Background: an optimization exercise with open tools, aiming at small area and a short achievable clock period. Do not read the settings as production practice. Function was checked by simulation only, so behaviour that the tests miss may differ from the original. Not every run is shown, and edits may drop behaviour that the tests do not exercise.

--- flow/design.v: outline only ---
// module VAR_LZC: 137 lines
// module fma: 92 lines
// module fma_s0: 902 lines
// module fma_s1: 1290 lines
// module fma_s2: 62 lines
module fma #(
    parameter       WORDWIDTH = 32,
    parameter       EXPONENTWIDTH = 8,
    parameter       MANTISSAWIDTH = 23
)(
    input wire                   clk_I,
    input wire                   rst_n_I,
    input wire [WORDWIDTH-1:0]   operand_a_I,
    input wire [WORDWIDTH-1:0]   operand_b_I,
    input wire [WORDWIDTH-1:0]   operand_c_I,
    input wire [2:0]             rnd_mode,
    input                        gate,
    output wire [WORDWIDTH-1:0]  result_O,
    output wire                  flag_overflow_O,
    output wire                  flag_underflow_O,
    output wire                  done_valid_O
);
  // ...
==> flow/flow/run.sh <==
#!/bin/bash
set -euo pipefail
MARGIN=$(cat flow/margin.txt)
bash standard.sh SETUP_SLACK_MARGIN="$MARGIN" \
  BUFFER_PORTS_ARGS="-buffer_cell sky130_fd_sc_hd__buf_2" finish > standard_flow.log 2>&1
==> flow/flow/margin.txt <==
13.5
==> flow/standard.sh <==
#!/bin/bash
# synth_recipe.tcl (not shown) runs the flow's synth.tcl, then flattens the netlist and writes it again
# the make line also repeats each setting of config.mk as NAME=value (left out here)
make -C /OpenROAD-flow-scripts/flow DESIGN_CONFIG=/design/flow/config.mk WORK_HOME=/design/flow/orfs CLKGATE_MAP_FILE= SYNTH_SCRIPT=/design/flow/synth_recipe.tcl "${@:-finish}"
==> flow/config.mk <==
export PLATFORM = sky130hd
export DESIGN_NAME = fma
export DESIGN_NICKNAME = fma
export VERILOG_FILES = /design/flow/design.v
export SDC_FILE = /design/flow/constraint.sdc
export NUM_CORES = 4
export LEC_CHECK = 0
export ABC_AREA = 1
export CAP_MARGIN = 20
export CORE_MARGIN = 2
export CORE_UTILIZATION = 40
export SLEW_MARGIN = 20
==> flow/constraint.sdc <==
create_clock -name core_clock -period 22.0 [get_ports {clk_I}]
set_input_delay 4.4000 -clock core_clock [delete_from_list [all_inputs] [get_ports {clk_I}]]
set_output_delay 4.4000 -clock core_clock [all_outputs]
set_load 0.01 [all_outputs]
Figure 1. Sizing map (run 1).
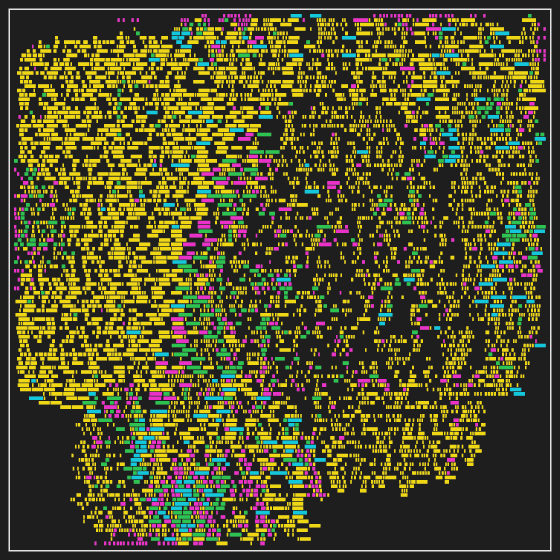
green -> drive 3 to 4  # cells 401, most used buf_4
cyan -> drive 6 and up  # cells 143, most used clkbuf_16
magenta -> drive 2  # cells 615, most used buf_2
yellow -> drive 1 or less  # cells 5752, most used nand2_1
Final Instance Area: 51700 sq um
Worst Slack Setup Final: 13180 ps
nonclk buf count: 398

Figure 2. I/O pins on the die edge (run 1).
Pins as bars across the die edge, other pins in grey.
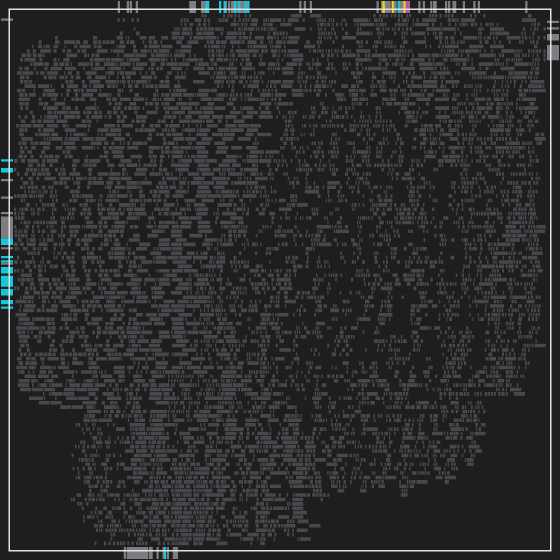
cyan -> `operand_b_I`  # pins 32, direction input, edge 22 west, 9 north, 1 south
magenta -> `flag_underflow_O`  # pins 1, direction output, edge north
yellow -> `rnd_mode`  # pins 3, direction input, edge north
Die Span Y: 334 um
die width: 334 um
I/O Buffers: 136

Figure 3. Port wiring (run 1).
Scale bar: 100 um.
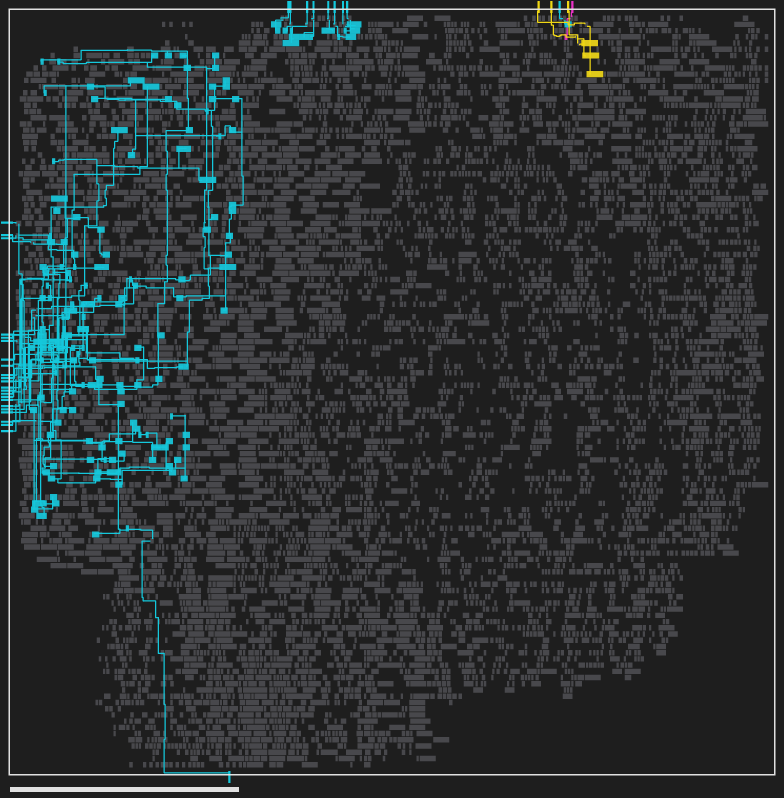
yellow -> `rnd_mode`  # bits 3, direction input, edge north, end cells 3, buffers 3, wire 107 um
magenta -> `flag_underflow_O`  # bits 1, direction output, edge north, end cells 1, buffers 1, wire 11.9 um
cyan -> `operand_b_I`  # bits 32, direction input, edge 22 west, 9 north, 1 south, end cells 178, buffers 32, wire 4670 um
I/O pin cnt: 137

==> summary.md, run 1 <==
| Metric | Value |
|---|---|
| Post-Syn Instances | slightly below 7000 |
| Number of cells on the critical path | 38 |
| Filler cells | 11200 |
| GR Util All Layers | between 30% and 40% |
| Top Family by Delay on Critical Path | buffers and inverters |
| CP max stage delay | around 430 ps |
| CTS Hold Bufs | 0 |
| Async SR Flop Fraction | ~18% |
| Worst skew pair latency | roughly 650 ps |
| Top layer in use | met5 |
| Share of cells above drive strength 1 | between 10% and 20% |
| Synth Area in Adders | 22.5% |
| Max reg flops | 77 |
| Final ANT Viol Nets | 0 |
| Nets | roughly 7600 |
| GRT overflow | 0 |
| WL final | approximately 210000 um |
| Slew headroom | 16.3% |
| Placed Cells | 8073 |
| Worst setup EP type | flop |
| Yosys cell types | 70 |
| Finish-stage setup viols | 0 |
| Worst Path Max Fanout | 7 |
| Worst Path Buf+Inv | 11 |
| Synth Flop Type | dfxtp_1 |
| Detailed Routing Iterations Pass 1 | 6 |
| Final core utilization | about 48% |
| Final setup TNS | 0 ps |
| CTS Buf Count | 31 |
| Final Critical Period | approximately 9000 ps |
| DRC | 0 |
| Dpl ws | ~11000 ps |
| Status | no timing/DRC/antenna violations |
| Via Count | 48500 |
| Met1 Routed Length | about 80000 um |
| Worst EP arrival | 9330 ps |
| Synth Area per Inst | 6.46 sq um |
| Clk root buf | clkbuf_16 |
| Period utilisation layout | between 40% and 50% |
| Simple-Gate Fraction of Synth Area | just under 30% |
| Worst clock skew | roughly 65 ps |
| CTS tree | yes |
| RSZ-0062 raised after global routing | true |
| Hold Path Class | flop to flop |
| Core area | ~110000 sq um |
| Fmax | around 110 MHz |
| Vias in the first global route | approximately 45000 |
| Placed wire-length estimate | around 160000 um |
| First-pass GRT wire length | 295000 um |
| Slowest cell on the critical path | fa_2 |
| Post-synthesis compound-gate area fraction | between 15 and 20% |
| Sequential element share of the synthesized area | roughly an eighth |
[run 1: layout make-up]
type,instances,area (sq um),area share (%)
multi-input combinational,5121,35600,68.9
sequential,256,5360,10.4
inverter,1071,4210,8.15
timing repair buffer,398,3590,6.94
tap,1414,1770,3.42
clock buffer,44,928,1.80
clock inverter,13,135,0.262
timing repair inverter,8,75.1,0.145
antenna,3,7.51,0.0145
[run 1: placed cells by master (no fill, tap or decap), types with 187 or more instances in the layout]
master / n
buf_4: 187
dfxtp_1: 209
fa_1: 319
inv_1: 946
nand2_1: 1476
nand3_1: 534
nor2_1: 440
o21ai_0: 276
o22ai_1: 299
xor2_1: 351
[run 1: what timing repair did]
action,in CTS,in global routing
resized for setup,388,428
setup buffers,65,87
pin swaps,79,121
gates cloned,16,25
setup endpoints to repair,148,165
[run 1: worst register-to-register path, delay by kind of cell (launching register included)]
| kind | cells | cell delay (ps) |
|---|---|---|
| AOI/OAI and AO/OA | 12 | 1880 |
| and+or+nand+nor | 20 | 2510 |
| buffers and inverters | 12 | 1370 |
| adders and majority gates | 5 | 1950 |
| DFF | 1 | 410 |
[run 1: layer usage]
metal	vias to the layer above	GRT usage (%)
met4	4	17.5
met3	610	5.75
met1	23100	45.4
met5	-	0
met2	2693	57.3
li1	22100	-
[run 1: cells in the mapped netlist, types with 6 or more instances]
cell type  instances  area (sq um)
nand4_1           74           463
and2_1             7          43.8
o221ai_1           6          52.6
o21ai_1           24           120
mux2i_1           16           160
dfxtp_1          210          4200
nand3_2            8          80.1
a221oi_1          17           149
fa_1             352          7050
clkinv_1          31           116
nor2_4            12           135
a21oi_1          221          1110
inv_1            996          3740
nand3b_1          23           173
nand2_2           26           163
o2111ai_1          9          78.8
o22ai_1          299          1870
ha_1             219          2740
o211ai_1          36           270
o21ai_0          413          2070
clkbuf_1         205           769
a31oi_1           21           131
buf_4              8          60.1
xnor2_1           26           228
nor4_1            23           144
o31ai_1            6          45.0
nor2_2            36           225
inv_2             44           165
o21bai_1          15           113
a211oi_1           7          52.6
nor3_1            88           440
nor2_1           495          1860
buf_1             47           176
buf_2             35           175
buf_6             14           158
nand3_1          571          2860
nor3b_1            9          67.6
or2_2             42           263
o21a_1            10          75.1
xor2_1           358          3140
nand2_1         1583          5940
dfrtp_1           43          1080
--- run 2: outline of the changes from run 1 ---
flow/design.v: 2485 -> 2471 lines; modules unchanged: 1
  fma: edited, 92 -> 86 lines
  fma_s0: edited, 902 -> 900 lines
  fma_s1: edited, 1290 -> 1306 lines
  fma_s2: edited, 62 -> 40 lines
==> module fma_s2 as of run 2 <==
module fma_s2 (
    input wire [30:0] r2_em,
    input wire [2:0]  r2_ab,
    input wire        r2_rs,
    input wire        r2_ovf,
    input wire        r2_sgn,
    input wire        r2_zero,
    output wire [31:0] result_O,
    output wire        flag_overflow_O,
    output wire        flag_underflow_O
);
wire [30:0] ones;
genvar gk;
generate for (gk = 0; gk < 31; gk = gk + 1) begin : g_ones
  if (gk == 0)
    assign ones[gk] = 1'b1;
  else if (gk < 8)
    assign ones[gk] = &r2_em[gk-1:0];
  else if (gk == 8)
    assign ones[gk] = r2_ab[0];
  else if (gk < 16)
    assign ones[gk] = r2_ab[0] & (&r2_em[gk-1:8]);
  else if (gk == 16)
    assign ones[gk] = r2_ab[0] & r2_ab[1];
  else if (gk < 23)
    assign ones[gk] = r2_ab[0] & r2_ab[1] & (&r2_em[gk-1:16]);
  else if (gk == 23)
    assign ones[gk] = &r2_ab;
  else
    assign ones[gk] = (&r2_ab) & (&r2_em[gk-1:23]);
end endgenerate
wire [30:0] em_o  = r2_em ^ (ones & {31{r2_rs}});
wire [7:0]  ex    = r2_em[30:23];
wire        cy_e  = r2_rs & ones[23];
wire        unf_o = cy_e ? (&ex) : ~|ex;
wire        ovf_o = cy_e ? (ex == 8'd254) : (&ex);
assign result_O         = (r2_zero | unf_o) ? 32'b0 : {r2_sgn, em_o};
assign flag_overflow_O  = r2_ovf | ovf_o;
assign flag_underflow_O = unf_o;
endmodule
==> module fma as of run 2 <==
module fma #(
    parameter       WORDWIDTH = 32,
    parameter       EXPONENTWIDTH = 8,
    parameter       MANTISSAWIDTH = 23
)(
    input wire                   clk_I,
    input wire                   rst_n_I,
    input wire [WORDWIDTH-1:0]   operand_a_I,
    input wire [WORDWIDTH-1:0]   operand_b_I,
    input wire [WORDWIDTH-1:0]   operand_c_I,
    input wire [2:0]             rnd_mode,
    input                        gate,
    output wire [WORDWIDTH-1:0]  result_O,
    output wire                  flag_overflow_O,
    output wire                  flag_underflow_O,
    output wire                  done_valid_O
);
wire [47:0] pp_s_nc;
reg  [47:0] r1_s_nc;
wire [48:0] pp_t_nc;
reg  [48:0] r1_t_nc;
wire [76:0] q_hi;
wire        st_align, eff_sub, sgn_p, sgn_c, nan_any;
wire [9:0]  sw_raw, ep;
wire [7:0]  ec1;
fma_s0 u_s0 (
  .operand_a_I(operand_a_I), .operand_b_I(operand_b_I), .operand_c_I(operand_c_I),
  .pp_s_nc(pp_s_nc), .pp_t_nc(pp_t_nc),
  .q_hi(q_hi), .st_align(st_align), .eff_sub(eff_sub),
  .sgn_p(sgn_p), .sgn_c(sgn_c), .nan_any(nan_any), .sw_raw(sw_raw), .ep(ep), .ec1(ec1)
);
reg [76:0] r1_q;
reg        r1_st, r1_eff_sub, r1_sgn_p, r1_sgn_c, r1_nan;
reg [9:0]  r1_sw, r1_ep;
reg [7:0]  r1_ec1;
reg [2:0]  r1_rnd;
reg        r1_valid, r1_rst;
always @(posedge clk_I) begin
  r1_s_nc <= pp_s_nc; r1_t_nc <= pp_t_nc; r1_q <= q_hi;
  r1_st <= st_align; r1_eff_sub <= eff_sub; r1_sgn_p <= sgn_p; r1_sgn_c <= sgn_c;
  r1_nan <= nan_any; r1_sw <= sw_raw; r1_ep <= ep; r1_ec1 <= ec1;
  r1_rnd <= rnd_mode;
end
always @(posedge clk_I or negedge rst_n_I) begin
  if (~rst_n_I) begin
    r1_valid <= 1'b0;
    r1_rst   <= 1'b1;
  end else begin
    r1_valid <= ~gate;
    r1_rst   <= 1'b0;
  end
end
wire [30:0] em_i;
wire [2:0]  ab_i;
wire        rs_i, ovf_i, sgn_r;
fma_s1 u_s1 (
  .r1_s_nc(r1_s_nc), .r1_t_nc(r1_t_nc), .r1_q(r1_q),
  .r1_st(r1_st), .r1_eff_sub(r1_eff_sub), .r1_sgn_p(r1_sgn_p), .r1_sgn_c(r1_sgn_c),
  .r1_sw(r1_sw), .r1_ep(r1_ep), .r1_ec1(r1_ec1), .r1_rnd(r1_rnd),
  .em_i(em_i), .ab_i(ab_i), .rs_i(rs_i), .ovf_i(ovf_i), .sgn_r(sgn_r)
);
reg [30:0] r2_em;
reg [2:0]  r2_ab;    
reg        r2_rs, r2_ovf, r2_sgn, r2_zero, r2_valid;
always @(posedge clk_I or negedge rst_n_I) begin
  if (~rst_n_I) begin
    r2_em <= {8'd1, 23'd0}; r2_ab <= 3'd0; r2_rs <= 1'b0; r2_ovf <= 1'b0;
    r2_sgn <= 1'b0; r2_zero <= 1'b1;
  end else if (r1_rst) begin
    r2_em <= 31'd0; r2_ab <= 3'd0; r2_rs <= 1'b0; r2_ovf <= 1'b0;
    r2_sgn <= 1'b0; r2_zero <= 1'b0;
  end else if (r1_valid) begin
    r2_em <= em_i; r2_ab <= ab_i; r2_rs <= rs_i; r2_ovf <= ovf_i;
    r2_sgn <= sgn_r; r2_zero <= r1_nan;
  end
end
always @(posedge clk_I or negedge rst_n_I) begin
  if (~rst_n_I) r2_valid <= 1'b0;
  else          r2_valid <= r1_valid;
end
fma_s2 u_s2 (
  .r2_em(r2_em), .r2_ab(r2_ab), .r2_rs(r2_rs), .r2_ovf(r2_ovf), .r2_sgn(r2_sgn), .r2_zero(r2_zero),
  .result_O(result_O), .flag_overflow_O(flag_overflow_O), .flag_underflow_O(flag_underflow_O)
);
assign done_valid_O = r2_valid;
endmodule
==> flow/flow/margin.txt (replaced) <==
13
==> run 2 against run 1 <==
Now fails the layout checks on max-capacitance violations, max-slew violations; area after synthesis is 0.85% lower; register-to-register slack worse by 460 ps; global-route usage is 2.8 points lower; via count is 4.9% lower; maximum frequency is 2.8% lower; critical path type unchanged.
==> summary.md, run 2 <==
| Metric | Value |
|---|---|
| Status | failed layout checks |
| SO Faults | max-capacitance violations, max-slew violations |
| Synth Area per Inst | 6.50 sq um (+0.67%) |
| Async SR Flop Fraction | 16.3% (-1.6 points) |
| Synthesized cell area | around 43000 sq um |
| Most common cell on crit path | nand2_2 |
| GR Util All Layers | 32.5% (-2.8 points) |
| Synth Flop Type | dfxtp_1 |
| Nets | 7390 (-2.2%) |
| Period utilisation layout | 41.3% (+1.2 points) |
| Commonest non-fill, non-tap cell in the layout | nand2_1 |
| Final Critical Period | 9080 ps (+255 ps) |
| Via Count | 46100 (-4.9%) |
| Top Family by Delay on Critical Path | simple AND/OR/NAND/NOR gates |
| FF+latch count, synth | 251 |
| Core area | 107000 sq um (-1.2%) |
| Grt met3 use | 3.88% (-1.9 points) |
| Slew headroom | -20.5% (-37 points) |
| I/O Buffers | 136 (unchanged) |
| CP max stage delay | 400 ps (-30 ps) |
| Count leader, synth | nand2_1 |
| GRT overflow | 0 (unchanged) |
| Worst Path Buf+Inv | 11 (unchanged) |
| Worst skew pair latency | 610 ps (-40 ps) |
| Number of cells on the critical path | 43 (+13%) |
| Drt wl/cell | around 23 um |
| Vias in the first global route | 43200 (-2.9%) |
| Share of cells above drive strength 1 | 11.7% (-5.0 points) |
| Max reg flops | 77 (unchanged) |
| Worst EP arrival | 9530 ps (+200 ps) |
| WL final | 188000 um (-10%) |
| CTS tree | yes |
| RSZ-0062 raised after global routing | true |
| Final setup TNS | 0 ps (unchanged) |
| Final ANT Viol Nets | 0 (unchanged) |
| Worst reg2reg setup slack | roughly 13000 ps |
| GR Util met2 | 50.8% (-6.5 points) |
| Largest area contributor in the netlist | fa_1 |
| CTS Hold Bufs | 0 (unchanged) |
| Placed wire-length estimate | 149000 um (-6.7%) |
| Slew Viols, Final | 6 |
| Startpoint types | primary input |
| Synth top cells by count | 1533 x nand2_1, 1083 x inv_1, 544 x nand3_1, 498 x nor2_1, 398 x o21ai_0 |
| Clk root buf | clkbuf_16 |
| Max Cap Viol | 1 |
| Worst Path Max Fanout | 8 (+1) |
| Footprint of the multi-input gates | 33600 sq um (-5.7%) |
| Commonest non-fill, non-tap cells in the layout | 1500 x nand2_1, 1068 x inv_1, 539 x nand3_1 |
| First-pass GRT wire length | 275000 um (-6.9%) |
| Fmax | 110 MHz (-2.8%) |
| Filler cells | 11200 (+0.62%) |
| Dominant cells by area after synthesis | fa_1 17%, nand2_1 13%, dfxtp_1 9.7% |
| Met1 Use GR | 43.6% (-1.7 points) |
| I/O pin cnt | 137 (unchanged) |
| Detailed Routing Iterations Pass 1 | 7 (+1) |
| CP Class | primary input to flop |
| Post-Syn Instances | 6648 (-1.5%) |
| Syn Nets | between 7000 and 8000 |
| Busiest grt layer | met2 |
| Worst clock skew | 42.5 ps (-22.2 ps) |
| Antenna cells | 0 (-3) |
| Finish-stage setup viols | 0 (unchanged) |
| Slowest cell on the critical path | nor4_4 |
| Sequential element share of the synthesized area | 12.1% (-0.18 points) |
| Hold Path Class | flop to flop |
| DRC | 0 (unchanged) |
| Yosys top cell area share | 16.8% (+0.60 points) |
| Worst setup EP type | flop |
| CTS Buf Count | 29 (-6.5%) |
[run 2: per-layer routing]
metal	vias up	part of all wire (%)
met5	-	0.0069
met3	410	8.2
met4	2	6.7
met2	2314	43
met1	21900	42
li1	21500	-
[run 2: timing repair]
action                                 CTS  global route
resized for setup                       85           320
setup endpoints to repair              113           115
endpoints found under the hold margin    0             0
setup buffers                           44            57
pin swaps                               25            80
gates cloned                             8            13
[run 2: cell families after synthesis]
group | count (synthesis) | synth area share, %
buffers and inverters | 1423 | 12.8
xor gates and xnor gates | 407 | 8.27
muxes | 17 | 0.397
AOI/OAI and AO/OA | 1048 | 14.2
DFF | 251 | 12.1
and+or+nand+nor | 2941 | 29.7
adders and majority gates | 560 | 22.5
other | 1 | 0.00868
[run 2: cell type report]
cell class	count	area share, %
clock inverters	10	0.225
well taps	1403	3.63
clock buffers	44	1.83
flip-flops and latches	251	10.8
inverters	1136	9.04
multi-input cells	4982	69.4
repair buffers	321	4.96
repair inverters	7	0.109
[run 2: metrics by stage]
step	instance area (sq um)	hold WS, ps	utilization (%)	worst slack [ps]	cells
floorplan	43400	374	-	12940	6648
CTS	46800	398	43.7	13000	8084
detailed placement	45100	385	42.2	10870	7978
global placement	45100	384	42.2	10940	7978
global route	48400	440	45.2	12640	8154
finish	48400	398	45.2	12920	8154
Figure 4. Where the registers sit (run 2).
Scale bar: 100 um. Other sequential cells in the stronger grey, the rest of the logic in the fainter grey.
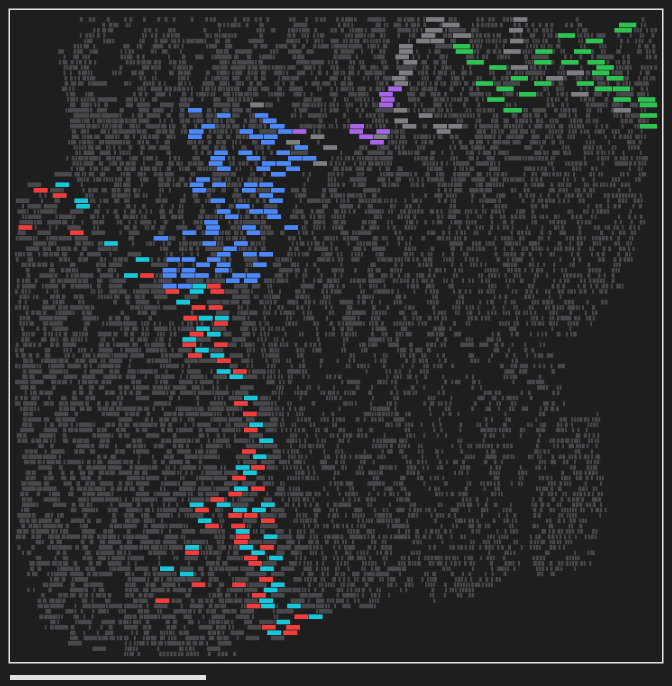
red -> `r1_t_nc`  # sequential cells 49
purple -> `r1_sw`  # sequential cells 10, where north
green -> `r2_em`  # sequential cells 31, where north-east
blue -> `r1_q`  # sequential cells 77
cyan -> `r1_s_nc`  # sequential cells 48
not coloured = 36
final core utilization: 45.2%
Storage cell area: 5240 sq um
sequential share of cell area: 10.8%

Figure 5. Port wiring (run 2).
Scale bar: 100 um.
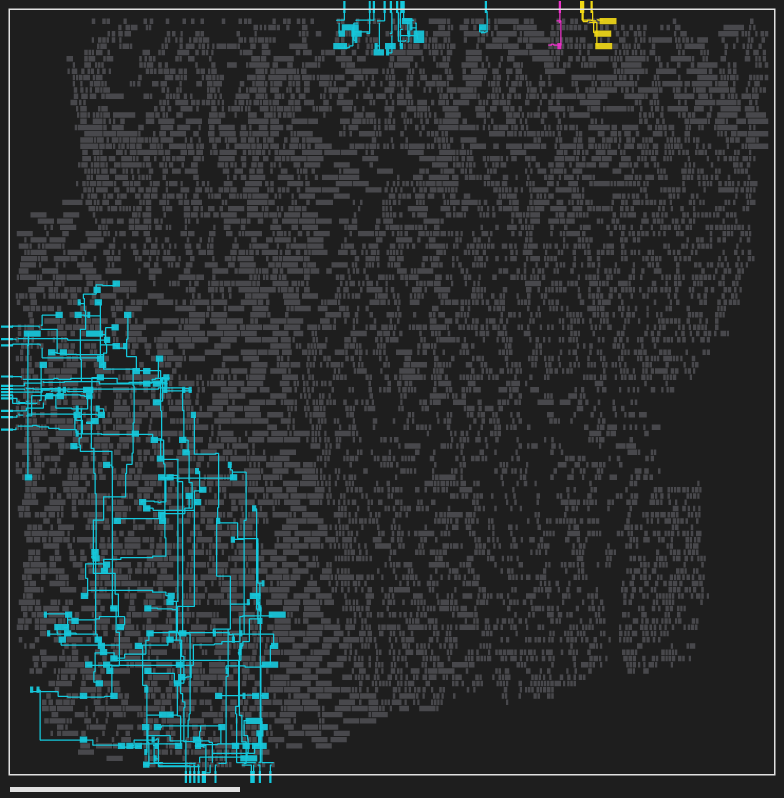
cyan -> `operand_b_I`  # bits 32, direction input, edge 12 west, 11 south, 9 north, end cells 181, buffers 34, wire 4140 um
magenta -> `flag_underflow_O`  # bits 1, direction output, edge north, end cells 1, buffers 1, wire 24.0 um
yellow -> `rnd_mode`  # bits 3, direction input, edge north, end cells 3, buffers 3, wire 43.8 um

Figure 6. I/O pins on the die edge (run 2).
Pins as bars across the die edge, other pins in grey.
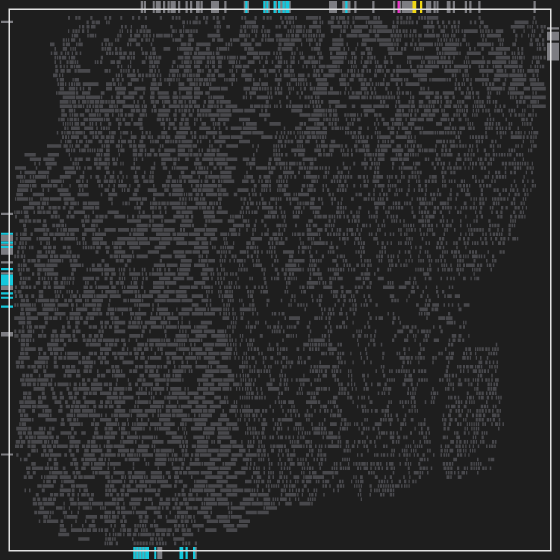
yellow -> `rnd_mode`  # pins 3, direction input, edge north
cyan -> `operand_b_I`  # pins 32, direction input, edge 12 west, 11 south, 9 north
magenta -> `flag_underflow_O`  # pins 1, direction output, edge north
all pins by edge = 77 north, 28 west, 19 south, 13 east
Die Span Y: 333 um
die width: 333 um

--- run 3 (diff from run 2) ---
--- a/flow/design.v
+++ b/flow/design.v
@@ -1822,12 +1822,8 @@
 wire [75:0] sum  = neg ? ~x_m1[75:0] : x_0[75:0];
 assign sgn_r = neg ? r1_sgn_c : r1_sgn_p;
-wire [5:0]  lzc_p, lzc_n;
-wire        no_one_p, no_one_n;
-VAR_LZC #(.C_WIDTH(51), .C_LEADONE_WIDTH(6)) u_lzc_p (.data_I(x_0[50:0]), .leading_one_O(lzc_p), .no_one_O(no_one_p));
-VAR_LZC #(.C_WIDTH(51), .C_LEADONE_WIDTH(6)) u_lzc_n (.data_I(~x_m1[50:0]), .leading_one_O(lzc_n), .no_one_O(no_one_n));
-wire [5:0]  lzc  = neg ? lzc_n : lzc_p;
-wire        ok_p = |(x_0[50:0] & lim_mask);
-wire        ok_n = |(~x_m1[50:0] & lim_mask);
-wire        lz_ok = cond_a & (neg ? ok_n : ok_p);
+wire [5:0]  lzc;
+wire        no_one;
+VAR_LZC #(.C_WIDTH(51), .C_LEADONE_WIDTH(6)) u_lzc (.data_I(sum[50:0]), .leading_one_O(lzc), .no_one_O(no_one));
+wire        lz_ok = cond_a & |(sum[50:0] & lim_mask);
 wire [75:0] sum_rev;
 generate for (gk = 0; gk < 76; gk = gk + 1) begin : g_rev
==> run 3 against run 2 <==
The run now finishes clean; synthesized cell count decreased by 4.9%; final area decreased by 3.8%; non-clock buffer count decreased by 55; flip-flop and latch count unchanged; via count decreased by 4.7%; count of clock-buffer cells in the layout decreased by 7; register-to-register slack improved by 100 ps; critical path depth decreased by 7; utilization decreased by 0.80 points; final cell count decreased by 4.9%; critical path type unchanged; critical endpoint is now r1_q[12]$_DFF_P_.
==> summary.md, run 3 <==
| Metric | Value |
|---|---|
| Slew Viols, Final | 0 (-6) |
| Status | no timing/DRC/antenna violations |
| CTS Hold Bufs | 0 (unchanged) |
| Final Critical Period | 8780 ps (-297 ps) |
| Yosys cell types | 70 |
| Fmax | 114 MHz (+3.4%) |
| Sequential element share of the synthesized area | 12.4% (+0.31 points) |
| Worst Path Buf+Inv | 12 (+1) |
| Area growth syn-to-layout | 10.5% |
| FF+latch count, synth | 251 (unchanged) |
| Synth Flop Type | dfxtp_1 |
| Max reg flops | 77 (unchanged) |
| Yosys top cell area share | 17.2% (+0.43 points) |
| Share of cells above drive strength 1 | 10.4% (-1.3 points) |
| Async SR Flop Fraction | 16.3% (unchanged) |
| Largest area contributor in the netlist | fa_1 |
| Dominant cells by area after synthesis | fa_1 17%, nand2_1 12%, dfxtp_1 10% |
| Worst setup EP type | flop |
| Period utilisation layout | 39.9% (-1.3 points) |
| I/O Buffers | 136 (unchanged) |
| Via Count | 44000 (-4.7%) |
| Commonest non-fill, non-tap cells in the layout | 1280 x nand2_1, 963 x inv_1, 475 x nand3_1 |
| CTS Buf Count | 30 (+3.4%) |
| Number of cells on the critical path | 36 (-16%) |
| Most common cell on crit path | nand2_1 |
| Commonest non-fill, non-tap cell in the layout | nand2_1 |
| Drt wl/cell | 22.8 um (-1.1%) |
| R2R cell count | 50 |
| RSZ-0062 raised after global routing | true |
| Initial cell density of the core | 40.2% |
| First-pass GRT wire length | 262000 um (-4.7%) |
| Hold Path Class | flop to flop |
| Max Cap Viol | 0 (-1) |
| DIE AREA | around 110000 sq um |
| Clock transition at path regs | 60 ps |
| Count leader, synth | nand2_1 |
| Top Family by Delay on Critical Path | buffers and inverters |
| Slowest cell on the critical path | fa_2 |
| WL final | 177000 um (-6.0%) |
| Post-synth EDFFs | 0 |
| # clock sinks | 251 |
| Slew headroom | 16.1% (+37 points) |
| Detailed Routing Iterations Pass 1 | 6 (-1) |
| GR Util All Layers | 31.8% (-0.77 points) |
| CTS tree | yes |
| Layout Cells excl Fill | 7754 (-4.9%) |
| Final setup TNS | 0 ps (unchanged) |
| I/O pin cnt | 137 (unchanged) |
| Startpoint types | primary input |
| Clk root buf | clkbuf_16 |
| Placed Cells | 7617 (-4.5%) |
| Nets | 6999 (-5.3%) |
| CP Class | primary input to flop |
| Final ANT Viol Nets | 0 (unchanged) |
| Post-Syn Instances | 6319 (-4.9%) |
| Worst Path Max Fanout | 18 (+10) |
| CP required | about 22000 ps |
| Yosys warns | 2 |
| Die width | 328 um (-1.2%) |
| Gpl congestion | between 1 and 1.5 |
| Syn Nets | 6981 (-4.5%) |
| Placed wire-length estimate | 138000 um (-7.2%) |
| Synth Area per Inst | 6.67 sq um (+2.6%) |
| Worst reg2reg setup slack | 13350 ps (+100 ps) |
| Worst EP arrival | 9260 ps (-270 ps) |
| Worst hold stages | 0 |
| Htree depth | 1 |
| Die Span Y | 328 um (-1.2%) |
| Final hold viol count | 0 |
| Number of antenna violations at the first check in global routing | 4 |
| Synthesized cell area | 42100 sq um (-2.5%) |
| Finish-stage setup viols | 0 (unchanged) |
| CP max stage delay | 370 ps (-30 ps) |
| Initial detailed-routing violation count | about 4500 |
| DRC | 0 (unchanged) |
| Largest net degree at the start of global routing | between 90 and 100 |
| Worst skew pair latency | 620 ps (about the same) |
| GRT overflow | 0 (unchanged) |
| Worst clock skew | 34.3 ps (-8.24 ps) |
| Vias in the first global route | 41800 (-3.4%) |
| Synth top cells by count | 1293 x nand2_1, 985 x inv_1, 492 x nor2_1, 478 x nand3_1, 406 x xor2_1 |
[run 3: cell types whose count changed in the layout (fill, tap and decap cells not counted), moves of 33 or more]
cell and change:
buf_4 -35, nand3_1 -64, nand2_1 -220, a21oi_1 +46
inv_1 -105, o21ai_2 -48, o21ai_1 +33
[run 3: kinds of logic (layout without fill, tap and decap cells)]
| group | after synthesis | in the layout | share of synthesized area [%] |
|---|---|---|---|
| compound gates | 1099 | 1102 | 15.0 |
| xor+xnor | 455 | 455 | 9.46 |
| fa+ha+maj | 560 | 560 | 23.1 |
| buf+inv | 1339 | 1372 | 12.5 |
| flops | 251 | 251 | 12.4 |
| mux | 12 | 12 | 0.285 |
| other cells | 1 | 3 | 0.00890 |
| simple gates | 2602 | 2608 | 27.3 |
[run 3: area by class of cell]
| type | count | area (sq um) |
|---|---|---|
| clock inverter | 19 | 272 |
| sequential | 251 | 5270 |
| clock buffer | 37 | 881 |
| inverter | 1041 | 4000 |
| tap | 1391 | 1740 |
| timing repair inverter | 9 | 68.8 |
| fill | 11200 | 58300 |
| timing repair buffer | 266 | 1880 |
| antenna | 2 | 5.00 |
| multi-input combinational | 4738 | 32400 |
[run 3: timing repair]
item,in CTS,in global routing
cloned,17,4
pin swaps,18,43
setup endpoints to repair,117,116
buffers inserted,29,28
gates resized for setup,110,223
[run 3: metrics by stage]
step	worst slack [ps]	hold slack (ps)	instance area, sq um
2_1_floorplan	13010	375	42200
3_3_place_gp	10310	397	43800
3_5_place_dp	10210	392	43800
4_1_cts	13000	407	45700
5_1_grt	12950	416	46500
6_report	13220	399	46500
[run 3: metal layers]
metal  vias up  track usage (%)  wire length, um
met5         -            0.133               13
met3       510             4.96            15100
met4         2             17.4            11800
met1     20700             42.3            73400
met2      2269             49.2            76100
li1      20400                -                -
Figure 7. Placement view (run 3).
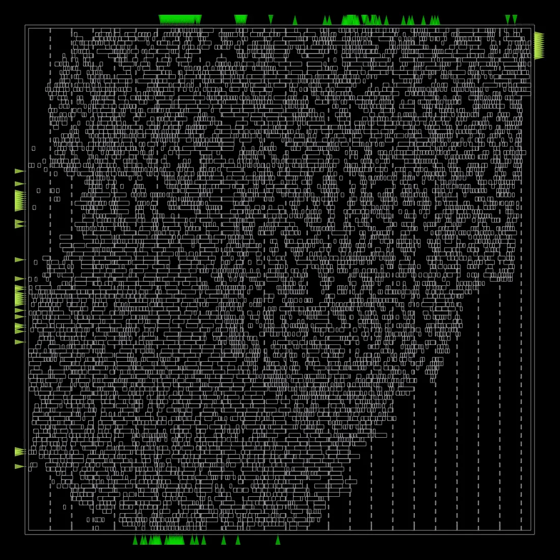
core area: 105000 sq um
Filler cells: 11200

Figure 8. Where the registers sit (run 3).
Scale bar: 100 um. Other sequential cells in the stronger grey, the rest of the logic in the fainter grey.
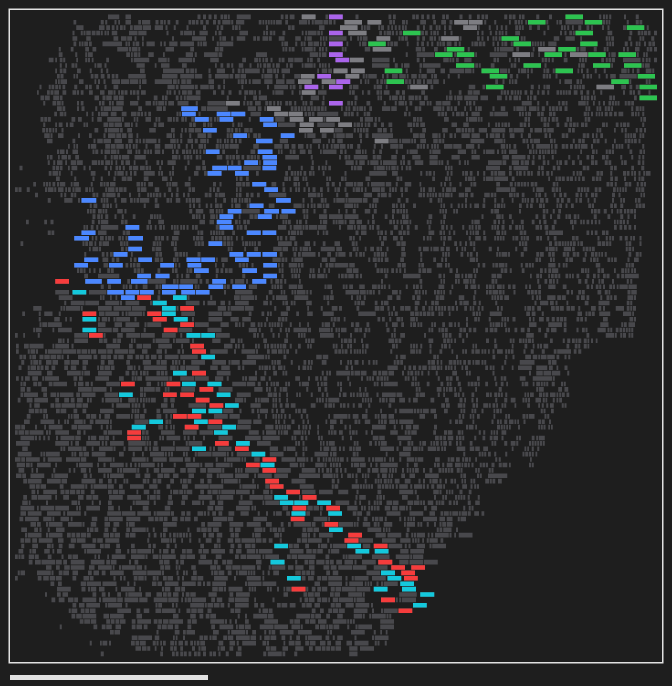
green -> `r2_em`  # sequential cells 31, where north-east
blue -> `r1_q`  # sequential cells 77
cyan -> `r1_s_nc`  # sequential cells 48
red -> `r1_t_nc`  # sequential cells 49
purple -> `r1_sw`  # sequential cells 10, where north
not coloured = 36
Storage cell area: 5270 sq um
final core utilization: 44.4%
sequential share of cell area: 11.3%

Figure 9. Sizing map (run 3).
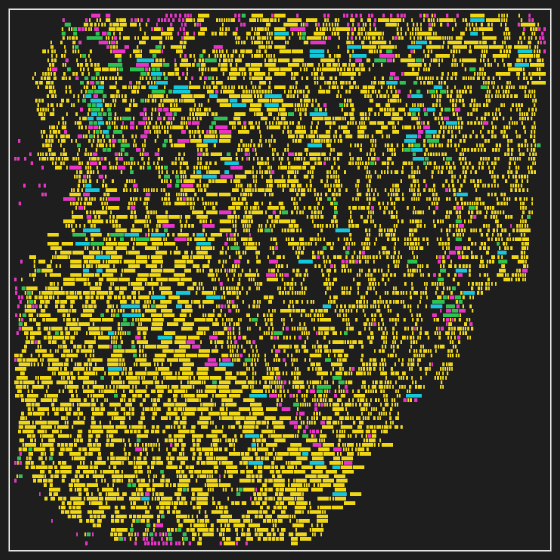
nonclk buf count: 266
Final Instance Area: 46500 sq um

--- run 4 (diff from run 3) ---
==> flow/flow/run.sh (replaced) <==
#!/bin/bash
# Layout: the standard flow (standard.sh) with these changes:
# - the input and output port buffers are sky130_fd_sc_hd__buf_2 cells.
set -euo pipefail
MARGIN=$(cat flow/margin.txt)
bash standard.sh SETUP_SLACK_MARGIN="$MARGIN" SKIP_GATE_CLONING=1 \
  BUFFER_PORTS_ARGS="-buffer_cell sky130_fd_sc_hd__buf_2" finish > standard_flow.log 2>&1
==> run 4 against run 3 <==
Worst hold slack improved by 0.52 ps; non-clock buffer count is 3 lower; critical path type unchanged; critical endpoint is now r1_q[74]$_DFF_P_; highest routed layer unchanged.
==> summary.md, run 4 <==
| Metric | Value |
|---|---|
| Status | no timing/DRC/antenna violations |
| Yosys warns | 2 (unchanged) |
| Gpl congestion | 1.02 (unchanged) |
| CP max stage delay | 350 ps (-20 ps) |
| Die width | 328 um (unchanged) |
| Via Count | 43800 (-0.34%) |
| Period utilisation layout | 39.9% (about the same) |
| Slowest cell on the critical path | fa_2 |
| Async SR Flop Fraction | 16.3% (unchanged) |
| DIE AREA | 108000 sq um (unchanged) |
| FF+latch count, synth | 251 (unchanged) |
| Largest area contributor in the netlist | fa_1 |
| Worst hold stages | 0 (unchanged) |
| I/O Buffers | 136 (unchanged) |
| Sequential element share of the synthesized area | 12.4% (unchanged) |
| Detailed Routing Iterations Pass 1 | 7 (+1) |
| Drt wl/cell | 22.7 um (-0.37%) |
| Hold Path Class | flop to flop |
| Clock transition at path regs | 60 ps (about the same) |
| Final setup TNS | 0 ps (unchanged) |
| Initial cell density of the core | 40.2% (unchanged) |
| Worst skew pair latency | 620 ps (about the same) |
| R2R cell count | 49 (-2.0%) |
| Nets | 6978 (-0.30%) |
| Footprint of the multi-input gates | 32200 sq um (-0.61%) |
| Storage cell area | 5270 sq um (unchanged) |
| Die Span Y | 328 um (unchanged) |
| Yosys top cell area share | 17.2% (unchanged) |
| DP Area | 43800 sq um (unchanged) |
| Met3 wire length | 14300 um (-5.5%) |
| Fmax | 114 MHz (about the same) |
| Post-Syn Instances | 6319 (unchanged) |
| RSZ-0062 raised after global routing | true |
| Via density per instance | approximately 5.7 |
| Slew headroom | 21.4% (+5.3 points) |
| Worst Path Max Fanout | 7 (-11) |
| Synth top cells by count | 1293 x nand2_1, 985 x inv_1, 492 x nor2_1, 478 x nand3_1, 406 x xor2_1 |
| CP required | 22480 ps (about the same) |
| Top layer in use | met5 |
| Commonest non-fill, non-tap cells in the layout | 1280 x nand2_1, 965 x inv_1, 476 x nand3_1 |
| DRC | 0 (unchanged) |
| GRT overflow | 0 (unchanged) |
| Worst EP arrival | 9250 ps (about the same) |
| Synthesized cell area | 42100 sq um (unchanged) |
| Clk root buf | clkbuf_16 |
| CTS tree | yes |
| Finish-stage setup viols | 0 (unchanged) |
| Synth Flop Type | dfxtp_1 |
| Worst reg2reg setup slack | 13330 ps (-20 ps) |
| Startpoint types | primary input |
| Final hold viol count | 0 (unchanged) |
| Dominant cells by area after synthesis | fa_1 17%, nand2_1 12%, dfxtp_1 10% |
| GR Util All Layers | 31.6% (-0.16 points) |
| Vias in the first global route | 41600 (-0.50%) |
| Worst clock skew | 32.9 ps (-1.34 ps) |
| Max clock buf depth | 3 |
| CTS Hold Bufs | 0 (unchanged) |
| CTS Buf Count | 30 (unchanged) |
| Post-synth EDFFs | 0 (unchanged) |
| Max Cap Viol | 0 (unchanged) |
| CP Class | primary input to flop |
| Number of antenna violations at the first check in global routing | 4 (unchanged) |
| Count leader, synth | nand2_1 |
| Commonest non-fill, non-tap cell in the layout | nand2_1 |
| Core area | 105000 sq um (unchanged) |
| Share of cells above drive strength 1 | 9.95% (-0.47 points) |
| Syn Nets | 6981 (unchanged) |
| Yosys cell types | 70 (unchanged) |
| WL final | 175000 um (-0.64%) |
| Most common cell on crit path | nand2_1 |
| Synth Area per Inst | 6.67 sq um (unchanged) |
| Met1 Routed Length | 73600 um (+0.20%) |
| DR WL met2 | 75800 um (-0.45%) |
| Placed wire-length estimate | 138000 um (unchanged) |
| # clock sinks | 251 (unchanged) |
| Slew @ Worst Pin | around 1200 ps |
| Final Critical Period | 8780 ps (-2.70 ps) |
| Slew Viols, Final | 0 (unchanged) |
| Initial detailed-routing violation count | 4507 (-0.84%) |
| Final ANT Viol Nets | 0 (unchanged) |
| I/O pin cnt | 137 (unchanged) |
| Max reg flops | 77 (unchanged) |
| First-pass GRT wire length | 260000 um (-0.54%) |
| Worst setup EP type | flop |
| Largest net degree at the start of global routing | 92 (-1.1%) |
| Htree depth | 1 (unchanged) |
[run 4: changes by cell type in the layout (fill, tap and decap cells not counted), sizes merged, moves of 2 or more]
cell      before   now
a21oi        215   212
buf          263   261
bufbuf         2     0
clkinvlp      17     8
nand2       1342  1338
nor2         528   526
[run 4: metal layers]
metal	vias up	global-route usage [%]
li1	20400	-
met1	20800	42.2
met2	2177	48.7
met3	473	4.85
met4	4	17.7
met5	-	0.133
[run 4: logic make-up (layout without fill, tap and decap cells)]
| family | after synthesis | count (layout) | synth area share [%] |
|---|---|---|---|
| AO/OA/AOI/OAI | 1099 | 1099 | 15.0 |
| multiplexers | 12 | 12 | 0.285 |
| buffers and inverters | 1339 | 1360 | 12.5 |
| other | 1 | 3 | 0.00890 |
| flip-flops | 251 | 251 | 12.4 |
| XOR/XNOR | 455 | 455 | 9.46 |
| adder cells (fa/ha/maj) | 560 | 560 | 23.1 |
| AND/OR/NAND/NOR | 2602 | 2602 | 27.3 |
[run 4: worst max-delay path, delay by kind of cell]
kind	cells	cell delay, ps
compound gates	10	1490
buf+inv	6	690
fa+ha+maj	3	730
xor+xnor	1	270
mux	1	170
simple gates	13	1470
[run 4: stage by stage]
| stage | instances | hold WS [ps] | setup slack, ps | util (%) |
|---|---|---|---|---|
| 2_1_floorplan | 6319 | 375 | 13010 | - |
| 3_3_place_gp | 7617 | 397 | 10310 | 41.8 |
| 3_5_place_dp | 7617 | 392 | 10210 | 41.8 |
| 4_1_cts | 7701 | 407 | 13000 | 43.4 |
| 5_1_grt | 7732 | 416 | 12890 | 44.1 |
| 6_report | 7733 | 399 | 13220 | 44.1 |
[run 4: cell type report]
type                       instances  area share [%]
inverter                        1041            8.64
multi-input combinational       4729            69.7
clock buffer                      37            1.91
clock inverter                    19           0.587
sequential                       251            11.4
timing repair buffer             263            3.99
tap                             1391            3.76
antenna                            2          0.0108
[run 4: what timing repair did]
action,CTS,global route
setup endpoints to repair,117,116
gates resized for setup,92,203
buffers inserted,28,29
pin swaps,12,36
Figure 10. Placement view (run 4).
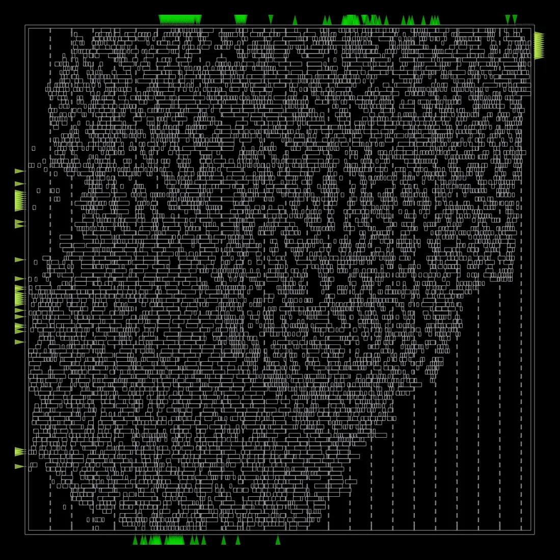
Filler cells: 11300
Tap Cells: 1391
Layout Cells excl Fill: 7733
cell row count: 119
sequential share of cell area: 11.4%

Figure 11. Port wiring (run 4).
Scale bar: 100 um.
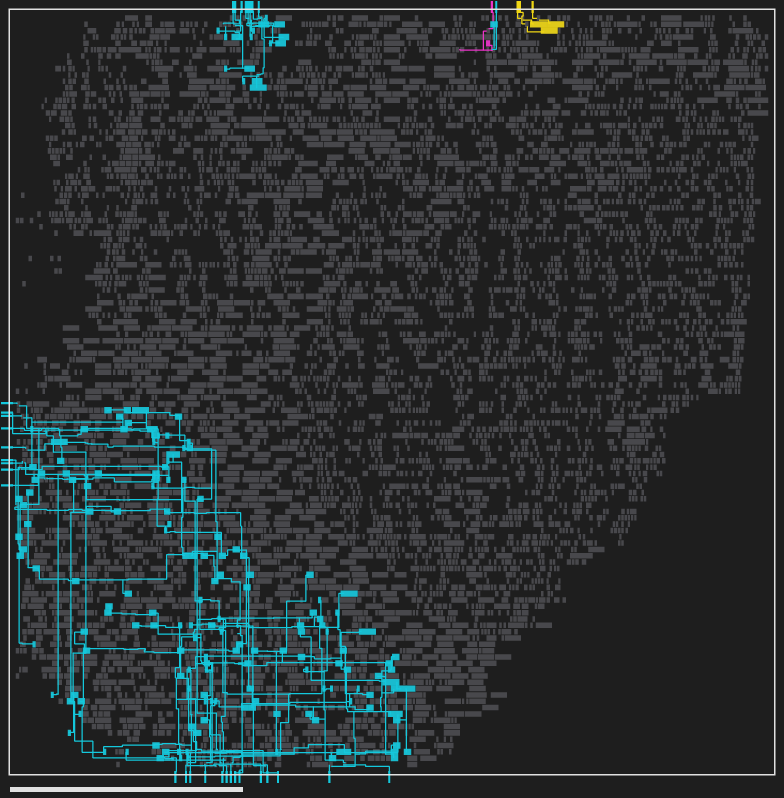

Figure 12. Sizing map (run 4).
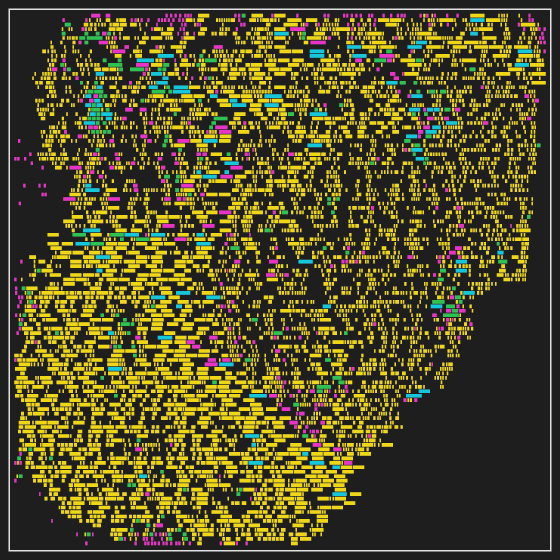
magenta -> drive 2  # cells 374, most used buf_2
cyan -> drive 6 and up  # cells 88, most used clkbuf_16
green -> drive 3 to 4  # cells 169, most used buf_4
yellow -> drive 1 or less  # cells 5709, most used nand2_1
Worst Slack Setup Final: 13220 ps
Area growth syn-to-layout: 9.76%
Final Instance Area: 46200 sq um

--- run 5 (diff from run 4) ---
==> flow/flow/margin.txt (replaced) <==
12.75
==> run 5 against run 4 <==
Routed wire length about the same; final area down 1.0%; final cell count down 0.18%; die area unchanged; clock skew down 6.9 ps; utilization down 0.46 points; largest cell class unchanged; highest routed layer is now met4.
==> summary.md, run 5 <==
| Metric | Value |
|---|---|
| Status | no timing/DRC/antenna violations |
| Worst reg2reg setup slack | 12980 ps (-350 ps) |
| Hold Path Class | flop to flop |
| Share of cells above drive strength 1 | 8.79% (-1.2 points) |
| DIE AREA | 108000 sq um (unchanged) |
| Worst Path Max Fanout | 24 (+17) |
| CP Class | flop to flop |
| Final Critical Period | 9020 ps (+242 ps) |
| Post-synth EDFFs | 0 (unchanged) |
| Async SR Flop Fraction | 16.3% (unchanged) |
| CTS tree | yes |
| Number of antenna violations at the first check in global routing | 3 (-1) |
| DRC | 0 (unchanged) |
| Synth Flop Type | dfxtp_1 |
| CP max stage delay | 610 ps (+260 ps) |
| GRT overflow | 0 (unchanged) |
| Cell row count | 119 (unchanged) |
| Worst hold stages | 0 (unchanged) |
| Slew headroom | 19.4% (-2.0 points) |
| Slew Viols, Final | 0 (unchanged) |
| Count leader, synth | nand2_1 |
| Placed Cells | 7621 (+0.053%) |
| Yosys top cell area share | 17.2% (unchanged) |
| Top Family by Delay on Critical Path | simple AND/OR/NAND/NOR gates |
| Finish-stage setup viols | 0 (unchanged) |
| Post-Syn Instances | 6319 (unchanged) |
| Initial cell density of the core | 40.2% (unchanged) |
| Startpoint types | flop |
| CP required | 22530 ps (+50 ps) |
| Worst skew pair latency | 610 ps (about the same) |
| Via density per instance | 5.67 (about the same) |
| Number of cells on the critical path | 53 (+56%) |
| Final hold viol count | 0 (unchanged) |
| Most common cell on crit path | nand2_1 |
| Syn Nets | 6981 (unchanged) |
| Slowest cell on the critical path | fa_2 |
| Core area | 105000 sq um (unchanged) |
| CTS Buf Count | 28 (-6.7%) |
| Sequential element share of the synthesized area | 12.4% (unchanged) |
| Worst EP arrival | 9550 ps (+300 ps) |
| Max reg flops | 77 (unchanged) |
| Via Count | 43700 (-0.16%) |
| I/O Buffers | 136 (unchanged) |
| RSZ-0062 raised after global routing | true |
| Yosys warns | 2 (unchanged) |
| Largest net degree at the start of global routing | 78 (-15%) |
| Largest area contributor in the netlist | fa_1 |
| Max clock buf depth | 3 (unchanged) |
| WL final | 175000 um (about the same) |
| Dominant cells by area after synthesis | fa_1 17%, nand2_1 12%, dfxtp_1 10% |
| Placed wire-length estimate | 138000 um (-0.65%) |
| Synth top cells by count | 1293 x nand2_1, 985 x inv_1, 492 x nor2_1, 478 x nand3_1, 406 x xor2_1 |
| Commonest non-fill, non-tap cell in the layout | nand2_1 |
| FF+latch count, synth | 251 (unchanged) |
| Synthesized cell area | 42100 sq um (unchanged) |
| R2R cell count | 53 (+8.2%) |
| Max Cap Viol | 0 (unchanged) |
| Htree depth | 1 (unchanged) |
| Final setup TNS | 0 ps (unchanged) |
| Drt wl/cell | 22.7 um (+0.12%) |
| Worst clock skew | 26.0 ps (-6.94 ps) |
| Final ANT Viol Nets | 0 (unchanged) |
| Synth Area per Inst | 6.67 sq um (unchanged) |
| Commonest non-fill, non-tap cells in the layout | 1283 x nand2_1, 974 x inv_1, 480 x nor2_1 |
| GR Util All Layers | 31.6% (about the same) |
| Period utilisation layout | 41.0% (+1.1 points) |
| Detailed Routing Iterations Pass 1 | 9 (+2) |
| Worst setup EP type | flop |
| Worst Path Buf+Inv | 9 (+3) |
| Clk root buf | clkbuf_16 |
| Vias in the first global route | 41800 (+0.52%) |
| # clock sinks | 251 (unchanged) |
| Clock transition at path regs | 60 ps (about the same) |
| Initial detailed-routing violation count | 5110 (+13%) |
| I/O pin cnt | 137 (unchanged) |
| Slew @ Worst Pin | 1200 ps (+35.5 ps) |
| First-pass GRT wire length | 260000 um (about the same) |
| Nets | 6967 (-0.16%) |
| Yosys cell types | 70 (unchanged) |
| Fmax | 111 MHz (-2.7%) |
| Gpl congestion | 1.07 (+4.6%) |
run 5: stage by stage:
stage / setup WS (ps) / hold WS, ps / cell area [sq um] / util [%]
6_report: 12980 / 400 / 45700 / 43.6
5_1_grt: 12690 / 417 / 45700 / 43.6
4_1_cts: 12770 / 403 / 45100 / 43.1
3_5_place_dp: 10160 / 386 / 43800 / 41.8
3_3_place_gp: 10300 / 389 / 43800 / 41.8
2_1_floorplan: 12780 / 375 / 42100 / -
run 5: layer usage:
layer	routed length, um	track usage (%)	vias to the layer above
li1	-	-	20400
met1	72800	42.3	20700
met2	75800	49.0	2223
met3	15200	4.72	490
met4	11400	17.4	0
met5	0	0	-
run 5: final cells by class:
type                       instances  area [sq um]
fill                           11200         59100
multi-input combinational       4729         32000
sequential                       251          5260
inverter                        1041          3990
timing repair buffer             254          1790
tap                             1391          1740
clock buffer                      35           788
clock inverter                    16           201
antenna                            2          5.00
run 5: timing repair:
item	CTS	global route
hold endpoints to repair	0	0
pin swaps	5	22
setup endpoints to repair	122	113
buffers inserted	12	33
gates resized for setup	65	127
hold buffers	0	0
run 5: cell families after synthesis:
group                    Yosys count  synth area share, %
buffers and inverters           1339                 12.5
adder cells (fa/ha/maj)          560                 23.1
XOR/XNOR                         455                 9.46
other                              1              0.00890
multiplexers                      12                0.285
AO/OA/AOI/OAI                   1099                 15.0
AND/OR/NAND/NOR                 2602                 27.3
flip-flops                       251                 12.4
Figure 13. I/O pins on the die edge (run 5).
Pins as bars across the die edge, other pins in grey.
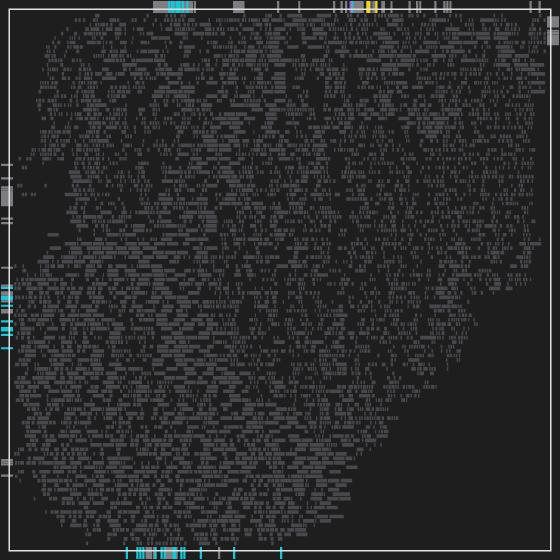
die width: 328 um
Die Span Y: 328 um

Figure 14. Placement view (run 5).
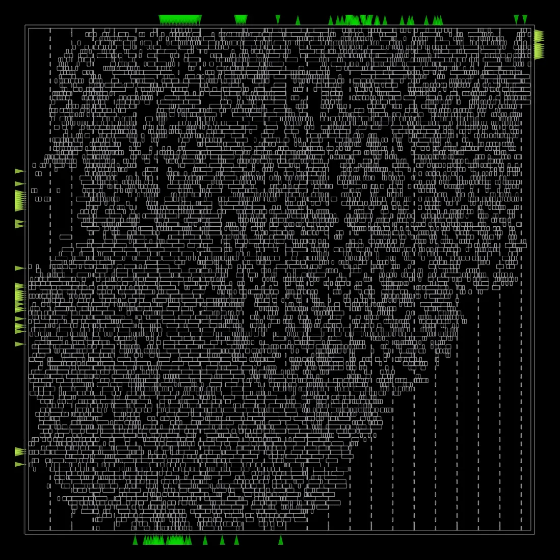
final core utilization: 43.6%
sequential share of cell area: 11.5%
Layout Cells excl Fill: 7719

Figure 15. Sizing map (run 5).
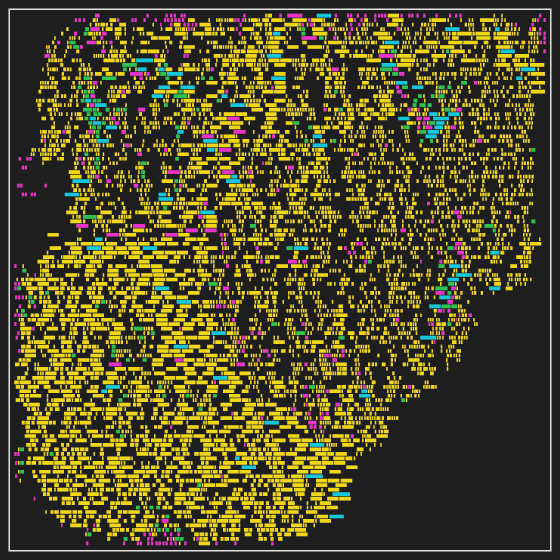
green -> drive 3 to 4  # cells 149, most used buf_4
cyan -> drive 6 and up  # cells 76, most used clkbuf_16
yellow -> drive 1 or less  # cells 5770, most used nand2_1
magenta -> drive 2  # cells 331, most used buf_2
Final Instance Area: 45700 sq um
Area growth syn-to-layout: 8.61%
Worst Slack Setup Final: 12980 ps

--- run 6 (diff from run 5) ---
==> flow/flow/margin.txt (replaced) <==
13.25
==> run 6 against run 5 <==
Non-clock buffer count rose by 87; clock skew rose by 3.0 ps; critical path type is now primary input to flop; critical endpoint is now r1_q[54]$_DFF_P_; largest cell class unchanged.
==> summary.md, run 6 <==
| Metric | Value |
|---|---|
| RSZ-0062 raised after global routing | true |
| Most common cell on crit path | o21ai_2 |
| Number of antenna violations at the first check in global routing | 3 (unchanged) |
| Core area | 105000 sq um (unchanged) |
| Sequential element share of the synthesized area | 12.4% (unchanged) |
| Max Cap Viol | 0 (unchanged) |
| Detailed Routing Iterations Pass 1 | 7 (-2) |
| Initial cell density of the core | 40.2% (unchanged) |
| Worst clock skew | 29.0 ps (+3.00 ps) |
| Largest net degree at the start of global routing | 75 (-3.8%) |
| Finish-stage setup viols | 0 (unchanged) |
| Final ANT Viol Nets | 0 (unchanged) |
| Final setup TNS | 0 ps (unchanged) |
| Worst Path Max Fanout | 7 (-71%) |
| Die width | 328 um (unchanged) |
| Worst hold stages | 0 (unchanged) |
| Status | no timing/DRC/antenna violations |
| Gpl congestion | 1.03 (-3.6%) |
| Fmax | 114 MHz (+2.4%) |
| First-pass GRT wire length | 266000 um (+2.2%) |
| Worst EP arrival | 9340 ps (-210 ps) |
| GR Util All Layers | 32.5% (+0.84 points) |
| Commonest non-fill, non-tap cells in the layout | 1233 x nand2_1, 959 x inv_1, 471 x nand3_1 |
| Slowest cell on the critical path | fa_2 |
| Drt wl/cell | 23.5 um (+3.4%) |
| Vias in the first global route | 41900 (+0.22%) |
| Placed wire-length estimate | 142000 um (+3.0%) |
| Slew headroom | 26.4% (+6.9 points) |
| WHS | 403 ps (+3.32 ps) |
| Startpoint types | primary input |
| Yosys warns | 2 (unchanged) |
| Syn Nets | 6981 (unchanged) |
| Via Count | 44500 (+1.7%) |
| CP required | 22540 ps (about the same) |
| Initial detailed-routing violation count | 4845 (-5.2%) |
| R2R cell count | 47 (-11%) |
| Synthesized cell area | 42100 sq um (unchanged) |
| CTS Buf Count | 29 (+3.6%) |
| I/O Buffers | 136 (unchanged) |
| Nets | 7055 (+1.3%) |
| Synth top cells by count | 1293 x nand2_1, 985 x inv_1, 492 x nor2_1, 478 x nand3_1, 406 x xor2_1 |
| Final hold viol count | 0 (unchanged) |
| Yosys cell types | 70 (unchanged) |
| Async SR Flop Fraction | 16.3% (unchanged) |
| FF+latch count, synth | 251 (unchanged) |
| Max reg flops | 77 (unchanged) |
| Post-Syn Instances | 6319 (unchanged) |
| Synth Flop Type | dfxtp_1 |
| Cell row count | 119 (unchanged) |
| CP Class | primary input to flop |
| DRC | 0 (unchanged) |
| Clk root buf | clkbuf_16 |
| Slew @ Worst Pin | 1100 ps (-101 ps) |
| Htree depth | 1 (unchanged) |
| WL final | 183000 um (+4.6%) |
| CP max stage delay | 390 ps (-220 ps) |
| Worst setup EP type | flop |
| GRT overflow | 0 (unchanged) |
| Worst reg2reg setup slack | 13450 ps (+470 ps) |
| Max clock buf depth | 3 (unchanged) |
| Via density per instance | 5.70 (+0.59%) |
| CTS tree | yes |
| # clock sinks | 251 (unchanged) |
| Post-synth EDFFs | 0 (unchanged) |
| DIE AREA | 108000 sq um (unchanged) |
| I/O pin cnt | 137 (unchanged) |
| Share of cells above drive strength 1 | 14.2% (+5.4 points) |
## run 6: cell counts after synthesis
Identical to the previous run, type by type.
## run 6: layout make-up
type                    instances  area (sq um)
diodes                          1          2.50
clock inverters                17           168
fillers                     11000         56800
flip-flops and latches        251          5290
inverters                    1041          4040
clock buffers                  36           792
well taps                    1391          1740
multi-input cells            4729         33200
repair buffers                341          2740
## run 6: through the flow
stage	cells	setup WS (ps)	area (sq um)
after floorplan	6319	13250	42200
after global placement	7622	10890	43900
after detailed placement	7622	10740	43900
after CTS	7709	13210	45600
after global routing	7807	12930	48000
final	7807	13190	48000
## run 6: cells by family (layout without fill, tap and decap cells)
family / after synthesis / count (layout) / synth area share (%)
adders and majority gates: 560 / 560 / 23.1
and+or+nand+nor: 2602 / 2602 / 27.3
DFF: 251 / 251 / 12.4
xor gates and xnor gates: 455 / 455 / 9.46
other: 1 / 2 / 0.00890
AOI/OAI and AO/OA: 1099 / 1099 / 15.0
buffers and inverters: 1339 / 1435 / 12.5
muxes: 12 / 12 / 0.285
## run 6: timing repair
| item | in CTS | in global routing |
|---|---|---|
| setup endpoints to repair | 118 | 120 |
| setup buffers | 34 | 95 |
| hold buffers | 0 | 0 |
| pin swaps | 24 | 123 |
| gates resized for setup | 148 | 505 |
## run 6: metal layers
metal | share of wire, % | routed length [um] | vias up | GRT usage (%)
li1 | - | - | 20500 | -
met1 | 42 | 76400 | 21200 | 43.7
met2 | 43 | 78900 | 2255 | 50.0
met3 | 8.9 | 16300 | 506 | 5.31
met4 | 6.4 | 11700 | 4 | 17.0
met5 | 0.0098 | 18 | - | 0
## run 6: critical path, delay by kind of cell
family,cells,cell delay [ps]
compound gates,9,1280
xor+xnor,1,200
fa+ha+maj,4,1190
buf+inv,10,1070
mux,1,120
simple gates,10,1070
Figure 16. I/O pins on the die edge (run 6).
Pins as bars across the die edge, other pins in grey.
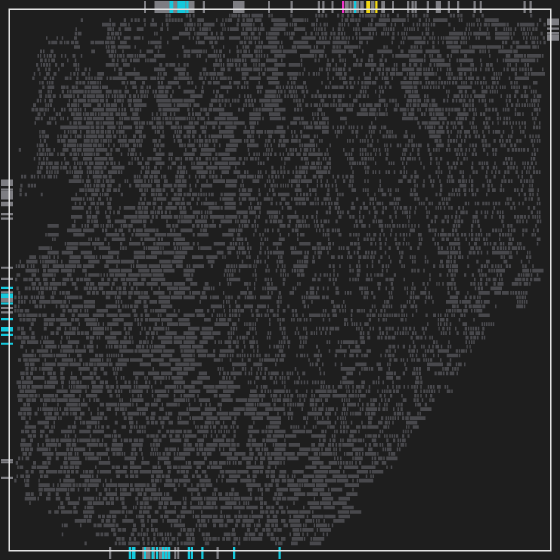
magenta -> `flag_underflow_O`  # pins 1, direction output, edge north
yellow -> `rnd_mode`  # pins 3, direction input, edge north
cyan -> `operand_b_I`  # pins 32, direction input, edge 14 south, 9 west, 9 north
all pins by edge = 71 north, 31 west, 27 south, 8 east

Figure 17. Sizing map (run 6).
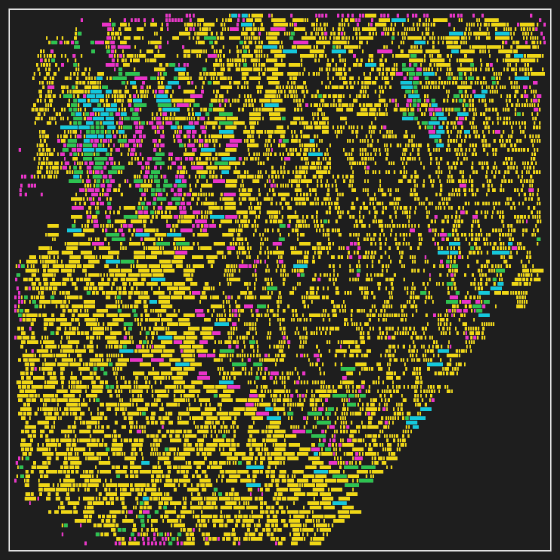
green -> drive 3 to 4  # cells 268, most used buf_4
magenta -> drive 2  # cells 524, most used buf_2
cyan -> drive 6 and up  # cells 116, most used clkbuf_16
yellow -> drive 1 or less  # cells 5507, most used nand2_1
nonclk buf count: 341
Area growth syn-to-layout: 14.0%
Worst Slack Setup Final: 13190 ps

Figure 18. Where the registers sit (run 6).
Scale bar: 100 um. Other sequential cells in the stronger grey, the rest of the logic in the fainter grey.
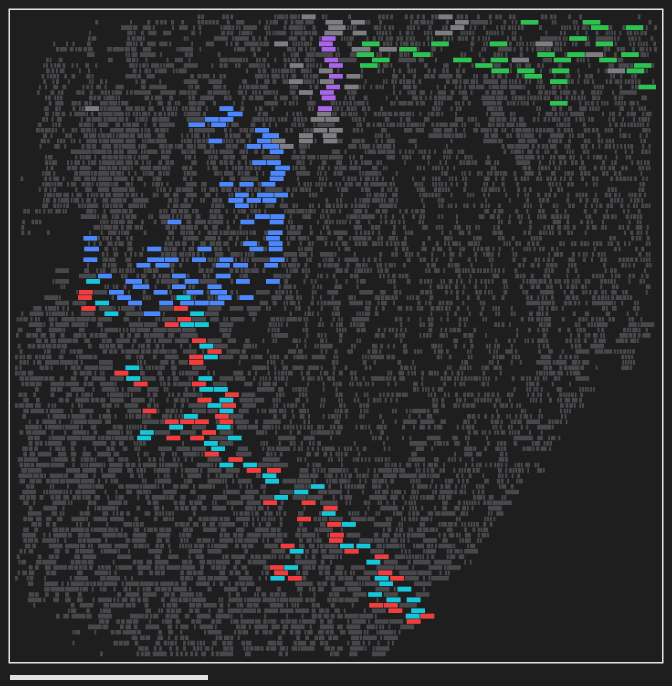
purple -> `r1_sw`  # sequential cells 10, where north
blue -> `r1_q`  # sequential cells 77
cyan -> `r1_s_nc`  # sequential cells 48
red -> `r1_t_nc`  # sequential cells 49
green -> `r2_em`  # sequential cells 31, where north-east
Storage cell area: 5290 sq um
final core utilization: 45.8%
sequential share of cell area: 11.0%

--- run 7 (diff from run 6) ---
--- a/flow/design.v
+++ b/flow/design.v
@@ -201,10 +201,8 @@
 reg [30:0] r2_em;
 reg [2:0]  r2_ab;    
-reg        r2_rs, r2_ovf, r2_sgn, r2_zero, r2_valid;
-always @(posedge clk_I or negedge rst_n_I) begin
-  if (~rst_n_I) begin
-    r2_em <= {8'd1, 23'd0}; r2_ab <= 3'd0; r2_rs <= 1'b0; r2_ovf <= 1'b0;
-    r2_sgn <= 1'b0; r2_zero <= 1'b1;
-  end else if (r1_rst) begin
+reg        r2_rs, r2_ovf, r2_sgn, r2_zero;
+reg        r2_on, r2_valid;
+always @(posedge clk_I) begin
+  if (r1_rst) begin
     r2_em <= 31'd0; r2_ab <= 3'd0; r2_rs <= 1'b0; r2_ovf <= 1'b0;
     r2_sgn <= 1'b0; r2_zero <= 1'b0;
@@ -215,9 +213,14 @@
 end
 always @(posedge clk_I or negedge rst_n_I) begin
-  if (~rst_n_I) r2_valid <= 1'b0;
-  else          r2_valid <= r1_valid;
+  if (~rst_n_I) begin
+    r2_on    <= 1'b0;
+    r2_valid <= 1'b0;
+  end else begin
+    r2_on    <= 1'b1;
+    r2_valid <= r1_valid;
+  end
 end
 fma_s2 u_s2 (
-  .r2_em(r2_em), .r2_ab(r2_ab), .r2_rs(r2_rs), .r2_ovf(r2_ovf), .r2_sgn(r2_sgn), .r2_zero(r2_zero),
+  .r2_em(r2_em), .r2_ab(r2_ab), .r2_rs(r2_rs), .r2_ovf(r2_ovf), .r2_sgn(r2_sgn), .r2_zero(r2_zero), .r2_on(r2_on),
   .result_O(result_O), .flag_overflow_O(flag_overflow_O), .flag_underflow_O(flag_underflow_O)
 );
@@ -2433,4 +2436,5 @@
     input wire        r2_sgn,
     input wire        r2_zero,
+    input wire        r2_on,
     output wire [31:0] result_O,
     output wire        flag_overflow_O,
@@ -2462,6 +2466,6 @@
 wire        unf_o = cy_e ? (&ex) : ~|ex;
 wire        ovf_o = cy_e ? (ex == 8'd254) : (&ex);
-assign result_O         = (r2_zero | unf_o) ? 32'b0 : {r2_sgn, em_o};
-assign flag_overflow_O  = r2_ovf | ovf_o;
-assign flag_underflow_O = unf_o;
+assign result_O         = (~r2_on | r2_zero | unf_o) ? 32'b0 : {r2_sgn, em_o};
+assign flag_overflow_O  = r2_on & (r2_ovf | ovf_o);
+assign flag_underflow_O = r2_on & unf_o;
 endmodule
==> flow/flow/margin.txt (replaced) <==
13
==> run 7 against run 6 <==
Register-to-register slack worse by 180 ps; critical path depth stayed put; sequential share of layout area hardly changed; worst hold slack better by 69 ps; area after synthesis is 1.6% lower; critical endpoint is now r1_q[3]$_DFF_P_; routed wire length is 1.7% lower; setup slack worse by 82 ps.
==> summary.md, run 7 <==
| Metric | Value |
|---|---|
| Status | no timing/DRC/antenna violations |
| Commonest non-fill, non-tap cells in the layout | 1203 x nand2_1, 1018 x inv_1, 517 x nor2_1 |
| R2R cell count | 50 (+6.4%) |
| Post-synth EDFFs | 0 (unchanged) |
| Via density per instance | 5.69 (-0.18%) |
| Busiest grt layer | met2 |
| Initial detailed-routing violation count | 4424 (-8.7%) |
| Worst clock skew | 33.5 ps (+4.47 ps) |
| # clock sinks | 252 (+0.40%) |
| I/O Buffers | 136 (unchanged) |
| GRT overflow | 0 (unchanged) |
| Worst setup EP type | flop |
| Final setup TNS | 0 ps (unchanged) |
| Startpoint types | primary input |
| DIE AREA | 106000 sq um (-1.6%) |
| Largest net degree at the start of global routing | 54 (-28%) |
| Nets | 6962 (-1.3%) |
| Final ANT Viol Nets | 0 (unchanged) |
| Synth Flop Type | dfxtp_1 |
| Async SR Flop Fraction | 1.59% (-15 points) |
| CTS tree | yes |
| Cell row count | 118 (-0.84%) |
| CP required | 22500 ps (-40 ps) |
| Gpl congestion | 1.05 (+1.7%) |
| DRC | 0 (unchanged) |
| CP max stage delay | 360 ps (-30 ps) |
| GR Util All Layers | 32.8% (+0.36 points) |
| Met1 Use GR | 43.8% (+0.12 points) |
| Drt wl/cell | 23.4 um (-0.39%) |
| Worst EP arrival | 9390 ps (+50 ps) |
| Worst hold stages | 2 (+2) |
| Yosys warns | 2 (unchanged) |
| Core area | 103000 sq um (-1.5%) |
| Post-Syn Instances | 6260 (-0.93%) |
| Grt met3 use | 5.56% (+0.25 points) |
| FF+latch count, synth | 252 (+0.40%) |
| Sequential element share of the synthesized area | 12.2% (-0.20 points) |
| GR Util met2 | 50.6% (+0.69 points) |
| Max clock buf depth | 3 (unchanged) |
| Syn Nets | 6922 (-0.85%) |
| CTS Hold Bufs | 0 (unchanged) |
| Most common cell on crit path | nand2_1 |
| Finish-stage setup viols | 0 (unchanged) |
| Synth top cells by count | 1237 x nand2_1, 1049 x inv_1, 546 x nor2_1, 422 x nand3_1, 419 x xor2_1 |
| Filler cells | 10900 (-0.54%) |
| Max reg flops | 77 (unchanged) |
| First-pass GRT wire length | 266000 um (about the same) |
| Final hold viol count | 0 (unchanged) |
| Die width | 326 um (-0.79%) |
| Vias in the first global route | 42300 (+0.96%) |
| WL final | 180000 um (-1.7%) |
| Area growth syn-to-layout | 12.6% |
| Clk root buf | clkbuf_16 |
| Via Count | 43800 (-1.5%) |
| Initial cell density of the core | 40.2% (about the same) |
| Htree depth | 2 (+1) |
| I/O pin cnt | 137 (unchanged) |
[run 7: layout make-up]
type / instances / area, sq um / area share [%]
Clock buffer: 41 / 927 / 1.99
Inverter: 1094 / 4260 / 9.13
Clock inverter: 19 / 245 / 0.526
Timing Repair Buffer: 286 / 2240 / 4.80
Multi-Input combinational cell: 4632 / 32100 / 68.9
Antenna cell: 1 / 2.50 / 0.00536
Tap cell: 1380 / 1730 / 3.70
Sequential cell: 252 / 5120 / 11.0
[run 7: cell families after synthesis]
group           synth area share [%]
simple gates                    25.6
flops                           12.2
compound gates                  15.6
other cells                   0.0181
xor+xnor                        9.76
mux                            0.459
fa+ha+maj                       23.5
buf+inv                         12.9
[run 7: layer usage]
metal,vias up,share of wire (%)
met1,21100,42
met4,6,6.2
met3,489,8.8
met5,-,0.063
li1,20200,-
met2,2109,43
[run 7: worst max-delay path: cells and delay by family]
family	cells	cell delay, ps
AOI/OAI and AO/OA	10	1410
adders and majority gates	4	1140
buffers and inverters	7	880
muxes	1	250
and+or+nand+nor	13	1270
[run 7: metrics by stage]
stage,worst slack (ps),hold slack (ps),std cells,instance area [sq um]
2_1_floorplan,13010,352,6260,41600
3_3_place_gp,9790,458,7553,43200
3_5_place_dp,9640,463,7554,43200
4_1_cts,12940,473,7642,45100
5_1_grt,12780,506,7705,46700
6_report,13110,472,7705,46700
[run 7: timing repair]
action                                  CTS  global route
endpoints found under the setup margin  113           118
resized for setup                       175           339
pin swaps                                11            72
cloned                                    0             0
setup buffers                            28            61
Figure 19. Sizing map (run 7).
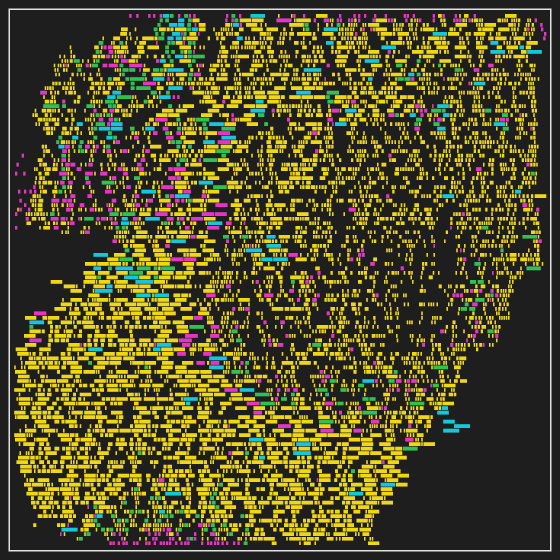
Worst Slack Setup Final: 13110 ps
nonclk buf count: 286

Figure 20. Where the registers sit (run 7).
Scale bar: 100 um. Other sequential cells in the stronger grey, the rest of the logic in the fainter grey.
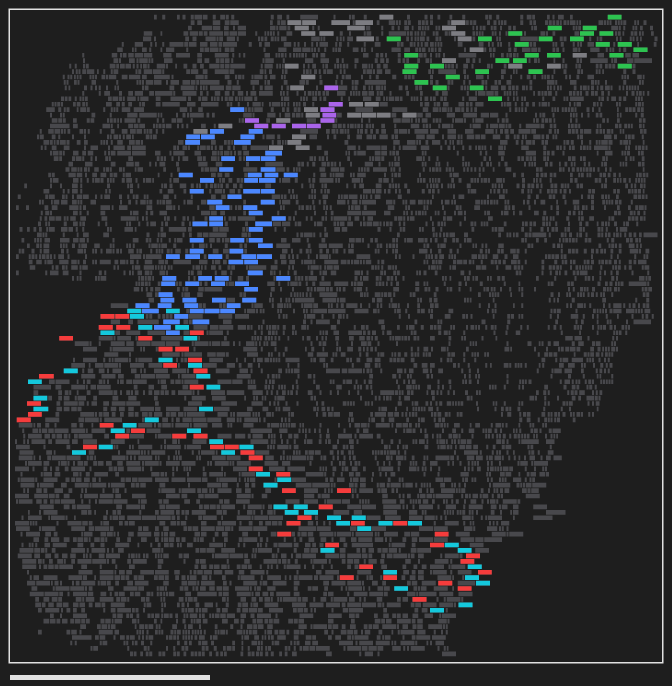
cyan -> `r1_s_nc`  # sequential cells 48
red -> `r1_t_nc`  # sequential cells 49
green -> `r2_em`  # sequential cells 31, where north-east
blue -> `r1_q`  # sequential cells 77
purple -> `r1_sw`  # sequential cells 10, where north
final core utilization: 45.2%
Storage cell area: 5120 sq um
sequential share of cell area: 11.0%

Figure 21. Port wiring (run 7).
Scale bar: 100 um.
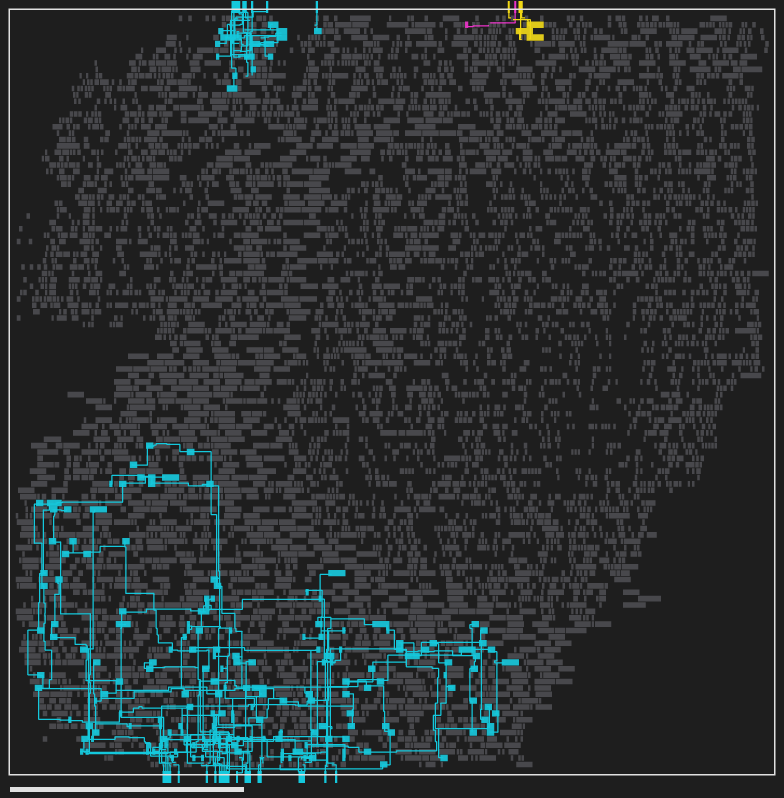
magenta -> `flag_underflow_O`  # bits 1, direction output, edge north, end cells 1, buffers 1, wire 25.7 um
cyan -> `operand_b_I`  # bits 32, direction input, edge 23 south, 9 north, end cells 210, buffers 34, wire 4780 um
yellow -> `rnd_mode`  # bits 3, direction input, edge north, end cells 3, buffers 3, wire 44.8 um

--- run 8 (diff from run 7) ---
==> flow/flow/run.sh (replaced) <==
#!/bin/bash
set -euo pipefail
MARGIN=$(cat flow/margin.txt)
bash standard.sh SETUP_SLACK_MARGIN="$MARGIN" \
  BUFFER_PORTS_ARGS="-buffer_cell sky130_fd_sc_hd__buf_2" finish > standard_flow.log 2>&1
==> run 8 against run 7 <==
Critical path type is now flop to flop; final area is essentially flat; largest cell class unchanged; critical path depth rose by 11; clock skew decreased by 1.5 ps; still clean; die area is the same; highest routed layer unchanged; register-to-register slack worse by 200 ps.
==> summary.md, run 8 <==
| Metric | Value |
|---|---|
| Most common cell on crit path | nand2_1 |
| CTS Hold Bufs | 0 (unchanged) |
| Finish-stage setup viols | 0 (unchanged) |
| Placed Cells | 7554 (unchanged) |
| Initial detailed-routing violation count | 4459 (+0.79%) |
| Commonest non-fill, non-tap cells in the layout | 1201 x nand2_1, 1017 x inv_1, 521 x nor2_1 |
| First-pass GRT wire length | 267000 um (+0.32%) |
| Htree depth | 2 (unchanged) |
| WL final | 181000 um (+0.45%) |
| Final hold viol count | 0 (unchanged) |
| Cell row count | 118 (unchanged) |
| Yosys warns | 2 (unchanged) |
| Startpoint types | flop |
| Syn Nets | 6922 (unchanged) |
| Final setup TNS | 0 ps (unchanged) |
| Post-Syn Instances | 6260 (unchanged) |
| GR Util met2 | 50.5% (-0.12 points) |
| I/O pin cnt | 137 (unchanged) |
| CP required | 22430 ps (-70 ps) |
| Via density per instance | 5.70 (+0.23%) |
| CTS Buf Count | 34 |
| WHS | 472 ps (-0.261 ps) |
| Worst Path Max Fanout | 5 |
| Met1 Use GR | 43.7% (-0.094 points) |
| Largest net degree at the start of global routing | 54 (unchanged) |
| Worst hold stages | 2 (unchanged) |
| Final Instance Area | 46600 sq um (about the same) |
| Grt met3 use | 5.85% (+0.29 points) |
| Largest area contributor in the netlist | fa_1 |
| Final Critical Period | 8930 ps |
| Post-synth EDFFs | 0 (unchanged) |
| Synth top cells by count | 1237 x nand2_1, 1049 x inv_1, 546 x nor2_1, 422 x nand3_1, 419 x xor2_1 |
| Max clock buf depth | 3 (unchanged) |
| CP max stage delay | 520 ps (+160 ps) |
| Nets | 6965 (+0.043%) |
| Layout Cells excl Fill | 7708 (+0.039%) |
| Sequential element share of the synthesized area | 12.2% (unchanged) |
| Worst reg2reg setup slack | between 10000 and 15000 ps |
| Synth Flop Type | dfxtp_1 |
| DIE AREA | 106000 sq um (unchanged) |
| GRT overflow | 0 (unchanged) |
| Worst clock skew | 32.0 ps (-1.47 ps) |
| Initial cell density of the core | 40.2% (unchanged) |
| Async SR Flop Fraction | 1.59% (unchanged) |
| Via Count | 44000 (+0.27%) |
| Max reg flops | 77 (unchanged) |
| # clock sinks | 252 (unchanged) |
| Final ANT Viol Nets | 0 (unchanged) |
| Busiest grt layer | met2 |
| Worst setup EP type | flop |
| I/O Buffers | 136 (unchanged) |
| Status | no timing/DRC/antenna violations |
| Die width | 326 um (unchanged) |
| GR Util All Layers | 32.9% (+0.11 points) |
| Drt wl/cell | 23.5 um (+0.41%) |
| R2R cell count | 46 (-8.0%) |
| DRC | 0 (unchanged) |
| Worst EP arrival | 9360 ps (-30 ps) |
| DP Area | 43200 sq um (unchanged) |
| Vias in the first global route | 42500 (+0.42%) |
| Gpl congestion | 1.05 (unchanged) |
==> run 8: changes by cell type in the layout (fill, tap and decap cells not counted), moves of 6 or more <==
cell and delta:
inv_2 +8, clkinvlp_4 +6, inv_4 -10, buf_4 -15, buf_6 -13, ha_1 +6
ha_4 -7, buf_8 -6, buf_2 +13
==> run 8: worst max-delay path, delay by kind of cell (launching register included) <==
family	cells	cell delay (ps)
adder cells (fa/ha/maj)	4	1550
flip-flops	1	420
buffers and inverters	7	780
AO/OA/AOI/OAI	9	1240
AND/OR/NAND/NOR	25	4630
XOR/XNOR	1	150
==> run 8: cells by family after synthesis <==
| kind of cell | after synthesis | share of synthesized area [%] |
|---|---|---|
| compound gates | 1118 | 15.6 |
| xor+xnor | 462 | 9.76 |
| fa+ha+maj | 560 | 23.5 |
| buf+inv | 1376 | 12.9 |
| flops | 252 | 12.2 |
| mux | 19 | 0.459 |
| other cells | 2 | 0.0181 |
| simple gates | 2471 | 25.6 |
==> run 8: metrics by stage <==
| step | util, % | worst slack (ps) |
|---|---|---|
| finish | 45.2 | 13080 |
| global route | 45.2 | 12750 |
| CTS | 43.9 | 13000 |
| detailed placement | 41.8 | 9640 |
| global placement | 41.8 | 9790 |
| floorplan | - | 13010 |
==> run 8: per-layer routing <==
metal  wire, um  up-vias  part of all wire (%)
met2      78200     2250                    43
met3      15800      520                   8.7
met1      75000    21000                    41
met4      11900        4                   6.6
met5        108        -                 0.060
li1           -    20200                     -
==> run 8: what timing repair did <==
item	4_1_cts	5_1_grt
endpoints found under the setup margin	113	118
hold endpoints to repair	0	0
cloned	13	15
pin swaps	17	56
gates resized for setup	202	277
buffers inserted	27	38
==> run 8: cell type report <==
| cell class | count | area [sq um] |
|---|---|---|
| repair buffers | 268 | 2040 |
| multi-input cells | 4643 | 32200 |
| diodes | 1 | 2.50 |
| clock buffers | 41 | 927 |
| repair inverters | 10 | 68.8 |
| fillers | 10900 | 56600 |
| well taps | 1380 | 1730 |
| clock inverters | 19 | 245 |
| inverters | 1094 | 4260 |
| flip-flops and latches | 252 | 5110 |
Figure 22. Placement view (run 8).
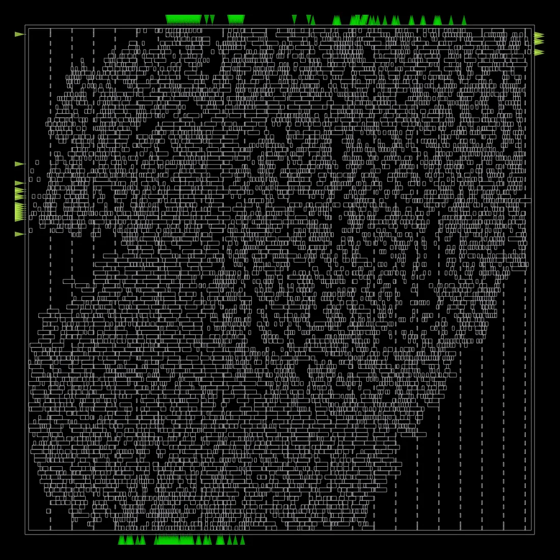
core area: 103000 sq um
Tap Cells: 1380

Figure 23. Where the registers sit (run 8).
Scale bar: 100 um. Other sequential cells in the stronger grey, the rest of the logic in the fainter grey.
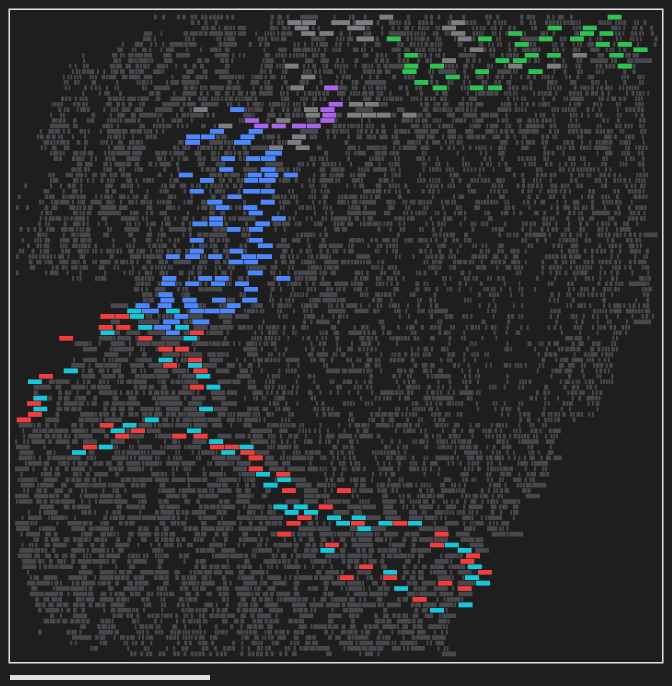
purple -> `r1_sw`  # sequential cells 10, where north
green -> `r2_em`  # sequential cells 31, where north-east
red -> `r1_t_nc`  # sequential cells 49
cyan -> `r1_s_nc`  # sequential cells 48
blue -> `r1_q`  # sequential cells 77
not coloured = 37
sequential share of cell area: 11.0%
Storage cell area: 5110 sq um
final core utilization: 45.2%

Figure 24. Sizing map (run 8).
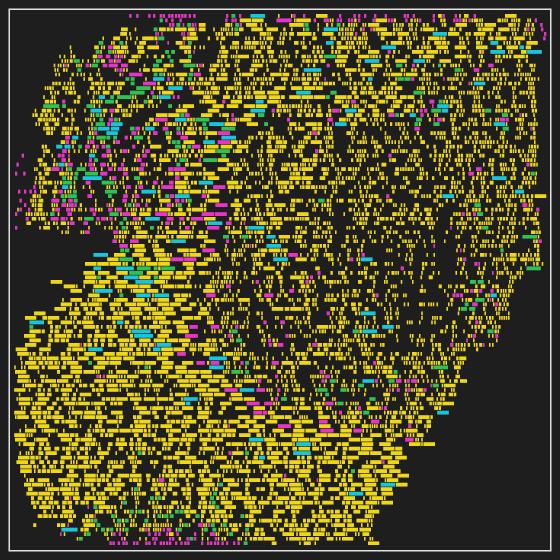
cyan -> drive 6 and up  # cells 91, most used clkbuf_16
magenta -> drive 2  # cells 435, most used buf_2
green -> drive 3 to 4  # cells 215, most used buf_4
yellow -> drive 1 or less  # cells 5586, most used nand2_1
Area growth syn-to-layout: 12.5%
nonclk buf count: 268

[port drivers added, routing unchanged]
Ports are ideal in the flow. The routed layouts listed here were re-timed in OpenROAD.
Step 1, drivers: a clkbuf_16 drives clk_I and a buf_2 each remaining input, both assumed.
Step 2 moves the port delays by t, midway between the first and last clock arrival at a register: inputs arrive t later, outputs are due t later. That takes back most of the time a late clock gives input paths.
Three values: no drivers, after step 1, after step 2; two values: the first two.
run | t, ns | setup WS [ns] | slew at the worst register clock pin (ns) | cell pins on the clock port's net
run 1 | 0.696 | 13.179 / 13.206 / 12.510 | 0.10 / 0.10 | 1
run 2 | 0.661 | 12.924 / 12.950 / 12.289 | 0.07 / 0.07 | 1
run 3 | 0.672 | 13.221 / 13.271 / 12.599 | 0.07 / 0.07 | 1
run 4 | 0.672 | 13.224 / 13.278 / 12.606 | 0.07 / 0.07 | 1
run 5 | 0.674 | 12.982 / 12.982 / 12.435 | 0.07 / 0.07 | 1
run 6 | 0.659 | 13.195 / 13.222 / 12.563 | 0.07 / 0.07 | 1
run 7 | 0.643 | 13.112 / 13.134 / 12.491 | 0.07 / 0.07 | 1
run 8 | 0.637 | 13.075 / 13.075 / 12.568 | 0.07 / 0.07 | 1
The setup slack of run 1, which loses most, moves by +0.027 ns with the drivers and by -0.669 ns with both steps.
